What follows belongs to an exercise in optimizing a design on an open flow for small area, a short achievable clock period and few clock cycles; a production flow would make more cautious choices. At most, simulation tests tie the RTL to the original design; equivalence was not proved. The series may have gaps, and a smaller design here may also do less where the tests do not look. Only the layout flow was run in runs 2 to 6; the RTL was not checked for function there.

Fig. 1: run 1, nets reached from selected ports
Scale bar: 50 µm.
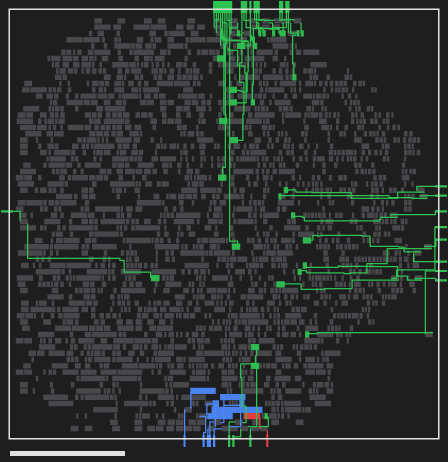
Fig. 2: run 1, supply network
Scale bar: 50 µm. Pins as bars on the die edge.
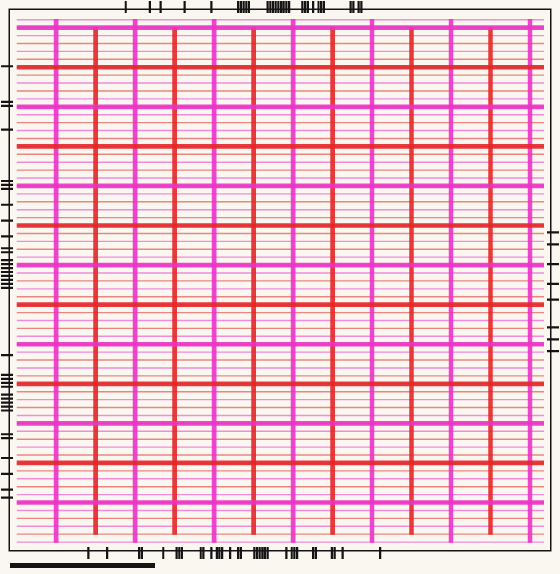
Fig. 3: run 1, where the registers sit
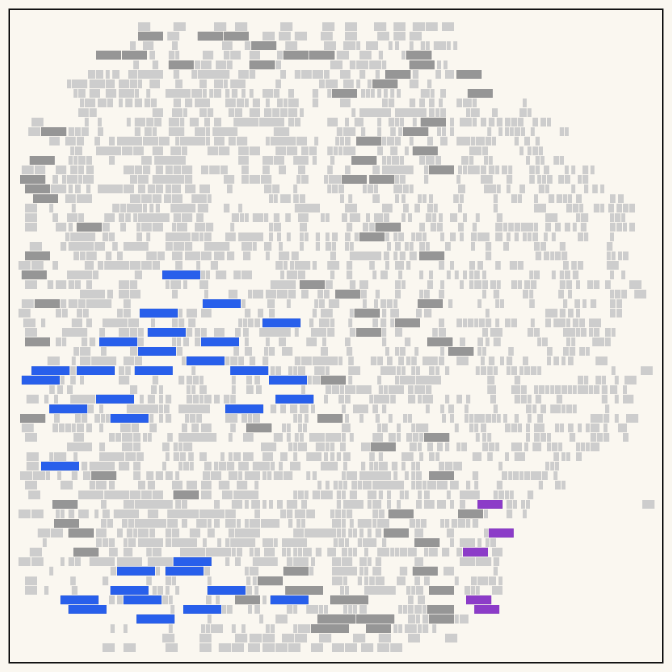
Fig. 4: run 1, track usage over the die
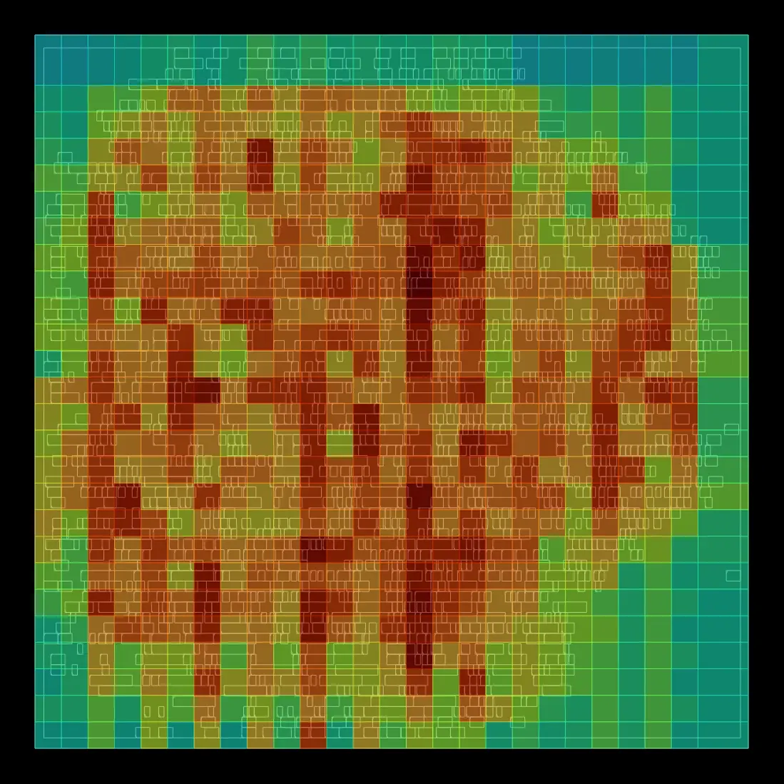
$ cat flow/design.v
module ALU_add #(
    parameter W = 32,
    parameter L = 24
) (
    input  wire [W-1:0] x,
    input  wire [W-1:0] y,
    input  wire         ci,
    output wire [W-1:0] s,
    output wire         co
);
  wire [L:0] cl;
  wire [W:L] c0, c1;
  wire [W-1:L] s0, s1;
  assign cl[0] = ci;
  genvar i;
  generate
    for (i = 0; i < L; i = i + 1) begin : g_lo
      assign s[i] = x[i] ^ y[i] ^ cl[i];
      assign cl[i+1] = (x[i] & y[i]) | (x[i] & cl[i]) | (y[i] & cl[i]);
    end
    assign c0[L] = 1'b0;
    assign c1[L] = 1'b1;
    for (i = L; i < W; i = i + 1) begin : g_hi
      assign s0[i] = x[i] ^ y[i] ^ c0[i];
      assign c0[i+1] = (x[i] & y[i]) | (x[i] & c0[i]) | (y[i] & c0[i]);
      assign s1[i] = x[i] ^ y[i] ^ c1[i];
      assign c1[i+1] = (x[i] & y[i]) | (x[i] & c1[i]) | (y[i] & c1[i]);
    end
  endgenerate
  assign s[W-1:L] = cl[L] ? s1 : s0;
  assign co = cl[L] ? c1[W] : c0[W];
endmodule
module ALU_bitlen (
    input  wire [31:0] x,
    output reg  [ 5:0] n
);
  integer i;
  always @(*) begin
    n = 6'd0;
    for (i = 0; i < 32; i = i + 1) if (x[i]) n = i + 1;
  end
endmodule
module alu_unit (
    input  wire        clk,
    input  wire        rst,
    input  wire        in_valid,
    output wire        in_ready,
    input  wire [ 4:0] in_op,
    input  wire [31:0] in_a,
    input  wire [31:0] in_b,
    output reg         out_valid,
    output reg  [31:0] out_result,
    output reg         out_exc
);
  reg        rdy;    
  reg        busy;   
  reg        v1;
  reg [ 4:0] op1;
  reg [31:0] a1;
  reg [31:0] b1;
  reg        first;  
  reg [ 4:0] cnt;    
  reg        bprev;  
  assign in_ready = rdy;
  wire acc     = in_valid & ~busy;
  wire in_long = (in_op[4:1] == 4'b0111);   
  wire o_add  = (op1 == 5'b00000);
  wire o_sub  = (op1 == 5'b00001);
  wire o_slt  = (op1 == 5'b00010);
  wire o_sltu = (op1 == 5'b00011);
  wire o_sll  = (op1 == 5'b01000);
  wire o_srl  = (op1 == 5'b01001);
  wire o_sra  = (op1 == 5'b01010);
  wire o_mul  = (op1 == 5'b01110);
  wire o_div  = (op1 == 5'b01111);
  wire o_sh   = o_sll | o_srl | o_sra;
  wire [5:0] la, lb;
  ALU_bitlen u_la (.x(a1), .n(la));
  ALU_bitlen u_lb (.x(b1), .n(lb));
  wire       b_zero   = (lb == 6'd0);
  wire [6:0] ldiff    = {1'b0, la} - {1'b0, lb};
  wire       div_triv = b_zero | ldiff[6];   
  wire [4:0] d        = ldiff[4:0];          
  wire        sh_left = ~(o_srl | o_sra);
  wire [31:0] sh_in = o_div ? b1 : a1;
  wire [31:0] sh_hi = sh_left ? {1'b0, sh_in[31:1]} : {32{o_sra & a1[31]}};
  wire [31:0] sh_lo = sh_left ? {sh_in[0], 31'b0} : sh_in;
  wire [ 4:0] sh_amt = o_div ? ~d : (o_sll ? ~b1[4:0] : b1[4:0]);
  wire [62:0] f0 = {sh_hi[30:0], sh_lo};
  wire [46:0] f1 = sh_amt[4] ? f0[62:16] : f0[46:0];
  wire [38:0] f2 = sh_amt[3] ? f1[46:8] : f1[38:0];
  wire [34:0] f3 = sh_amt[2] ? f2[38:4] : f2[34:0];
  wire [32:0] f4 = sh_amt[1] ? f3[34:2] : f3[32:0];
  wire [31:0] sh_res = sh_amt[0] ? f4[32:1] : f4[31:0];
  wire o_and  = (op1 == 5'b00100);
  wire o_nor  = (op1 == 5'b00101);
  wire o_or   = (op1 == 5'b00110);
  wire o_xor  = (op1 == 5'b00111);
  wire o_lui  = (op1 == 5'b01011);
  wire o_andn = (op1 == 5'b01100);
  wire o_orn  = (op1 == 5'b01101);
  wire arith_sub = o_sub | o_slt | o_sltu | o_div;
  wire inv_b  = arith_sub | o_nor | o_andn | o_or;   
  wire neg_a  = o_nor | o_or | o_orn;                 
  wire zero_a = o_lui;                                
  wire sel_c  = o_and | o_nor | o_andn | o_or | o_orn;
  wire inv_c  = o_or | o_orn;
  wire sel_s  = o_xor | o_lui;
  function [32:0] booth_row;   
    input [31:0] a;
    input [2:0] bits;
    reg one, two, neg;
    begin
      one = bits[1] ^ bits[0];
      two = (bits == 3'b100) | (bits == 3'b011);
      neg = bits[2] & ~(bits[1] & bits[0]);
      booth_row = {neg, ({32{one}} & a | {32{two}} & {a[30:0], 1'b0}) ^ {32{neg}}};
    end
  endfunction
  wire [ 2:0] r0b = o_mul ? {b1[1:0], bprev & ~first}
                          : (zero_a ? 3'b000 : (neg_a ? 3'b101 : 3'b010));
  wire [ 2:0] r1b = o_mul ? b1[3:1] : 3'b000;
  wire [32:0] r0 = booth_row(a1, r0b);
  wire [32:0] r1 = booth_row(a1, r1b);
  wire        n0 = r0[32];
  wire        n1 = r1[32];
  wire [31:0] m_acc = o_mul ? (first ? 32'b0 : out_result) : (b1 ^ {32{inv_b}});
  wire [31:0] m_p = r0[31:0];
  wire [31:0] m_q = {r1[29:0], n1, n1};   
  wire [31:0] csa_s = m_acc ^ m_p ^ m_q;
  wire [31:0] csa_c = (m_acc & m_p) | (m_acc & m_q) | (m_p & m_q);
  wire        mul_last = ((b1[31:4] == 28'b0) & ~b1[3]) | (a1[27:0] == 28'b0);
  wire        mul_next_last = ((b1[31:8] == 24'b0) & ~b1[7]) | (a1[23:0] == 24'b0);
  wire [31:0] sum;
  wire        acout;
  ALU_add #(.W(32), .L(16)) u_add (.x(csa_s), .y({csa_c[30:0], n1}), .ci(o_mul ? n0 : arith_sub),
                                   .s(sum), .co(acout));
  wire        cout = acout | csa_c[31];   
  wire ovf  = (a1[31] ~^ m_acc[31]) & (a1[31] ^ sum[31]);
  wire slt  = (a1[31] & ~b1[31]) | ((a1[31] ~^ b1[31]) & sum[31]);
  wire sltu = ~cout;
  wire q    = cout;   
  wire [31:0] quo = {out_result[30:0], q};
  wire sel_sum = o_add | o_sub | o_mul;
  wire sel_b0  = o_slt | o_sltu;
  wire [31:0] lg_res = ({32{sel_c}} & (csa_c ^ {32{inv_c}})) | ({32{sel_s}} & csa_s);
  wire [31:0] res_ops = ({32{sel_sum}} & sum) | ({32{o_sh}} & sh_res) | lg_res
                      | {31'b0, sel_b0 & (o_slt ? slt : sltu)};
  wire exc_ops = (o_add | o_sub) & ovf;
  wire mul_go = v1 & o_mul;
  wire div_go = v1 & o_div;
  always @(posedge clk) begin
    if (~busy) begin
      op1 <= in_op;
      a1  <= in_a;
      b1  <= in_b;
    end else if (o_mul) begin
      a1 <= {a1[27:0], 4'b0};
      b1 <= {4'b0, b1[31:4]};
    end else begin   
      if (~first & q) a1 <= sum;
      b1 <= first ? sh_res : {1'b0, b1[31:1]};
    end
    first <= ~busy;
    bprev <= b1[3];
    cnt   <= first ? d : cnt - 5'd1;
    if (div_go)
      out_result <= first ? 32'b0 : quo;
    else
      out_result <= res_ops;
    out_exc <= div_go ? first & b_zero : exc_ops;
  end
  always @(posedge clk) begin
    if (rst) begin
      rdy       <= 1'b1;
      busy      <= 1'b0;
      v1        <= 1'b0;
      out_valid <= 1'b0;
    end else begin
      out_valid <= 1'b0;
      v1        <= 1'b0;
      if (mul_go) begin
        if (mul_last) begin
          out_valid <= 1'b1;
          rdy       <= 1'b1;
      busy      <= 1'b0;
        end else begin
          v1 <= 1'b1;
          if (mul_next_last) begin
            rdy  <= 1'b1;
            busy <= 1'b0;
          end
        end
      end else if (div_go) begin
        if (first ? div_triv : cnt == 5'd0) begin
          out_valid <= 1'b1;
          rdy       <= 1'b1;
      busy      <= 1'b0;
        end else begin
          v1 <= 1'b1;
          if (first ? d == 5'd0 : cnt == 5'd1) begin
            rdy  <= 1'b1;
            busy <= 1'b0;
          end
        end
      end else begin
        out_valid <= v1;
      end
      if (acc) begin
        v1  <= 1'b1;
        rdy  <= ~in_long;
        busy <= in_long;
      end
    end
  end
endmodule
$ cat flow/run.sh
#!/bin/bash
# synth_recipe.tcl (not shown) runs the flow's synth.tcl, then flattens the netlist and writes it again
# the make line also repeats each setting of config.mk as NAME=value (left out here)
make -C /OpenROAD-flow-scripts/flow DESIGN_CONFIG=/design/flow/config.mk WORK_HOME=/design/flow/orfs CLKGATE_MAP_FILE= SYNTH_SCRIPT=/design/flow/synth_recipe.tcl finish
$ cat flow/config.mk
export PLATFORM = sky130hd
export DESIGN_NAME = alu_unit
export DESIGN_NICKNAME = alu_unit
export VERILOG_FILES = /design/flow/design.v
export SDC_FILE = /design/flow/constraint.sdc
export NUM_CORES = 4
export LEC_CHECK = 0
export ABC_AREA = 1
export CAP_MARGIN = 20
export CORE_MARGIN = 2
export CORE_UTILIZATION = 40
export PLACE_DENSITY = 0.6
export SLEW_MARGIN = 20
$ cat flow/constraint.sdc
create_clock -name core_clock -period 64.0 [get_ports {clk}]
set_input_delay 12.8000 -clock core_clock [delete_from_list [all_inputs] [get_ports {clk}]]
set_output_delay 12.8000 -clock core_clock [all_outputs]
set_load 0.01 [all_outputs]
==> results_dict.tcl, run 1 <==
set metrics [dict create \
    status "finished clean" \
    hold_depth 0 \
    drtPass1Iterations 6 \
    setup_viol 0 \
    drive_gt1_frac 0.0808 \
    crit_type "reg -> out" \
    dp.cells 2428 \
    synthCells 1990 \
    max_freq_mhz 69.9 \
    initial_core_util 0.405 \
    fin_util 0.463 \
    met3_length_um 5610 \
    gp_congestion 0.963 \
    place_worst_setup_slack_ns 49.71 \
    cp-endpoint "out_result[30]" \
    yosysWarningCount 2 \
    relSlewSlack 0.253 \
    final_cell_mix "nand2_1, o21ai_0, inv_1" \
    worst_ep_arrival_time_ns 1.51 \
    hold_viol_final 0 \
    grt_max_degree 77 \
    crit_chain "clkdlybuf4s50_1" \
    diodes 0 \
    tightest_slew_ns 1.12 \
    place_area_mm2 0.0145 \
    grt_first_pass_wirelength_um 84600 \
    rrSetupSlack_ns 50.30 \
    synth-compound-area-share 0.282 \
    synthSimpleGateAreaFrac 0.230 \
    slew_viol_final 0 \
    worstRegToRegCells 65 \
    core_region_area_mm2 0.0325 \
    crit_fanout 3 \
    cp.buffers_inverters 1 \
    layout_commonest_cell "nand2_1" \
    design_area_mm2 0.0151 \
    critPathCaptureType "primary output" \
    wl_met1_um 23100 \
    n_fill_cell 3483 \
    holdPathEnd "bprev$_DFF_P_" \
    use_met2 0.510 \
    root_buffer "clkbuf_16" \
    whs_ns 0.473 \
    synth_area_per_cell_um2 6.63 \
    fin_setup_tns_ns 0 \
    finalCritPeriodShare 0.224 \
    finalCriticalPeriod_ns 14.31 \
    slowest_delay_ns 0.60 \
    drt_iter0_drc 2111 \
    cp_top_family "buffers and inverters" \
    synthXorXnorAreaFrac 0.0757 \
    antenna_found_initial 0 \
    grt-busiest-layer "met2" \
    cts-resized-gates 0 \
    met3_usage 0.0511 \
    via_count 15100 \
    synth_mux_area_frac 0.0129 \
    yosys.area_share.adder 0.102 \
    synth_seq_area_share 0.200 \
    overflow 0 \
    cts.sinks 113 \
    synth_edf_count 37 \
    clock_latency_ns 0.46 \
    htree_levels 4 \
    slowest_stage "clkdlybuf4s50_1" \
    post-dp-hpwl_um 42000 \
    min_path_type "reg -> reg" \
    cts_buffers 17 \
    die_h_um 186 \
    hp-start "b1[3]$_DFF_P_" \
    cap_viol_max_count 0 \
    clkTransAtPathRegs_ns 0.06 \
    rows 66 \
    dieArea_mm2 0.0344 \
    area_growth_pct 14.1 \
    r2r_start "op1[2]$_DFFE_PN_" \
    cp.required_ns 51.20 \
    nets 2156 \
    syn_nets 2141 \
    yosys_most_used_dff "dfxtp_1" \
    synth_seq_cells 113 \
    wl_met2_um 24800 \
    drt-vias-per-instance 6.13 \
    fin_worst_skew_ns 0.0139 \
    cp-start-kind "register" \
    ys_types 61 \
    portBuffers 106 \
    post_cts_buffers 0 \
    crit_start "out_result[30]$_DFF_P_" \
    synth-async-reset-ratio 0 \
    tritoncts "done" \
    crit-reg2reg-capture "a1[7]$_DFFE_PP_" \
    fin_ws_ns 49.69 \
    syn-cell-area_mm2 0.0132 \
    final_cell_count_no_fill 2460 \
    ant_nets 0 \
    drc 0 \
    dieWidth_um 186 \
    cp.depth 1 \
    clockBufferDepth 2 \
    grt_pass1_vias 14000 \
    boundaryPins 107 \
    rsz0062_at_grt "false" \
    hold_buffers 0 \
    wirelength_um 56400 \
    synth_top_family_by_area "compound AO/OA/AOI/OAI gates" \
    top_layer_used "met4" \
]
Testbench counts for the RTL of run 1, summed over its fixed seeds: cycles 39,421.
About Fig. 1:
in_op -> blue  # direction input, edge bottom, end cells 8, wire 108 µm
out_exc -> red  # direction output, edge bottom, end cells 1, wire 7.70 µm
in_b -> green  # direction input, edge 20 top, 8 right, 3 bottom, 1 left, end cells 32, wire 1,490 µm

About Fig. 2:
VSS -> magenta
VDD -> red
rows = 66
met1 rails = 67
signal pins = 107
met4 straps = 13
met5 straps = 13

About Fig. 3:
cnt -> purple  # placed flops 5, where bottom right
a1 -> blue  # placed flops 32

About Fig. 4:
wire per inst: 22.9 µm
met1 track demand over resource: 0.445
gr usage total: 0.329

==> run 1: state kept, by name (all words and copies together) (netlist names) <==
| name | cells |
|---|---|
| a1 | 32 |
| b1 | 32 |
| out_result | 32 |
| cnt | 5 |
| op1 | 5 |
| bprev | 1 |
| busy | 1 |
| first | 1 |
| out_exc | 1 |
| out_valid | 1 |
| rdy | 1 |
| v1 | 1 |
==> run 1: cells in the mapped netlist (16+ instances only) <==
| master | n | area share |
|---|---|---|
| edfxtp_1 | 37 | 0.084 |
| nor2_1 | 105 | 0.030 |
| nand2_2 | 31 | 0.015 |
| o21ai_0 | 248 | 0.094 |
| clkbuf_1 | 89 | 0.025 |
| a21oi_1 | 131 | 0.050 |
| xor2_1 | 78 | 0.052 |
| or2_2 | 17 | 0.0081 |
| buf_1 | 18 | 0.0051 |
| nor3_1 | 20 | 0.0076 |
| o22ai_1 | 72 | 0.034 |
| nand2_1 | 401 | 0.11 |
| a31oi_1 | 20 | 0.0095 |
| xnor2_1 | 36 | 0.024 |
| o211ai_1 | 16 | 0.0091 |
| buf_2 | 26 | 0.0099 |
| ha_1 | 31 | 0.029 |
| mux2i_1 | 17 | 0.013 |
| inv_1 | 169 | 0.048 |
| fa_1 | 48 | 0.073 |
| nand3_1 | 88 | 0.033 |
| dfxtp_1 | 76 | 0.12 |
| o21ai_1 | 56 | 0.021 |
==> run 1: worst reg2reg max path: cells and delay by family (launching register included) <==
family / cells / cell delay, ns
adder cells (fa/ha/maj): 17 / 7.23
XOR/XNOR: 1 / 0.19
flip-flops: 1 / 0.46
AO/OA/AOI/OAI: 8 / 1.27
multiplexers: 1 / 0.16
AND/OR/NAND/NOR: 30 / 2.32
buffers and inverters: 8 / 1.69
==> run 1: cell type report <==
type / instances / area [µm²] / share of cell area
flip-flops and latches: 113 / 2630 / 0.175
multi-input cells: 1550 / 9300 / 0.618
repair buffers: 134 / 1270 / 0.0844
inverters: 189 / 713 / 0.0474
clock buffers: 17 / 425 / 0.0283
well taps: 442 / 553 / 0.0367
clock inverters: 15 / 158 / 0.0105
--- run 2 (changed files replaced; the others as in run 1) ---
==> flow/design.v <==
module ALU_add #(
    parameter W = 32,
    parameter L = 24
) (
    input  wire [W-1:0] x,
    input  wire [W-1:0] y,
    input  wire         ci,
    output wire [W-1:0] s,
    output wire         co
);
  wire [L:0] cl;
  wire [W:L] c0, c1;
  wire [W-1:L] s0, s1;
  assign cl[0] = ci;
  genvar i;
  generate
    for (i = 0; i < L; i = i + 1) begin : g_lo
      assign s[i] = x[i] ^ y[i] ^ cl[i];
      assign cl[i+1] = (x[i] & y[i]) | (x[i] & cl[i]) | (y[i] & cl[i]);
    end
    assign c0[L] = 1'b0;
    assign c1[L] = 1'b1;
    for (i = L; i < W; i = i + 1) begin : g_hi
      assign s0[i] = x[i] ^ y[i] ^ c0[i];
      assign c0[i+1] = (x[i] & y[i]) | (x[i] & c0[i]) | (y[i] & c0[i]);
      assign s1[i] = x[i] ^ y[i] ^ c1[i];
      assign c1[i+1] = (x[i] & y[i]) | (x[i] & c1[i]) | (y[i] & c1[i]);
    end
  endgenerate
  assign s[W-1:L] = cl[L] ? s1 : s0;
  assign co = cl[L] ? c1[W] : c0[W];
endmodule
module ALU_bitlen (
    input  wire [31:0] x,
    output reg  [ 5:0] n
);
  integer i;
  always @(*) begin
    n = 6'd0;
    for (i = 0; i < 32; i = i + 1) if (x[i]) n = i + 1;
  end
endmodule
module alu_unit (
    input  wire        clk,
    input  wire        rst,
    input  wire        in_valid,
    output wire        in_ready,
    input  wire [ 4:0] in_op,
    input  wire [31:0] in_a,
    input  wire [31:0] in_b,
    output reg         out_valid,
    output reg  [31:0] out_result,
    output reg         out_exc
);
  reg        rdy;
  reg        v1;
  reg [ 4:0] op1;
  reg [31:0] a1;
  reg [31:0] b1;
  reg        first;  
  reg [ 4:0] cnt;    
  reg        bprev;  
  assign in_ready = rdy;
  wire acc     = in_valid & rdy;
  wire in_long = (in_op[4:1] == 4'b0111);   
  wire o_add  = (op1 == 5'b00000);
  wire o_sub  = (op1 == 5'b00001);
  wire o_slt  = (op1 == 5'b00010);
  wire o_sltu = (op1 == 5'b00011);
  wire o_sll  = (op1 == 5'b01000);
  wire o_srl  = (op1 == 5'b01001);
  wire o_sra  = (op1 == 5'b01010);
  wire o_mul  = (op1 == 5'b01110);
  wire o_div  = (op1 == 5'b01111);
  wire o_sh   = o_sll | o_srl | o_sra;
  wire [5:0] la, lb;
  ALU_bitlen u_la (.x(a1), .n(la));
  ALU_bitlen u_lb (.x(b1), .n(lb));
  wire       b_zero   = (lb == 6'd0);
  wire [6:0] ldiff    = {1'b0, la} - {1'b0, lb};
  wire       div_triv = b_zero | ldiff[6];   
  wire [4:0] d        = ldiff[4:0];          
  wire        sh_left = ~(o_srl | o_sra);
  wire [31:0] sh_in = o_div ? b1 : a1;
  wire [31:0] sh_hi = sh_left ? {1'b0, sh_in[31:1]} : {32{o_sra & a1[31]}};
  wire [31:0] sh_lo = sh_left ? {sh_in[0], 31'b0} : sh_in;
  wire [ 4:0] sh_amt = o_div ? ~d : (o_sll ? ~b1[4:0] : b1[4:0]);
  wire [62:0] f0 = {sh_hi[30:0], sh_lo};
  wire [46:0] f1 = sh_amt[4] ? f0[62:16] : f0[46:0];
  wire [38:0] f2 = sh_amt[3] ? f1[46:8] : f1[38:0];
  wire [34:0] f3 = sh_amt[2] ? f2[38:4] : f2[34:0];
  wire [32:0] f4 = sh_amt[1] ? f3[34:2] : f3[32:0];
  wire [31:0] sh_res = sh_amt[0] ? f4[32:1] : f4[31:0];
  reg [3:0] lt;
  always @(*) begin
    case (op1)
      5'b00100:  lt = 4'b1000;
      5'b00101:  lt = 4'b0001;
      5'b00110:   lt = 4'b1110;
      5'b00111:  lt = 4'b0110;
      5'b01011:  lt = 4'b1010;
      5'b01100: lt = 4'b0100;
      5'b01101:  lt = 4'b1101;
      default:   lt = 4'b0000;
    endcase
  end
  wire [31:0] lg_res;
  genvar gi;
  generate
    for (gi = 0; gi < 32; gi = gi + 1) begin : g_lg
      assign lg_res[gi] = a1[gi] ? (b1[gi] ? lt[3] : lt[2]) : (b1[gi] ? lt[1] : lt[0]);
    end
  endgenerate
  function [32:0] booth_row;   
    input [31:0] a;
    input [2:0] bits;
    reg one, two, neg;
    begin
      one = bits[1] ^ bits[0];
      two = (bits == 3'b100) | (bits == 3'b011);
      neg = bits[2] & ~(bits[1] & bits[0]);
      booth_row = {neg, ({32{one}} & a | {32{two}} & {a[30:0], 1'b0}) ^ {32{neg}}};
    end
  endfunction
  wire [32:0] r0 = booth_row(a1, {b1[1:0], bprev & ~first});
  wire [32:0] r1 = booth_row(a1, b1[3:1]);
  wire        n0 = r0[32];
  wire        n1 = r1[32];
  wire [31:0] m_acc = first ? 32'b0 : out_result;
  wire [31:0] m_p = r0[31:0];
  wire [31:0] m_q = {r1[29:0], n1, n1};   
  wire [31:0] csa_s = m_acc ^ m_p ^ m_q;
  wire [31:0] csa_c = (m_acc & m_p) | (m_acc & m_q) | (m_p & m_q);
  wire        mul_last = ((b1[31:4] == 28'b0) & ~b1[3]) | (a1[27:0] == 28'b0);
  wire        mul_next_last = ((b1[31:8] == 24'b0) & ~b1[7]) | (a1[23:0] == 24'b0);
  wire [31:0] ax = o_mul ? csa_s : a1;
  wire [31:0] ay = o_mul ? {csa_c[30:0], n1} : (o_add ? b1 : ~b1);
  wire        aci = o_mul ? n0 : ~o_add;
  wire [31:0] sum;
  wire        cout;
  ALU_add #(.W(32), .L(24)) u_add (.x(ax), .y(ay), .ci(aci), .s(sum), .co(cout));
  wire ovf  = (a1[31] ~^ ay[31]) & (a1[31] ^ sum[31]);
  wire slt  = (a1[31] & ~b1[31]) | ((a1[31] ~^ b1[31]) & sum[31]);
  wire sltu = ~cout;
  wire q    = cout;   
  wire [31:0] quo = {out_result[30:0], q};
  wire sel_sum = o_add | o_sub | o_mul;
  wire sel_b0  = o_slt | o_sltu;
  wire [31:0] res_ops = ({32{sel_sum}} & sum) | ({32{o_sh}} & sh_res) | lg_res
                      | {31'b0, sel_b0 & (o_slt ? slt : sltu)};
  wire exc_ops = (o_add | o_sub) & ovf;
  wire mul_go = v1 & o_mul;
  wire div_go = v1 & o_div;
  always @(posedge clk) begin
    if (rdy) begin
      op1 <= in_op;
      a1  <= in_a;
      b1  <= in_b;
    end else if (o_mul) begin
      a1 <= {a1[27:0], 4'b0};
      b1 <= {4'b0, b1[31:4]};
    end else begin   
      if (~first & q) a1 <= sum;
      b1 <= first ? sh_res : {1'b0, b1[31:1]};
    end
    first <= rdy;
    bprev <= b1[3];
    cnt   <= first ? d : cnt - 5'd1;
    if (div_go)
      out_result <= first ? 32'b0 : quo;
    else
      out_result <= res_ops;
    out_exc <= div_go ? first & b_zero : exc_ops;
  end
  always @(posedge clk) begin
    if (rst) begin
      rdy       <= 1'b1;
      v1        <= 1'b0;
      out_valid <= 1'b0;
    end else begin
      out_valid <= 1'b0;
      v1        <= 1'b0;
      if (mul_go) begin
        if (mul_last) begin
          out_valid <= 1'b1;
          rdy       <= 1'b1;
        end else begin
          v1 <= 1'b1;
          if (mul_next_last) rdy <= 1'b1;
        end
      end else if (div_go) begin
        if (first ? div_triv : cnt == 5'd0) begin
          out_valid <= 1'b1;
          rdy       <= 1'b1;
        end else begin
          v1 <= 1'b1;
          if (first ? d == 5'd0 : cnt == 5'd1) rdy <= 1'b1;
        end
      end else begin
        out_valid <= v1;
      end
      if (acc) begin
        v1  <= 1'b1;
        rdy <= ~in_long;
      end
    end
  end
endmodule
Fig. 5: run 2, nets reached from selected ports
Scale bar: 50 µm.
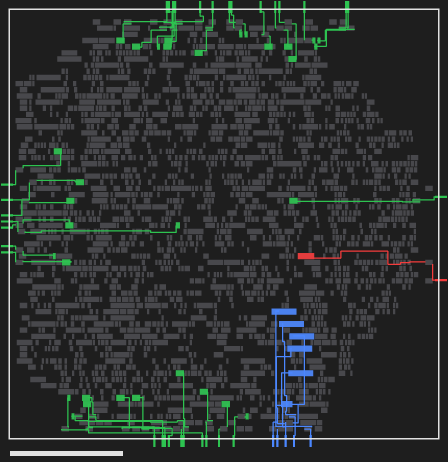
out_exc -> red  # direction output, edge right, end cells 1, wire 67.7 µm
in_op -> blue  # direction input, edge bottom, end cells 8, wire 282 µm
in_b -> green  # direction input, edge 14 top, 10 bottom, 7 left, 1 right, end cells 32, wire 1,070 µm

Fig. 6: run 2, track usage over the die
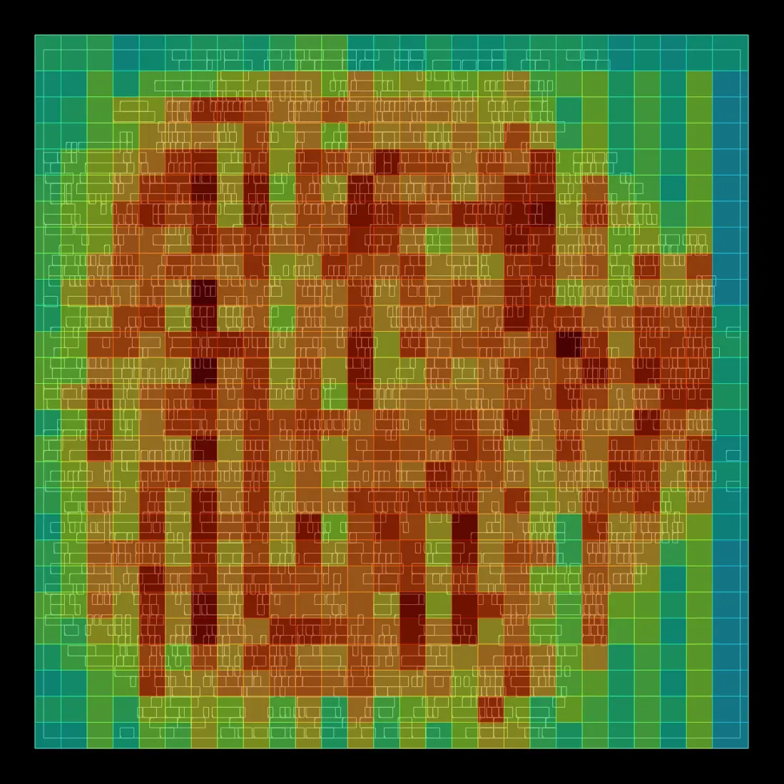
met1 track demand over resource: 0.424
post-layout util: 0.451
wire per inst: 22.6 µm
gr usage total: 0.325

Fig. 7: run 2, where the registers sit
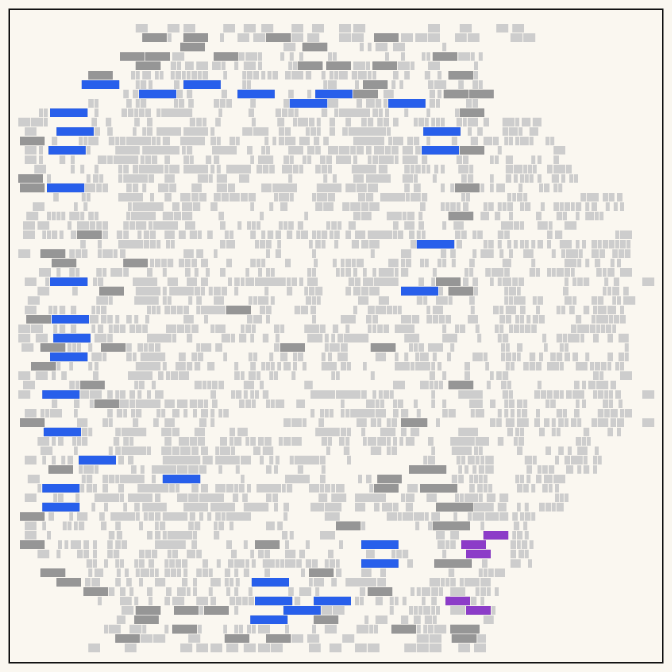
cnt -> purple  # placed flops 5, where bottom right
a1 -> blue  # placed flops 32
not coloured = 75

Fig. 8: run 2, gate-type map
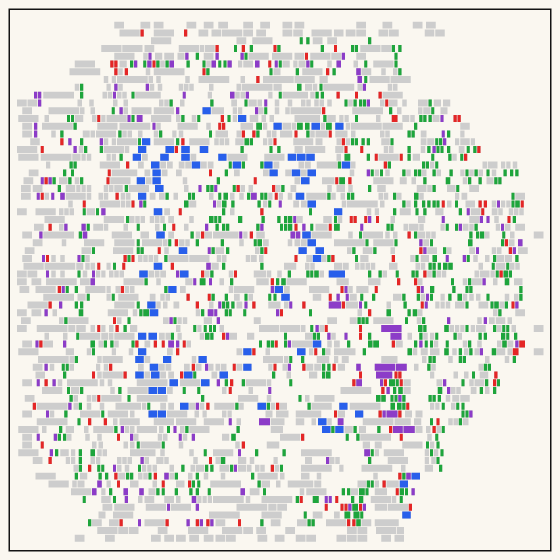
NAND gates -> green  # cells 558, where spread over the die
XOR/XNOR gates -> blue  # cells 82
inverters -> red  # cells 202, where spread over the die
NOR gates -> purple  # cells 193, where spread over the die

==> run 2 against run 1 <==
Effect of this change: still clean; sequential share of layout area decreased by 0.22 points; critical path depth increased by 53; design area increased by 0.66%; clock skew about the same; global-route usage decreased by 0.48 points; routed wire length increased by 2.9%.
==> results_dict.tcl, run 2 <==
set metrics [dict create \
    cap_viol_max_count 0 \
    synth_top_area_share 0.135 \
    yosys_most_used_dff "dfxtp_1" \
    tritoncts "done" \
    gp_congestion 0.972 \
    setup_viol 0 \
    synth-async-reset-ratio 0 \
    drt_iter0_drc 1835 \
    finalCritPeriodShare 0.245 \
    n_fill_cell 3542 \
    nets 2268 \
    root_buffer "clkbuf_16" \
    wirelength_um 58000 \
    grt_max_degree 89 \
    diodes 0 \
    synth_area_per_cell_um2 6.42 \
    slew_viol_final 0 \
    synth_seq_cells 112 \
    met3_length_um 6590 \
    multi_input_area_mm2 0.00960 \
    clkTransAtPathRegs_ns 0.09 \
    ant_nets 0 \
    overflow 0 \
    hold_viol_final 0 \
    wl_met2_um 25400 \
    via_count 15500 \
    drtPass1Iterations 6 \
    status "finished clean" \
    cp-start-kind "register" \
    clock_latency_ns 0.40 \
    drt-vias-per-instance 6.03 \
    rows 67 \
    hold_buffers 0 \
    min_path_type "reg -> reg" \
    yosysWarningCount 2 \
    portBuffers 106 \
    fin_setup_tns_ns 0 \
    final_cell_mix "nand2_1, o21ai_0, a21oi_1" \
    synth_edf_count 37 \
    area_growth_pct 10.8 \
    rsz0062_at_grt "false" \
    layout_commonest_cell "nand2_1" \
    antenna_found_initial 1 \
    dieWidth_um 189 \
    post_cts_buffers 0 \
    die_h_um 189 \
    crit_fanout 46 \
    syn_nets 2280 \
    grt_first_pass_wirelength_um 88300 \
    dieArea_mm2 0.0357 \
    top_layer_used "met4" \
    synth_seq_area_share 0.191 \
    worstRegToRegCells 54 \
    hold_depth 2 \
    tightest_slew_ns 1.05 \
    synthTopCellsByCount "nand2_1, o21ai_0, a21oi_1, inv_1, nor2_1" \
    drc 0 \
    fin_worst_skew_ns 0.0141 \
    worst_ep_arrival_time_ns 15.73 \
    finalCriticalPeriod_ns 15.68 \
    syn-cell-area_mm2 0.0137 \
    reg.largest.list "a1 x32, b1 x32, out_result x32" \
    synth_area_leader_cell "nand2_1" \
    crit_type "reg -> reg" \
    ff_latch_area_mm2 0.00262 \
    drive_gt1_frac 0.0532 \
    cts_buffers 9 \
    synth.most_common_cell "nand2_1" \
    cp.required_ns 64.05 \
    relSlewSlack 0.297 \
    clockBufferDepth 2 \
    cts-resized-gates 0 \
    ys_types 60 \
    grt_pass1_vias 14800 \
    post-dp-hpwl_um 42600 \
]
==> run 2: kinds of logic after synthesis <==
logic type	synth area share
buf+inv	0.108
fa+ha+maj	0.102
mux	0.0161
compound gates	0.305
simple gates	0.225
xor+xnor	0.0531
flops	0.191
==> run 2: per-layer routing <==
layer	vias up	global-route usage
li1	7184	-
met1	7310	0.424
met2	838	0.500
met3	162	0.0914
met4	0	0.143
met5	-	0
==> run 2: through the flow <==
step	hold WS (ns)	area (µm²)	cells	setup WS [ns]	util
2_1_floorplan	0.326	13700	2130	48.54	-
3_3_place_gp	0.463	14800	2555	48.43	0.440
3_5_place_dp	0.459	14800	2555	48.37	0.440
4_1_cts	0.470	15100	2571	48.32	0.451
5_1_grt	0.499	15200	2571	47.62	0.451
6_report	0.474	15200	2571	48.32	0.451
==> run 2: worst paths after layout <==
check / from / end / slack (ns)
hold / removal: v1$_SDFF_PP0_ / out_valid$_SDFF_PP0_ / 0.47
setup reg to reg: op1[4]$_DFFE_PP_ / a1[7]$_DFFE_PP_ / 48.32
setup / recovery: op1[4]$_DFFE_PP_ / a1[7]$_DFFE_PP_ / 48.32
hold reg to reg: v1$_SDFF_PP0_ / out_valid$_SDFF_PP0_ / 0.47
==> run 2: area by class of cell <==
type	count	area share
Clock buffer	9	0.0149
Clock inverter	7	0.00826
Inverter	202	0.0505
Multi-Input combinational cell	1661	0.634
Sequential cell	112	0.173
Tap cell	448	0.0370
Timing Repair Buffer	132	0.0829
==> run 2: worst max-delay path, delay by kind of cell (launching register included) <==
family / cells / cell delay, ns
flip-flops: 1 / 0.46
adder cells (fa/ha/maj): 24 / 10.61
AO/OA/AOI/OAI: 9 / 0.95
AND/OR/NAND/NOR: 12 / 1.75
buffers and inverters: 9 / 1.45
==> run 3: changes to the inputs <==
--- a/flow/design.v
+++ b/flow/design.v
@@ -138,7 +138,7 @@
   wire        aci = o_mul ? n0 : ~o_add;
   wire [31:0] sum;
   wire        cout;
-  ALU_add #(.W(32), .L(24)) u_add (.x(ax), .y(ay), .ci(aci), .s(sum), .co(cout));
+  ALU_add #(.W(32), .L(16)) u_add (.x(ax), .y(ay), .ci(aci), .s(sum), .co(cout));
   wire ovf  = (a1[31] ~^ ay[31]) & (a1[31] ^ sum[31]);
   wire slt  = (a1[31] & ~b1[31]) | ((a1[31] ~^ b1[31]) & sum[31]);
   wire sltu = ~cout;
--- a/flow/config.mk
+++ b/flow/config.mk
@@ -5,7 +5,6 @@
 export SDC_FILE = /design/flow/constraint.sdc
 export NUM_CORES = 4
 export LEC_CHECK = 0
-export ABC_AREA = 1
 export CAP_MARGIN = 20
 export CORE_MARGIN = 2
 export CORE_UTILIZATION = 40
Fig. 9: run 3, where the registers sit
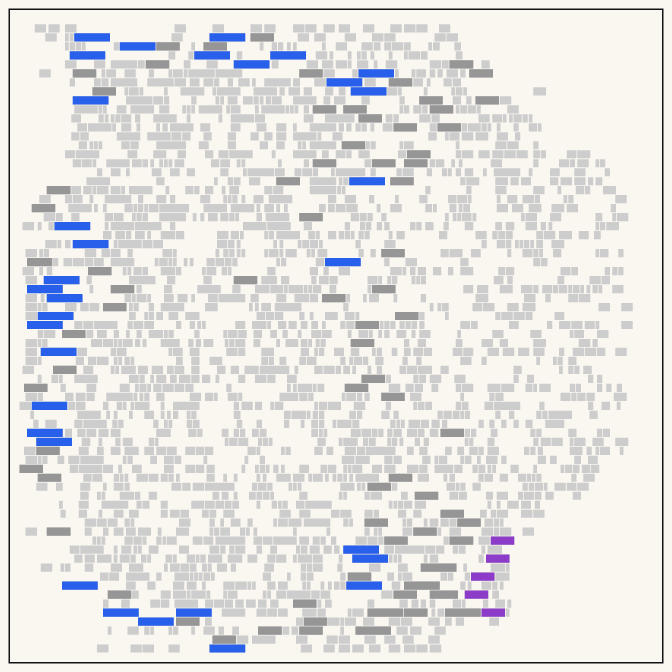
a1 -> blue  # placed flops 32
cnt -> purple  # placed flops 5, where bottom right
not coloured = 75

Fig. 10: run 3, nets reached from selected ports
Scale bar: 50 µm.
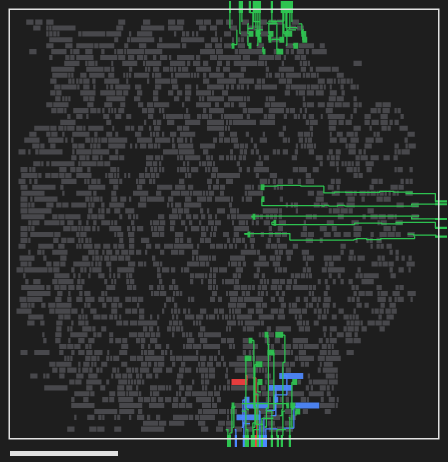
in_op -> blue  # direction input, edge bottom, end cells 7, wire 135 µm
out_exc -> red  # direction output, edge bottom, end cells 1, wire 32.2 µm
in_b -> green  # direction input, edge 15 top, 12 bottom, 5 right, end cells 32, wire 1,110 µm

==> run 3 against run 2 <==
Effect of this change: worst setup slack better by 1.1 ns; global-route usage up 0.73 points; via count up 2.8%; count of clock-buffer cells in the layout is 1 higher; design area is 8.3% higher; maximum frequency increased by 7.2%; utilization decreased by 0.35 points; cell count decreased by 7.5%; still clean; sequential cell count stayed put.
==> results_dict.tcl, run 3 <==
set metrics [dict create \
    crit_fanout 64 \
    cp_top_family "flip-flops" \
    worst_ep_arrival_time_ns 1.82 \
    synth.most_common_cell "nand2_1" \
    clockBufferDepth 2 \
    synth_seq_cells 112 \
    synth_area_leader_cell "dfxtp_1" \
    initial_core_util 0.407 \
    drc 0 \
    final_cell_mix "nand2_1, o21ai_0, nor2_1" \
    status "finished clean" \
    hold_buffers 0 \
    cts-resized-gates 0 \
    post_cts_buffers 0 \
    synth_edf_count 37 \
    synthCells 1961 \
    finalCritPeriodShare 0.228 \
    fin_worst_skew_ns 0.0154 \
    syn-cell-area_mm2 0.0150 \
    drt_iter0_drc 1960 \
    rows 70 \
    dieArea_mm2 0.0389 \
    clock_latency_ns 0.39 \
    synth_seq_area_share 0.175 \
    core_region_area_mm2 0.0367 \
    via_count 15900 \
    nets 2056 \
    yosysWarningCount 2 \
    setup_viol 0 \
    crit_start "rdy$_SDFFE_PP1P_" \
    cp.required_ns 51.20 \
    tritoncts "done" \
    fin_setup_tns_ns 0 \
    place_worst_setup_slack_ns 49.79 \
    clkTransAtPathRegs_ns 0.09 \
    die_h_um 197 \
    reg.largest.list "a1 x32, b1 x32, out_result x32" \
    hp-start "cnt[0]$_DFF_P_" \
    grt_first_pass_wirelength_um 97100 \
    min_path_type "reg -> reg" \
    dp.cells 2363 \
    drtPass1Iterations 8 \
    synthTopCellsByArea "dfxtp_1, edfxtp_1, mux2i_1, nand2_1, fa_1" \
    crit_type "reg -> out" \
    synth_top_area_share 0.100 \
    slowest_stage "dfxtp_4" \
    final_cell_count_no_fill 2379 \
    tightest_slew_ns 1.21 \
    critPathCaptureType "primary output" \
    area_growth_pct 9.77 \
    post-dp-hpwl_um 46600 \
    ys_types 85 \
    diodes 0 \
    synth-async-reset-ratio 0 \
    cap_viol_max_count 0 \
    fin_ws_ns 49.38 \
    relSlewSlack 0.194 \
    dieWidth_um 197 \
    gp_congestion 0.970 \
    wirelength_um 65200 \
    finalCriticalPeriod_ns 14.62 \
    grt_max_degree 77 \
    max_freq_mhz 68.4 \
    layout_commonest_cell "nand2_1" \
    cts_buffers 9 \
    n_fill_cell 3691 \
    r2r_start "op1[1]$_DFFE_PP_" \
    rsz0062_at_grt "false" \
    synth_area_per_cell_um2 7.63 \
    antenna_found_initial 0 \
    cp.buffers_inverters 1 \
    synthTopCellsByCount "nand2_1, clkbuf_1, o21ai_0, nor2_1, a21oi_1" \
    drive_gt1_frac 0.0837 \
    slew_viol_final 0 \
    crit_chain "clkdlybuf4s50_1" \
    ant_nets 0 \
    grt_pass1_vias 15100 \
    syn_nets 2111 \
    root_buffer "clkbuf_16" \
    htree_levels 3 \
    portBuffers 106 \
    cts.sinks 112 \
    slowest_delay_ns 0.76 \
    overflow 0 \
    boundaryPins 107 \
    yosys_most_used_dff "dfxtp_1" \
    cp-start-kind "register" \
    drt-vias-per-instance 6.70 \
    rrSetupSlack_ns 50.94 \
    hold_viol_final 0 \
]
Fig. 11: run 3, supply network
Scale bar: 50 µm. Pins as bars on the die edge.
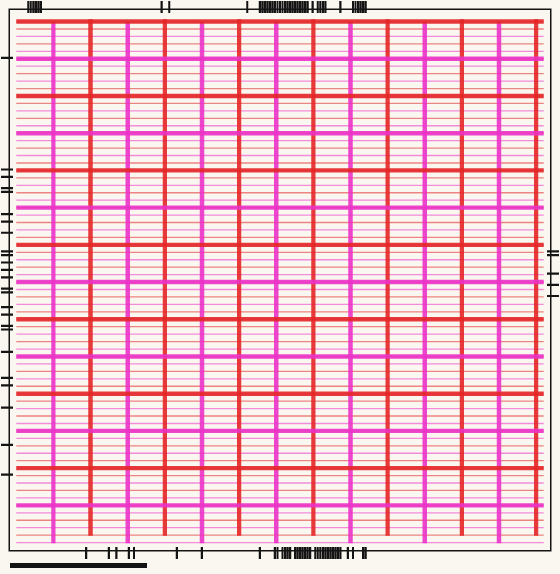
VDD -> red
VSS -> magenta
rows = 70
met4 straps = 14
met5 straps = 14
met1 rails = 71
signal pins = 107

Fig. 12: run 3, track usage over the die
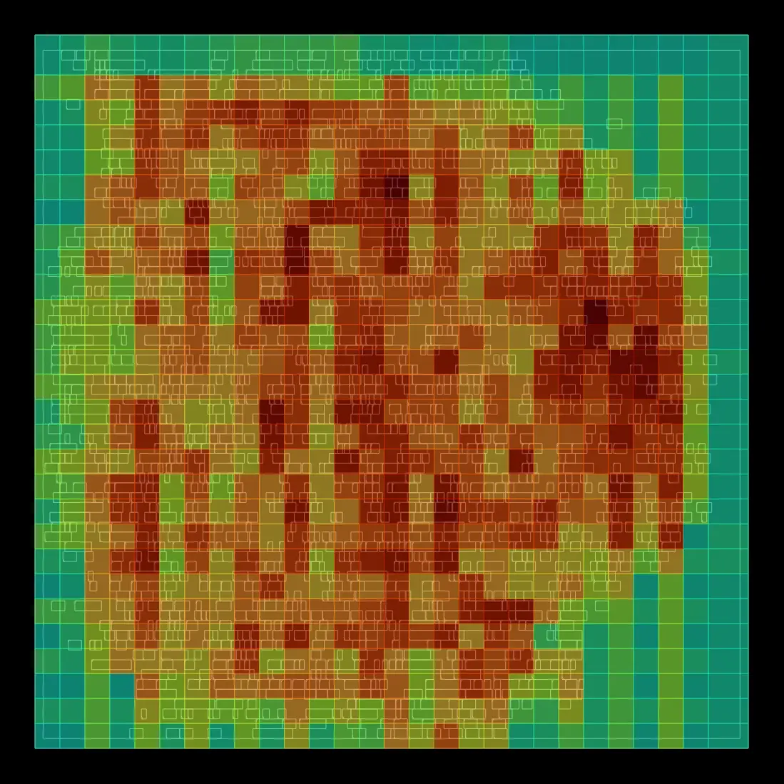
GR Layer Usage met2: 0.500
wire per inst: 27.4 µm
met3 Use GR: 0.0673
post-layout util: 0.447
gr usage total: 0.332

[run 3: changes by cell type after synthesis, moves of 54 or more]
cell | before | now
nand2_1 | 491 | 268
mux2i_1 | 22 | 109
o21ai_1 | 97 | 2
a21oi_1 | 174 | 120
a22oi_1 | 1 | 69
inv_1 | 173 | 34
o21ai_0 | 257 | 141
xnor2_1 | 5 | 69
clkbuf_1 | 101 | 156
[run 3: area by class of cell]
cell class,instances,area (µm²),share of cell area
timing repair buffer,149,1380,0.0843
clock inverter,6,52.6,0.00320
tap,468,586,0.0357
multi-input combinational,1599,11400,0.695
sequential,112,2620,0.159
inverter,35,131,0.00800
clock buffer,10,229,0.0139
[run 3: layer usage]
layer | wire [µm] | vias to the layer above | global-route usage
met1 | 26800 | 7692 | 0.454
met5 | 0 | - | 0
met4 | 3200 | 0 | 0.158
li1 | - | 7053 | -
met2 | 28200 | 987 | 0.500
met3 | 7020 | 197 | 0.0673
[run 3: cells by family (layout without fill, tap and decap cells)]
family / count (synthesis) / after routing / share of synthesized area
AND/OR/NAND/NOR: 631 / 631 / 0.196
AO/OA/AOI/OAI: 615 / 615 / 0.276
buffers and inverters: 250 / 200 / 0.0666
multiplexers: 160 / 160 / 0.130
XOR/XNOR: 115 / 115 / 0.0674
flip-flops: 112 / 112 / 0.175
adder cells (fa/ha/maj): 78 / 78 / 0.0894
[run 3: through the flow]
step	area, µm²	hold WS (ns)
after floorplan	15000	0.343
after global placement	16100	0.469
after detailed placement	16100	0.484
after CTS	16400	0.512
after global routing	16400	0.551
final	16400	0.515
[run 3: final timing paths]
| kind | end | cells after the start |
|---|---|---|
| max | in_ready | 1 |
| min | cnt[0]$_DFF_P_ | 1 |
| max reg2reg | a1[8]$_DFFE_PP_ | 31 |
| min reg2reg | cnt[0]$_DFF_P_ | 1 |
Fig. 13: run 3, gate-type map
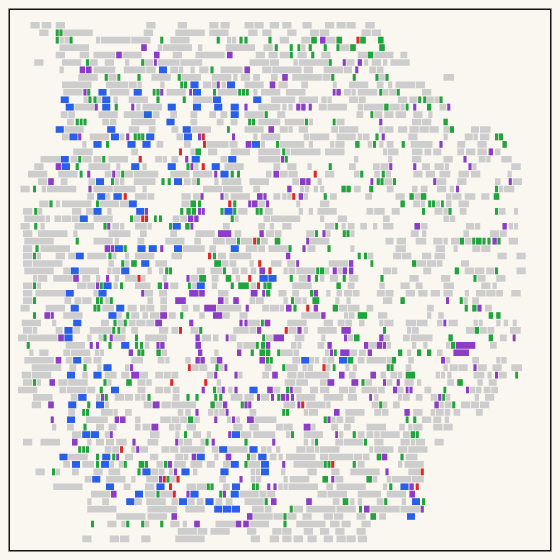

==> run 4: changes to the inputs <==
--- a/flow/config.mk
+++ b/flow/config.mk
@@ -5,6 +5,7 @@
 export SDC_FILE = /design/flow/constraint.sdc
 export NUM_CORES = 4
 export LEC_CHECK = 0
+export ABC_AREA = 1
 export CAP_MARGIN = 20
 export CORE_MARGIN = 2
 export CORE_UTILIZATION = 40
Fig. 14: run 4, gate-type map
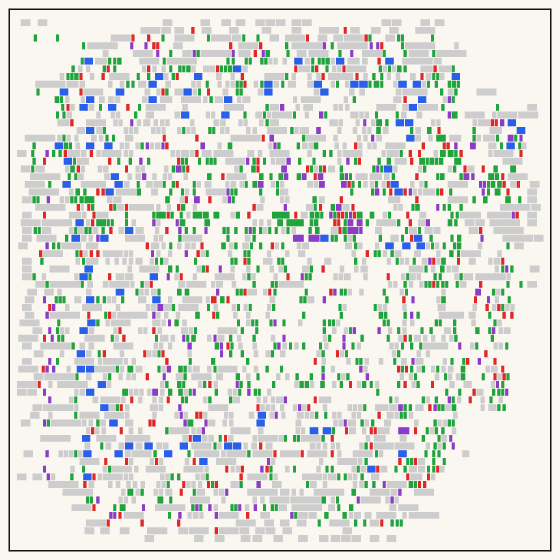
NAND gates -> green  # cells 693, where spread over the die
NOR gates -> purple  # cells 168, where spread over the die
XOR/XNOR gates -> blue  # cells 89, where spread over the die
inverters -> red  # cells 235, where spread over the die

Fig. 15: run 4, nets reached from selected ports
Scale bar: 50 µm.
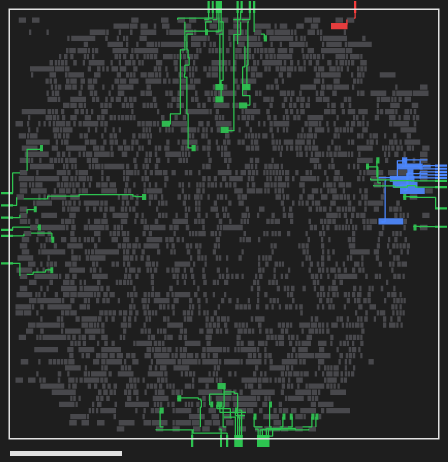
in_op -> blue  # direction input, edge right, end cells 8, wire 159 µm
out_exc -> red  # direction output, edge top, end cells 1, wire 5.90 µm
in_b -> green  # direction input, edge 13 bottom, 9 top, 6 left, 4 right, end cells 32, wire 1,010 µm

Fig. 16: run 4, supply network
Scale bar: 50 µm. Pins as bars on the die edge.
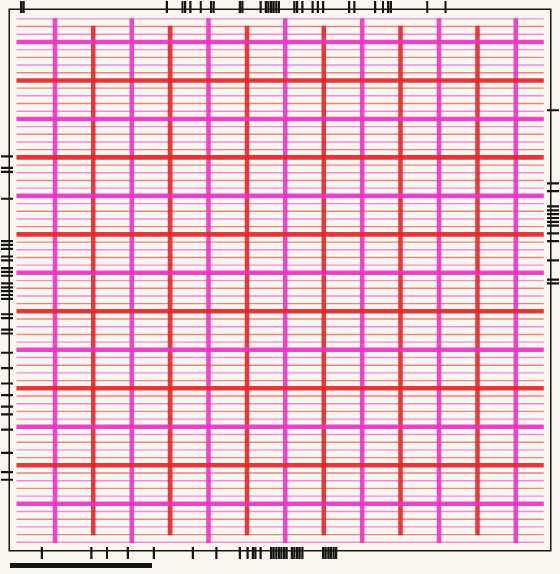
VDD -> red
VSS -> magenta
met1 rails = 69
met5 straps = 13
rows = 68
signal pins = 107

Fig. 17: run 4, where the registers sit
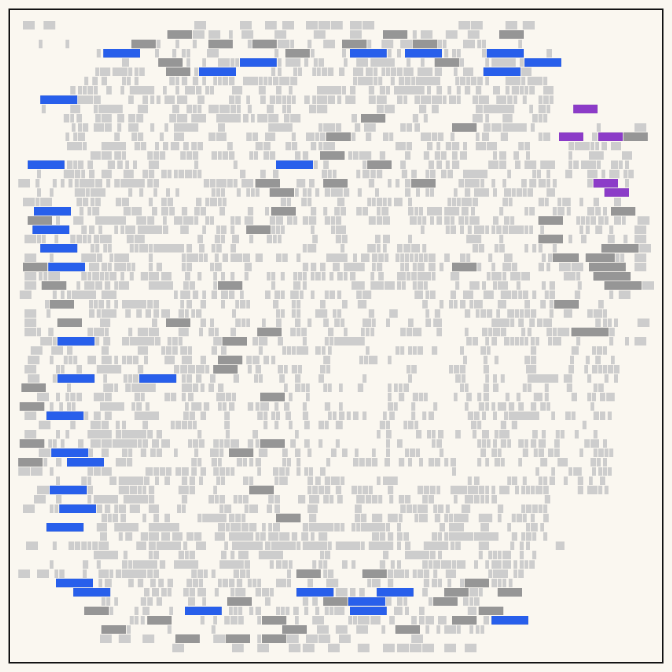
cnt -> purple  # placed flops 5, where top right
a1 -> blue  # placed flops 32, where spread over the die

==> run 4 against run 3 <==
Effect of this change: count of clock-buffer cells in the layout unchanged; worst setup slack improved by 0.22 ns; design area decreased by 5.3%; worst hold slack got worse by 0.034 ns; critical path depth unchanged; register-to-register slack improved by 0.70 ns; utilization increased by 0.39 points; non-clock buffer count decreased by 11; critical path type unchanged; critical endpoint unchanged; highest routed layer unchanged.
==> results_dict.tcl, run 4 <==
set metrics [dict create \
    via_count 16700 \
    cp.depth 1 \
    hold_buffers 0 \
    synth_area_leader_cell "nand2_1" \
    layout_commonest_cell "nand2_1" \
    crit_chain "clkdlybuf4s50_1" \
    max_freq_mhz 69.4 \
    min_path_type "reg -> reg" \
    cp.buffers_inverters 1 \
    grt_max_degree 78 \
    root_buffer "clkbuf_16" \
    boundaryPins 107 \
    status "finished clean" \
    drive_gt1_frac 0.0446 \
    grt_first_pass_wirelength_um 94100 \
    drtPass1Iterations 7 \
    drt-vias-per-instance 6.07 \
    finalCritPeriodShare 0.225 \
    drc 0 \
    nets 2434 \
    yosysWarningCount 2 \
    dieArea_mm2 0.0364 \
    die_h_um 191 \
    htree_levels 3 \
    synth_top_area_share 0.156 \
    yosys_most_used_dff "dfxtp_1" \
    synthTopCellsByCount "nand2_1, o21ai_0, inv_1, a21oi_1, nor2_1" \
    synth_edf_count 37 \
    synth_seq_area_share 0.187 \
    rows 68 \
    diodes 0 \
    hold_depth 2 \
    synthTopCellsByArea "nand2_1, o21ai_0, dfxtp_1, edfxtp_1, fa_1" \
    fin_setup_tns_ns 0 \
    overflow 0 \
    cap_viol_max_count 0 \
    slowest_delay_ns 0.61 \
    grt_pass1_vias 15300 \
    synth-async-reset-ratio 0 \
    crit_type "reg -> out" \
    wl_per_cell_um 22.7 \
    rsz0062_at_grt "false" \
    synth.most_common_cell "nand2_1" \
    cp.required_ns 51.20 \
    tightest_slew_ns 1.09 \
    setup_viol 0 \
    initial_core_util 0.405 \
    core_region_area_mm2 0.0345 \
    drt_iter0_drc 2395 \
    slew_viol_final 0 \
    finalCriticalPeriod_ns 14.40 \
    cts.sinks 112 \
    fin_ws_ns 49.60 \
    clkTransAtPathRegs_ns 0.08 \
    grt_usage 0.341 \
    fin_worst_skew_ns 0.0192 \
    worstRegToRegCells 35 \
    clockBufferDepth 2 \
    syn-cell-area_mm2 0.0140 \
    area_growth_pct 11.4 \
]
-- run 4: cell count changes after synthesis, sizes merged, moves of 26 or more --
cell	change
nor2b	-37
o21ai	+269
nand3	+47
nand2	+313
inv	+183
o22ai	+51
nor3	-34
clkbuf	-48
xnor2	-51
mux2	-26
a21oi	+44
mux2i	-107
a22oi	-65
-- run 4: layout make-up --
| type | instances | area [µm²] |
|---|---|---|
| Inverter | 235 | 885 |
| Fill cell | 3789 | 18900 |
| Sequential cell | 112 | 2620 |
| Clock buffer | 10 | 229 |
| Multi-Input combinational cell | 1788 | 9890 |
| Tap cell | 455 | 569 |
| Clock inverter | 6 | 45.0 |
| Timing Repair Buffer | 138 | 1310 |
-- run 4: cells by family after synthesis --
family	Yosys count	synth area share
flops	112	0.187
compound gates	738	0.291
simple gates	879	0.261
xor+xnor	89	0.0558
mux	4	0.00287
buf+inv	385	0.107
fa+ha+maj	78	0.0957
-- run 4: final timing paths --
path / start / end / slack [ns]
max: rdy$_SDFFE_PP1P_ / in_ready / 49.60
min: v1$_SDFF_PP0_ / out_valid$_SDFF_PP0_ / 0.48
max reg2reg: op1[0]$_DFFE_PP_ / a1[29]$_DFFE_PP_ / 51.64
min reg2reg: v1$_SDFF_PP0_ / out_valid$_SDFF_PP0_ / 0.48
-- run 4: metal layers --
metal / part of all wire / track usage
met1: 0.43 / 0.486
met2: 0.42 / 0.509
met3: 0.12 / 0.0668
met4: 0.035 / 0.121
met5: 0 / 0
-- run 4: metrics by stage --
stage	hold slack, ns	instance area [µm²]	instances	util
2_1_floorplan	0.329	14000	2285	-
5_1_grt	0.528	15500	2744	0.451
6_report	0.481	15500	2744	0.451
3_3_place_gp	0.469	15300	2727	0.443
3_5_place_dp	0.469	15300	2727	0.443
4_1_cts	0.483	15500	2743	0.451
-- run 4: worst reg2reg max path, delay by kind of cell (launching register included) --
family | cells | cell delay [ns]
adder cells (fa/ha/maj) | 16 | 7.03
buffers and inverters | 8 | 2.32
AND/OR/NAND/NOR | 8 | 1.78
flip-flops | 1 | 0.57
AO/OA/AOI/OAI | 3 | 0.32
Fig. 18: run 4, track usage over the die
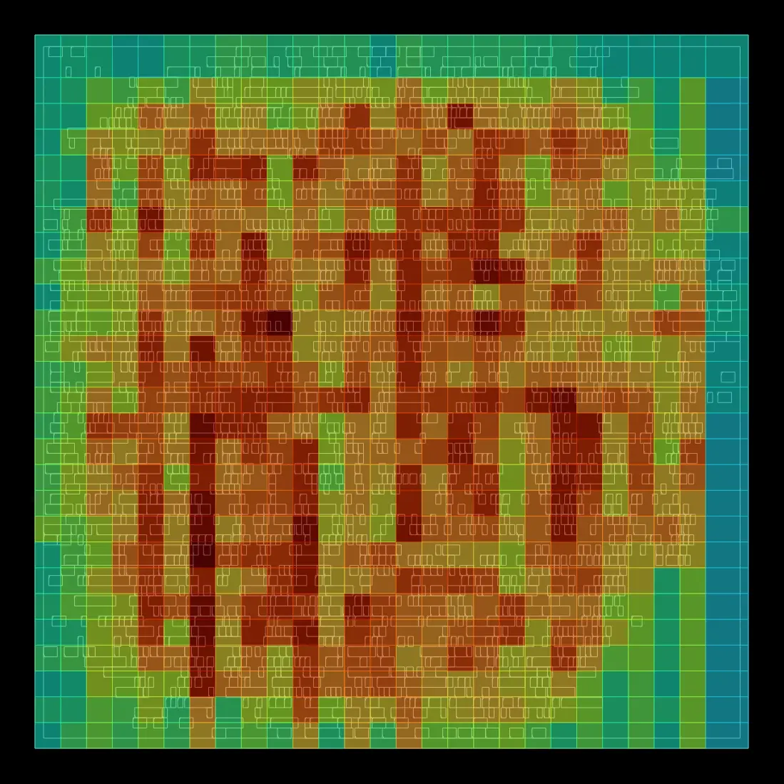

==> run 5: changes to the inputs <==
--- a/flow/design.v
+++ b/flow/design.v
@@ -77,9 +77,8 @@
   ALU_bitlen u_la (.x(a1), .n(la));
   ALU_bitlen u_lb (.x(b1), .n(lb));
   wire       b_zero   = (lb == 6'd0);
-  wire [6:0] ldiff    = {1'b0, la} - {1'b0, lb};
-  wire       div_triv = b_zero | ldiff[6];   
-  wire [4:0] d        = ldiff[4:0];          
+  wire       div_triv = b_zero | (la < lb);   
+  wire [4:0] d        = la[4:0] - lb[4:0];    
   wire        sh_left = ~(o_srl | o_sra);
   wire [31:0] sh_in = o_div ? b1 : a1;
   wire [31:0] sh_hi = sh_left ? {1'b0, sh_in[31:1]} : {32{o_sra & a1[31]}};
@@ -131,14 +130,14 @@
   wire [31:0] m_q = {r1[29:0], n1, n1};   
   wire [31:0] csa_s = m_acc ^ m_p ^ m_q;
   wire [31:0] csa_c = (m_acc & m_p) | (m_acc & m_q) | (m_p & m_q);
-  wire        mul_last = ((b1[31:4] == 28'b0) & ~b1[3]) | (a1[27:0] == 28'b0);
-  wire        mul_next_last = ((b1[31:8] == 24'b0) & ~b1[7]) | (a1[23:0] == 24'b0);
+  wire        mul_last = ((b1[31:4] == 28'b0) & ~b1[3]) | (cnt == 5'd7);
+  wire        mul_next_last = ((b1[31:8] == 24'b0) & ~b1[7]) | (cnt == 5'd6);
   wire [31:0] ax = o_mul ? csa_s : a1;
   wire [31:0] ay = o_mul ? {csa_c[30:0], n1} : (o_add ? b1 : ~b1);
   wire        aci = o_mul ? n0 : ~o_add;
   wire [31:0] sum;
   wire        cout;
-  ALU_add #(.W(32), .L(16)) u_add (.x(ax), .y(ay), .ci(aci), .s(sum), .co(cout));
+  ALU_add #(.W(32), .L(24)) u_add (.x(ax), .y(ay), .ci(aci), .s(sum), .co(cout));
   wire ovf  = (a1[31] ~^ ay[31]) & (a1[31] ^ sum[31]);
   wire slt  = (a1[31] & ~b1[31]) | ((a1[31] ~^ b1[31]) & sum[31]);
   wire sltu = ~cout;
@@ -152,35 +151,21 @@
   wire mul_go = v1 & o_mul;
   wire div_go = v1 & o_div;
   always @(posedge clk) begin
-    if (rdy) begin
-      op1 <= in_op;
-      a1  <= in_a;
-      b1  <= in_b;
-    end else if (o_mul) begin
-      a1 <= {a1[27:0], 4'b0};
-      b1 <= {4'b0, b1[31:4]};
-    end else begin   
-      if (~first & q) a1 <= sum;
-      b1 <= first ? sh_res : {1'b0, b1[31:1]};
-    end
-    first <= rdy;
-    bprev <= b1[3];
-    cnt   <= first ? d : cnt - 5'd1;
-    if (div_go)
-      out_result <= first ? 32'b0 : quo;
-    else
-      out_result <= res_ops;
-    out_exc <= div_go ? first & b_zero : exc_ops;
-  end
-  always @(posedge clk) begin
+    out_result <= res_ops;
+    out_exc    <= exc_ops;
     if (rst) begin
       rdy       <= 1'b1;
       v1        <= 1'b0;
       out_valid <= 1'b0;
     end else begin
-      out_valid <= 1'b0;
-      v1        <= 1'b0;
+      out_valid <= v1 & ~o_mul & ~o_div;
+      if (v1) v1 <= 1'b0;
       if (mul_go) begin
+        a1    <= {a1[27:0], 4'b0};
+        b1    <= {4'b0, b1[31:4]};
+        bprev <= b1[3];
+        cnt   <= cnt + 5'd1;
+        first <= 1'b0;
         if (mul_last) begin
           out_valid <= 1'b1;
           rdy       <= 1'b1;
@@ -188,16 +173,41 @@
           v1 <= 1'b1;
           if (mul_next_last) rdy <= 1'b1;
         end
-      end else if (div_go) begin
-        if (first ? div_triv : cnt == 5'd0) begin
-          out_valid <= 1'b1;
-          rdy       <= 1'b1;
+      end
+      if (div_go) begin
+        first <= 1'b0;
+        if (first) begin
+          out_result <= 32'b0;
+          out_exc    <= b_zero;
+          b1         <= sh_res;
+          cnt        <= d;
+          if (div_triv) begin
+            out_valid <= 1'b1;
+            rdy       <= 1'b1;
+          end else begin
+            v1 <= 1'b1;
+            if (d == 5'd0) rdy <= 1'b1;
+          end
         end else begin
-          v1 <= 1'b1;
-          if (first ? d == 5'd0 : cnt == 5'd1) rdy <= 1'b1;
+          out_result <= quo;
+          out_exc    <= 1'b0;
+          if (q) a1 <= sum;
+          b1  <= {1'b0, b1[31:1]};
+          cnt <= cnt - 5'd1;
+          if (cnt == 5'd0) begin
+            out_valid <= 1'b1;
+          end else begin
+            v1 <= 1'b1;
+            if (cnt == 5'd1) rdy <= 1'b1;
+          end
         end
-      end else begin
-        out_valid <= v1;
+      end
+      if (rdy) begin
+        op1   <= in_op;
+        a1    <= in_a;
+        b1    <= in_b;
+        first <= 1'b1;
+        cnt   <= 5'd0;
       end
       if (acc) begin
         v1  <= 1'b1;
--- a/flow/config.mk
+++ b/flow/config.mk
@@ -5,7 +5,6 @@
 export SDC_FILE = /design/flow/constraint.sdc
 export NUM_CORES = 4
 export LEC_CHECK = 0
-export ABC_AREA = 1
 export CAP_MARGIN = 20
 export CORE_MARGIN = 2
 export CORE_UTILIZATION = 40
Fig. 19: run 5, track usage over the die
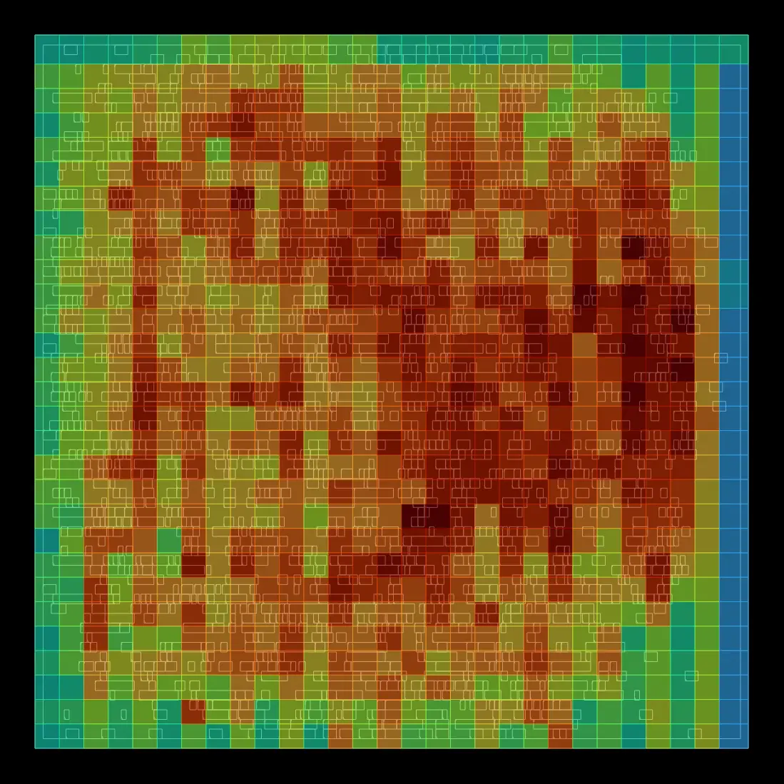
wire per inst: 29.9 µm
global route hottest layer: met2
met1 track demand over resource: 0.487
post-layout util: 0.447

Fig. 20: run 5, gate-type map
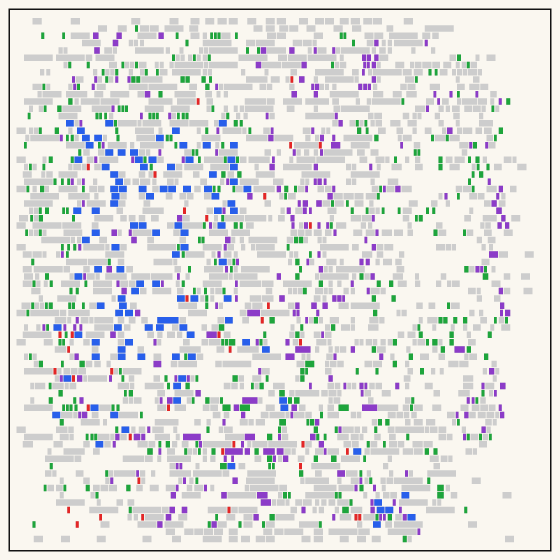
XOR/XNOR gates -> blue  # cells 109
NAND gates -> green  # cells 370, where spread over the die
inverters -> red  # cells 38
NOR gates -> purple  # cells 278, where spread over the die

Fig. 21: run 5, where the registers sit
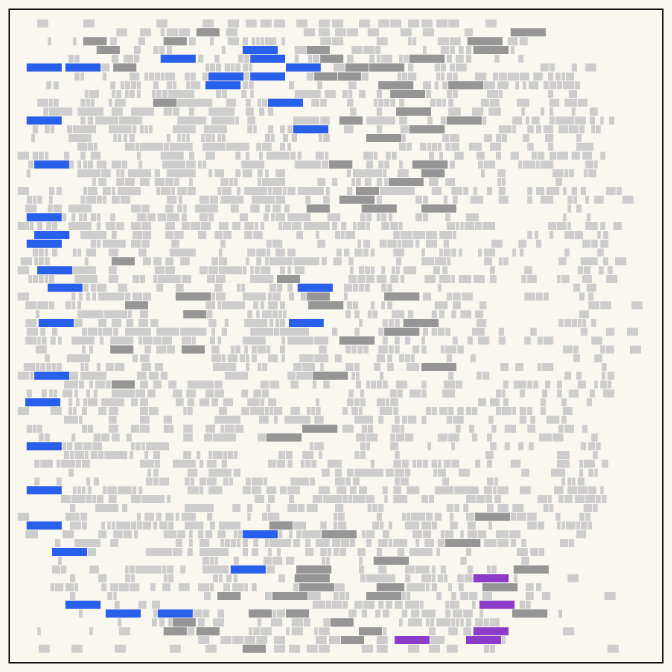
cnt -> purple  # placed flops 5, where bottom right
a1 -> blue  # placed flops 32
not coloured = 75

Fig. 22: run 5, nets reached from selected ports
Scale bar: 50 µm.
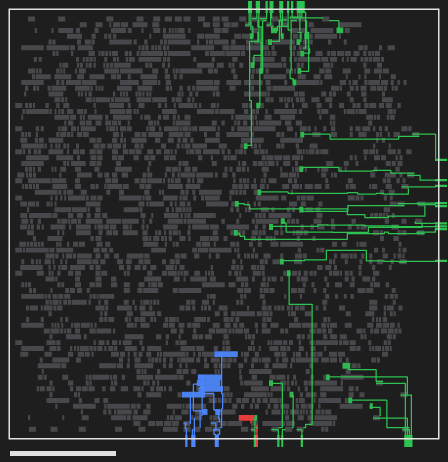
out_exc -> red  # direction output, edge bottom, end cells 1, wire 9.20 µm
in_b -> green  # direction input, edge 15 top, 9 right, 8 bottom, end cells 32, wire 1,580 µm
in_op -> blue  # direction input, edge bottom, end cells 7, wire 176 µm

==> run 5 against run 4 <==
Effect of this change: still clean; sequential share of layout area grew 0.61 points; die area grew 11%; cell count is 7.5% lower; count of clock-buffer cells in the layout shrank 1; critical path depth grew 35; utilization is 0.41 points lower; routed wire length up 22%; clock skew decreased by 0.0022 ns; largest cell class unchanged.
==> results_dict.tcl, run 5 <==
set metrics [dict create \
    hp-start "out_result[15]$_DFF_P_" \
    place_worst_setup_slack_ns 47.29 \
    slowest_stage "edfxtp_1" \
    yosysWarningCount 2 \
    grt_max_degree 142 \
    grt_pass1_vias 16500 \
    synth_area_leader_cell "edfxtp_1" \
    nets 2168 \
    rrSetupSlack_ns 47.28 \
    synth_edf_count 76 \
    core_region_area_mm2 0.0386 \
    fin_setup_tns_ns 0 \
    layout_commonest_cell "nand2_1" \
    n_fill_cell 3990 \
    cp.buffers_inverters 1 \
    use_met2 0.551 \
    drt-vias-per-instance 6.80 \
    holdPathEnd "out_result[16]$_DFF_P_" \
    drt_iter0_drc 2130 \
    finalCriticalPeriod_ns 16.72 \
    yosys_most_used_dff "edfxtp_1" \
    final_cell_mix "nand2_1, a21oi_1, nor2_1" \
    diodes 0 \
    relSlewSlack 0.322 \
    post-dp-hpwl_um 55200 \
    min_path_type "reg -> reg" \
    gp_congestion 1.03 \
    synth_area_per_cell_um2 7.51 \
    cap_viol_max_count 0 \
    wirelength_um 76000 \
    boundaryPins 107 \
    synth-async-reset-ratio 0 \
    fin_worst_skew_ns 0.0170 \
    clock_latency_ns 0.40 \
    setup_viol 0 \
    tritoncts "done" \
    cp_top_family "adder cells" \
    drc 0 \
    grt_usage 0.368 \
    status "finished clean" \
    crit-reg2reg-capture "a1[29]$_DFFE_PN_" \
    tightest_slew_ns 1.01 \
    synthCells 2076 \
    ys_types 94 \
    synth_seq_cells 112 \
    cp.required_ns 64.15 \
    root_buffer "clkbuf_16" \
    slew_viol_final 0 \
    reg.largest.list "a1 x32, b1 x32, out_result x32" \
    worstRegToRegCells 36 \
    portBuffers 106 \
    cp-start-kind "register" \
    dieWidth_um 201 \
    grt_first_pass_wirelength_um 112000 \
    crit_fanout 49 \
    drtPass1Iterations 6 \
    htree_levels 3 \
    cts.sinks 112 \
    ant_nets 0 \
    clkTransAtPathRegs_ns 0.10 \
    crit_type "reg -> reg" \
    overflow 0 \
    cts-resized-gates 0 \
    hold_buffers 0 \
    synthTopCellsByArea "edfxtp_1, fa_1, a21oi_1, nand2_1, dfxtp_1" \
    cts_buffers 9 \
    initial_core_util 0.404 \
    post_cts_buffers 0 \
    critPathCaptureType "register" \
    fin_ws_ns 47.28 \
]
## run 5: changes by cell type after synthesis, sizes merged, moves of 39 or more
cell / before / now
nand2: 583 / 258
o21ai: 412 / 160
inv: 217 / 37
a22oi: 4 / 70
clkbuf: 108 / 170
a21oi: 165 / 222
xnor2: 18 / 68
o22ai: 68 / 22
nor3: 16 / 59
a211oi: 0 / 39
dfxtp: 75 / 36
edfxtp: 37 / 76
## run 5: final cells by class
cell class / count / area (µm²) / area share
Inverter: 38 / 143 / 0.00827
Sequential cell: 112 / 3010 / 0.174
Tap cell: 518 / 648 / 0.0376
Clock inverter: 7 / 113 / 0.00653
Clock buffer: 9 / 225 / 0.0131
Multi-Input combinational cell: 1697 / 11600 / 0.675
Timing Repair Buffer: 158 / 1460 / 0.0849
## run 5: worst max path at each step
stage / startpoint / end / slack, ns / cells past startpoint
after floorplan: first$_SDFFCE_PP1P_ / a1[28]$_DFFE_PN_ / 48.28 / 47
after global placement: first$_SDFFCE_PP1P_ / a1[29]$_DFFE_PN_ / 47.51 / 41
after detailed placement: first$_SDFFCE_PP1P_ / a1[29]$_DFFE_PN_ / 47.29 / 41
after CTS: first$_SDFFCE_PP1P_ / a1[29]$_DFFE_PN_ / 47.28 / 41
after global routing: op1[1]$_DFFE_PP_ / a1[26]$_DFFE_PN_ / 46.45 / 37
final: op1[1]$_DFFE_PP_ / a1[29]$_DFFE_PN_ / 47.28 / 36
## run 5: cells by family (layout without fill, tap and decap cells)
kind of cell | count (synthesis) | after routing | synth area share
AOI/OAI and AO/OA | 712 | 712 | 0.293
adders and majority gates | 80 | 80 | 0.0912
DFF | 112 | 112 | 0.193
buffers and inverters | 267 | 212 | 0.0694
muxes | 94 | 94 | 0.0817
and+or+nand+nor | 702 | 702 | 0.210
xor gates and xnor gates | 109 | 109 | 0.0621
## run 5: metal layers
layer / wire length (µm) / share of wire
met1: 30300 / 0.40
met2: 32900 / 0.43
met3: 8140 / 0.11
met4: 4700 / 0.062
met5: 0 / 0
## run 5: through the flow
step / area (µm²) / util / hold WS [ns] / instances
after detailed placement: 16900 / 0.438 / 0.645 / 2523
after CTS: 17200 / 0.447 / 0.661 / 2539
final: 17200 / 0.447 / 0.651 / 2539
after global placement: 16900 / 0.438 / 0.658 / 2523
after global routing: 17200 / 0.447 / 0.679 / 2539
after floorplan: 15600 / - / 0.540 / 2076
--- run 6 (changed files replaced; the others as in run 5) ---
==> flow/design.v <==
module ALU (
    input  wire [ 4:0] ALUOp,
    input  wire [31:0] A,
    input  wire [31:0] B,
    output wire [31:0] Result,
    output wire        ALUExp
);
  wire        is_sub = (ALUOp == 5'b00001) | (ALUOp == 5'b00010) | (ALUOp == 5'b00011);
  wire [31:0] adder_b = is_sub ? ~B : B;
  wire [31:0] adder_res;
  wire        adder_cout;
  assign {adder_cout, adder_res} = A + adder_b + is_sub;
  wire ovf = (A[31] ~^ adder_b[31]) & (A[31] ^ adder_res[31]);
  wire slt = (A[31] & ~B[31]) | ((A[31] ~^ B[31]) & adder_res[31]);
  wire sltu = ~adder_cout;
  wire [31:0] sll_res = A << B[4:0];
  wire [63:0] sr64 = {{32{(ALUOp == 5'b01010) & A[31]}}, A} >> B[4:0];
  reg [31:0] r;
  always @(*) begin
    case (ALUOp)
      5'b00000, 5'b00001: r = adder_res;
      5'b00010:  r = {31'b0, slt};
      5'b00011: r = {31'b0, sltu};
      5'b00100:  r = A & B;
      5'b00101:  r = ~(A | B);
      5'b00110:   r = A | B;
      5'b00111:  r = A ^ B;
      5'b01000:  r = sll_res;
      5'b01001, 5'b01010: r = sr64[31:0];
      5'b01011:  r = B;
      5'b01100: r = A & ~B;
      5'b01101:  r = A | ~B;
      default:   r = 32'b0;
    endcase
  end
  assign Result = r;
  assign ALUExp = ((ALUOp == 5'b00000) | (ALUOp == 5'b00001)) & ovf;
endmodule
module alu_unit (
    input  wire        clk,
    input  wire        rst,
    input  wire        in_valid,
    output wire        in_ready,
    input  wire [ 4:0] in_op,
    input  wire [31:0] in_a,
    input  wire [31:0] in_b,
    output reg         out_valid,
    output reg  [31:0] out_result,
    output reg         out_exc
);
  reg        busy;
  reg        v1;
  reg [ 4:0] op1;
  reg [31:0] a1;
  reg [31:0] b1;
  reg [ 1:0] ph;   
  assign in_ready = ~busy;
  wire acc = in_valid & ~busy;
  wire in_long = (in_op == 5'b01110) | (in_op == 5'b01111);
  wire is_mul = (op1 == 5'b01110);
  wire is_div = (op1 == 5'b01111);
  wire [31:0] alu_res;
  wire        alu_exc;
  ALU u_alu (
      .ALUOp (op1),
      .A     (a1),
      .B     (b1),
      .Result(alu_res),
      .ALUExp(alu_exc)
  );
  wire        first = (ph == 2'd0);
  wire [31:0] mul_acc = (first ? 32'b0 : out_result)
                      + (b1[0] ? a1 : 32'b0)
                      + (b1[1] ? {a1[30:0], 1'b0} : 32'b0)
                      + (b1[2] ? {a1[29:0], 2'b0} : 32'b0)
                      + (b1[3] ? {a1[28:0], 3'b0} : 32'b0);
  wire        mul_last = (b1[31:4] == 28'b0);
  wire        mul_next_last = (b1[31:8] == 24'b0);
  function [5:0] bitlen;
    input [31:0] x;
    integer i;
    begin
      bitlen = 6'd0;
      for (i = 0; i < 32; i = i + 1) if (x[i]) bitlen = i + 1;
    end
  endfunction
  wire [5:0] la = bitlen(a1);
  wire [5:0] lb = bitlen(b1);
  wire        b_zero = (lb == 6'd0);
  wire        div_triv = b_zero | (la < lb);   
  wire [4:0]  d = la[4:0] - lb[4:0];           
  wire [31:0] a_sr = a1 >> d;
  wire [31:0] a_sl = a1 << (5'd0 - d);
  wire [ 4:0] cnt_init = d;
  wire [32:0] r_in = (ph == 2'd1) ? {1'b0, out_result} : {out_result, a1[31]};
  wire [32:0] r_sub = r_in - {1'b0, b1};
  wire        q = ~r_sub[32];
  wire [31:0] r_new = q ? r_sub[31:0] : r_in[31:0];
  reg  [ 4:0] cnt;
  always @(posedge clk) begin
    if (rst) begin
      busy      <= 1'b0;
      v1        <= 1'b0;
      out_valid <= 1'b0;
      ph        <= 2'd0;
    end else begin
      out_valid <= 1'b0;
      if (v1 && is_mul) begin
        out_result <= mul_acc;
        a1 <= {a1[27:0], 4'b0};
        b1 <= {4'b0, b1[31:4]};
        ph <= 2'd2;
        if (mul_last) begin
          out_valid <= 1'b1;
          out_exc   <= 1'b0;
          v1        <= 1'b0;
          busy      <= 1'b0;
          ph        <= 2'd0;
        end else if (mul_next_last) begin
          busy <= 1'b0;
        end
      end else if (v1 && is_div) begin
        if (ph == 2'd0) begin
          if (div_triv) begin
            out_result <= 32'b0;
            out_exc    <= b_zero;
            out_valid  <= 1'b1;
            v1         <= 1'b0;
            busy       <= 1'b0;
          end else begin
            out_result <= a_sr;
            ph         <= 2'd1;
            if (d == 5'd0) busy <= 1'b0;
          end
        end else if (ph == 2'd1) begin
          out_result <= r_new;
          a1         <= (d == 5'd0) ? {31'b0, q} : (a_sl | {31'b0, q});
          cnt        <= cnt_init;
          ph         <= 2'd2;
          if (d == 5'd0) begin
            out_result <= {31'b0, q};
            out_exc    <= 1'b0;
            out_valid  <= 1'b1;
            v1         <= 1'b0;
            ph         <= 2'd0;
          end else if (d == 5'd1) begin
            busy <= 1'b0;
          end
        end else begin
          out_result <= r_new;
          a1         <= {a1[30:0], q};
          cnt        <= cnt - 5'd1;
          if (cnt == 5'd1) begin
            out_result <= {a1[30:0], q};
            out_exc    <= 1'b0;
            out_valid  <= 1'b1;
            v1         <= 1'b0;
            ph         <= 2'd0;
          end else if (cnt == 5'd2) begin
            busy <= 1'b0;
          end
        end
      end else if (v1) begin
        out_result <= alu_res;
        out_exc    <= alu_exc;
        out_valid  <= 1'b1;
        v1         <= 1'b0;
      end
      if (acc) begin
        v1   <= 1'b1;
        op1  <= in_op;
        a1   <= in_a;
        b1   <= in_b;
        busy <= in_long;
        ph   <= 2'd0;
      end
    end
  end
endmodule
==> run 6 against run 5 <==
Effect of this change: count of clock-buffer cells in the layout unchanged; clock skew increased by 0.0086 ns; critical path depth decreased by 30; highest routed layer is now met5; cell count increased by 51%; critical endpoint is now a1[31]$_DFFE_PP_; still clean on timing, DRC and antenna.
==> results_dict.tcl, run 6 <==
set metrics [dict create \
    setup_viol 0 \
    hold_buffers 0 \
    fin_setup_tns_ns 0 \
    design_area_mm2 0.0267 \
    synthCells 3082 \
    synthTopCellsByArea "edfxtp_1, mux4_2, ha_1, fa_1, nand2_1" \
    layout_commonest_cell "nand2_1" \
    drtPass1Iterations 6 \
    root_buffer "clkbuf_16" \
    hold_depth 2 \
    gp_congestion 1.04 \
    core_region_area_mm2 0.0605 \
    crit_fanout 17 \
    syn_nets 3420 \
    synth_top_area_share 0.131 \
    hp-start "busy$_SDFFE_PP0P_" \
    cp.required_ns 64.14 \
    synth_seq_area_share 0.135 \
    reg.largest.list "a1 x32, b1 x32, out_result x32" \
    grt_pass1_vias 24900 \
    grt_usage 0.378 \
    die_h_um 252 \
    ys_types 92 \
    place_area_mm2 0.0264 \
    hold_viol_final 0 \
    synth_seq_cells 112 \
    synth_mux_area_frac 0.163 \
    clock_latency_ns 0.43 \
    post-dp-hpwl_um 88800 \
    cts-resized-gates 0 \
    via_count 26500 \
    synthXorXnorAreaFrac 0.0500 \
    grt_first_pass_wirelength_um 175000 \
    min_path_type "reg -> reg" \
    syn-cell-area_mm2 0.0245 \
    synth-async-reset-ratio 0 \
    wirelength_um 122000 \
    synth-compound-area-share 0.240 \
    boundaryPins 107 \
    tightest_slew_ns 1.14 \
    place_worst_setup_slack_ns 47.72 \
    antenna_found_initial 8 \
    tritoncts "done" \
    drive_gt1_frac 0.0908 \
    status "finished clean" \
    yosys_most_used_dff "edfxtp_1" \
    overflow 0 \
    dieWidth_um 252 \
    area_growth_pct 8.77 \
    synth_edf_count 107 \
    critPathCaptureType "register" \
    rrSetupSlack_ns 55.84 \
    final_cell_mix "nand2_1, nor2_1, o21ai_0" \
    worstRegToRegCells 16 \
    yosysWarningCount 2 \
    portBuffers 106 \
    wl_per_cell_um 31.8 \
    ant_nets 0 \
    synthTopCellsByCount "nand2_1, nor2_1, o21ai_0, clkbuf_1, ha_1" \
    fin_ws_ns 49.07 \
    htree_levels 3 \
    synth.most_common_cell "nand2_1" \
    fin_worst_skew_ns 0.0255 \
    synthSimpleGateAreaFrac 0.182 \
    cts.sinks 112 \
    clkTransAtPathRegs_ns 0.09 \
    cts_buffers 9 \
    synth_area_leader_cell "edfxtp_1" \
    crit_type "in -> reg" \
    rsz0062_at_grt "false" \
    yosys.area_share.adder 0.164 \
    finalCriticalPeriod_ns 14.93 \
    drt_iter0_drc 3812 \
    cp-start-kind "primary input" \
    drt-vias-per-instance 6.93 \
    worst_ep_arrival_time_ns 15.07 \
    r2r_start "b1[2]$_DFFE_PP_" \
    rows 90 \
    cap_viol_max_count 0 \
    synth_area_per_cell_um2 7.96 \
    slew_viol_final 0 \
    relSlewSlack 0.234 \
    finalCritPeriodShare 0.233 \
    synth_top_family_by_area "compound AO/OA/AOI/OAI gates" \
    holdPathEnd "busy$_SDFFE_PP0P_" \
    whs_ns 0.562 \
    drc 0 \
    dieArea_mm2 0.0633 \
    max_freq_mhz 67.0 \
    clockBufferDepth 2 \
    grt_max_degree 101 \
    initial_core_util 0.406 \
    post_cts_buffers 0 \
    crit-reg2reg-capture "a1[29]$_DFFE_PP_" \
    nets 3372 \
]
## run 6: changes by cell type in the layout (fill, tap and decap cells not counted), sizes merged, moves of 35 or more
cell	previous run	this run
a21oi	222	172
a22oi	70	13
buf	52	87
fa	56	91
ha	24	175
inv	40	164
mux2i	38	144
mux4	23	103
nand2	258	442
nand3	94	54
nor2	158	297
o211ai	16	56
o21ai	160	208
## run 6: worst max-delay path by stage
stage                        start               end  depth (start not counted)
final                     in_valid  a1[31]$_DFFE_PP_                          6
after global routing      in_valid  a1[30]$_DFFE_PP_                          6
after CTS                 in_valid  a1[30]$_DFFE_PP_                          5
after detailed placement  in_valid  a1[30]$_DFFE_PP_                          5
after global placement    in_valid  a1[30]$_DFFE_PP_                          5
after floorplan           in_valid  a1[30]$_DFFE_PP_                          5
## run 6: final cells by class
| class | count | area (µm²) |
|---|---|---|
| clock inverters | 7 | 46.3 |
| clock buffers | 9 | 225 |
| diodes | 2 | 5.00 |
| fillers | 6055 | 33800 |
| well taps | 782 | 978 |
| repair buffers | 193 | 1760 |
| multi-input cells | 2551 | 19700 |
| flip-flops and latches | 112 | 3310 |
| inverters | 167 | 628 |
## run 6: stage by stage
step | util | cells
floorplan | - | 3082
global placement | 0.436 | 3803
detailed placement | 0.436 | 3803
CTS | 0.440 | 3819
global route | 0.441 | 3821
finish | 0.441 | 3823
## run 6: worst max-delay path, stage by stage
cell and delay (ns):
clkdlybuf4s50_1 0.49, nor2b_4 0.42, nor2_1 0.31, a21oi_4 0.63
buf_16 0.24, o21a_1 0.17
## run 6: cells by family after synthesis
logic type | Yosys count
and+or+nand+nor | 1018
AOI/OAI and AO/OA | 864
buffers and inverters | 419
muxes | 267
adders and majority gates | 266
xor gates and xnor gates | 136
DFF | 112
## run 6: layer usage
metal	routed length, µm	vias up	GRT usage
li1	-	11300	-
met1	48500	13100	0.503
met2	51800	1727	0.564
met3	13700	379	0.0904
met4	7620	8	0.209
met5	53	-	0
Fig. 23: run 6, gate-type map
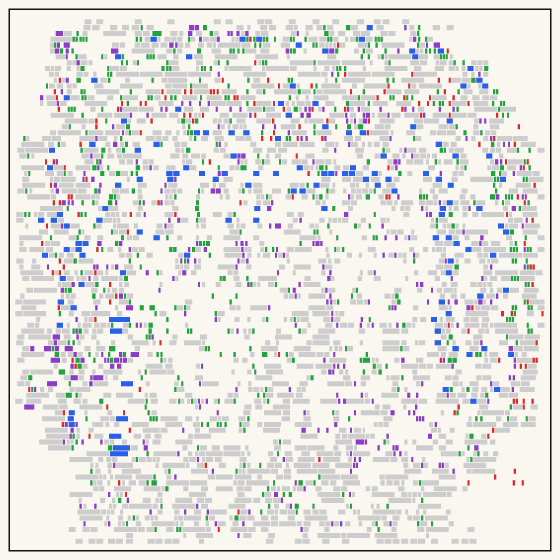
NOR gates -> purple  # cells 393, where spread over the die
NAND gates -> green  # cells 552, where spread over the die
XOR/XNOR gates -> blue  # cells 136
inverters -> red  # cells 167

Fig. 24: run 6, nets reached from selected ports
Scale bar: 100 µm.
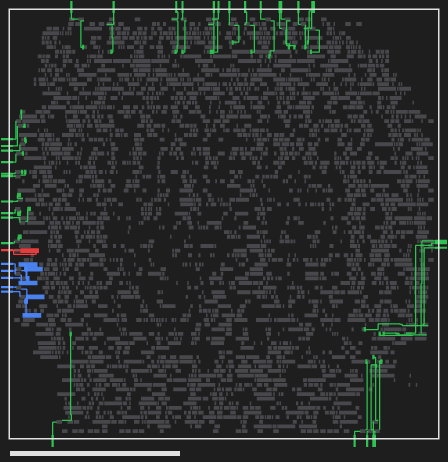
in_op -> blue  # direction input, edge left, end cells 7, wire 78.9 µm
out_exc -> red  # direction output, edge left, end cells 1, wire 24.2 µm
in_b -> green  # direction input, edge 14 top, 10 left, 5 bottom, 3 right, end cells 32, wire 1,040 µm

Fig. 25: run 6, supply network
Scale bar: 100 µm. Pins as bars on the die edge.
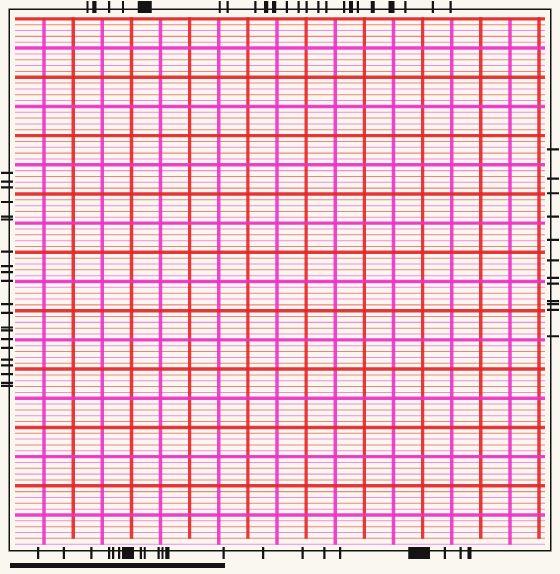
VSS -> magenta
VDD -> red
rows = 90
met4 straps = 18
met5 straps = 18
met1 rails = 91
signal pins = 107

Fig. 26: run 6, where the registers sit
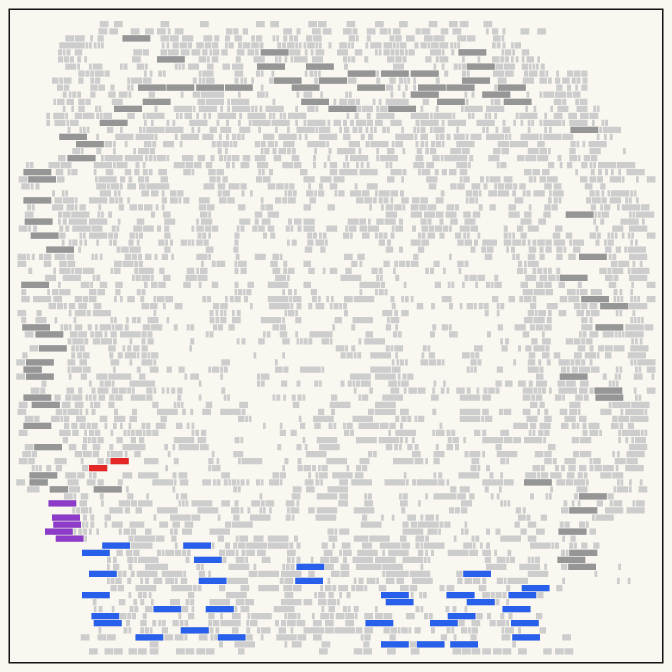
cnt -> purple  # placed flops 5, where bottom left
ph -> red  # placed flops 2
a1 -> blue  # placed flops 32, where a horizontal strip, bottom

[what the ideal ports hide]
The flow's constraints put no driver on any port. The routed layouts listed below were extracted and timed again, unchanged, in two steps. Step 1, drivers: a clkbuf_16 drives clk and a buf_2 each remaining input, both assumed. Step 2 adds t to the input delays and takes it off the output delays; t is the mean of the earliest and latest rising clock arrival at the registers after step 1. Input paths then give back, and output paths get back, about the clock's delay inside the block. a / b / c = ideal ports / drivers / drivers and shift; a / b = the first two.
run	shift t [ns]	slack for setup (ns)	worst hold slack (ns)	clock arrival spread, ns	worst data-port slew with drivers (ns)
run 1	0.497	49.690 / 49.641 / 49.691	0.473 / 0.473 / 0.473	0.014 / 0.014	0.05
run 2	0.440	48.318 / 48.318 / 48.318	0.474 / 0.474 / 0.474	0.014 / 0.014	0.07
run 3	0.435	49.378 / 49.323 / 49.758	0.515 / 0.515 / 0.515	0.015 / 0.016	0.05
run 4	0.447	49.600 / 49.545 / 49.992	0.481 / 0.481 / 0.481	0.020 / 0.019	0.05
run 5	0.443	47.278 / 47.278 / 47.278	0.651 / 0.651 / 0.651	0.017 / 0.017	0.07
run 6	0.477	49.068 / 49.105 / 48.628	0.562 / 0.562 / 0.562	0.026 / 0.025	0.07
After both steps every run listed still meets setup and hold. The setup slack of run 6, which loses most, moves by +0.037 ns with the drivers and by -0.440 ns with both steps.
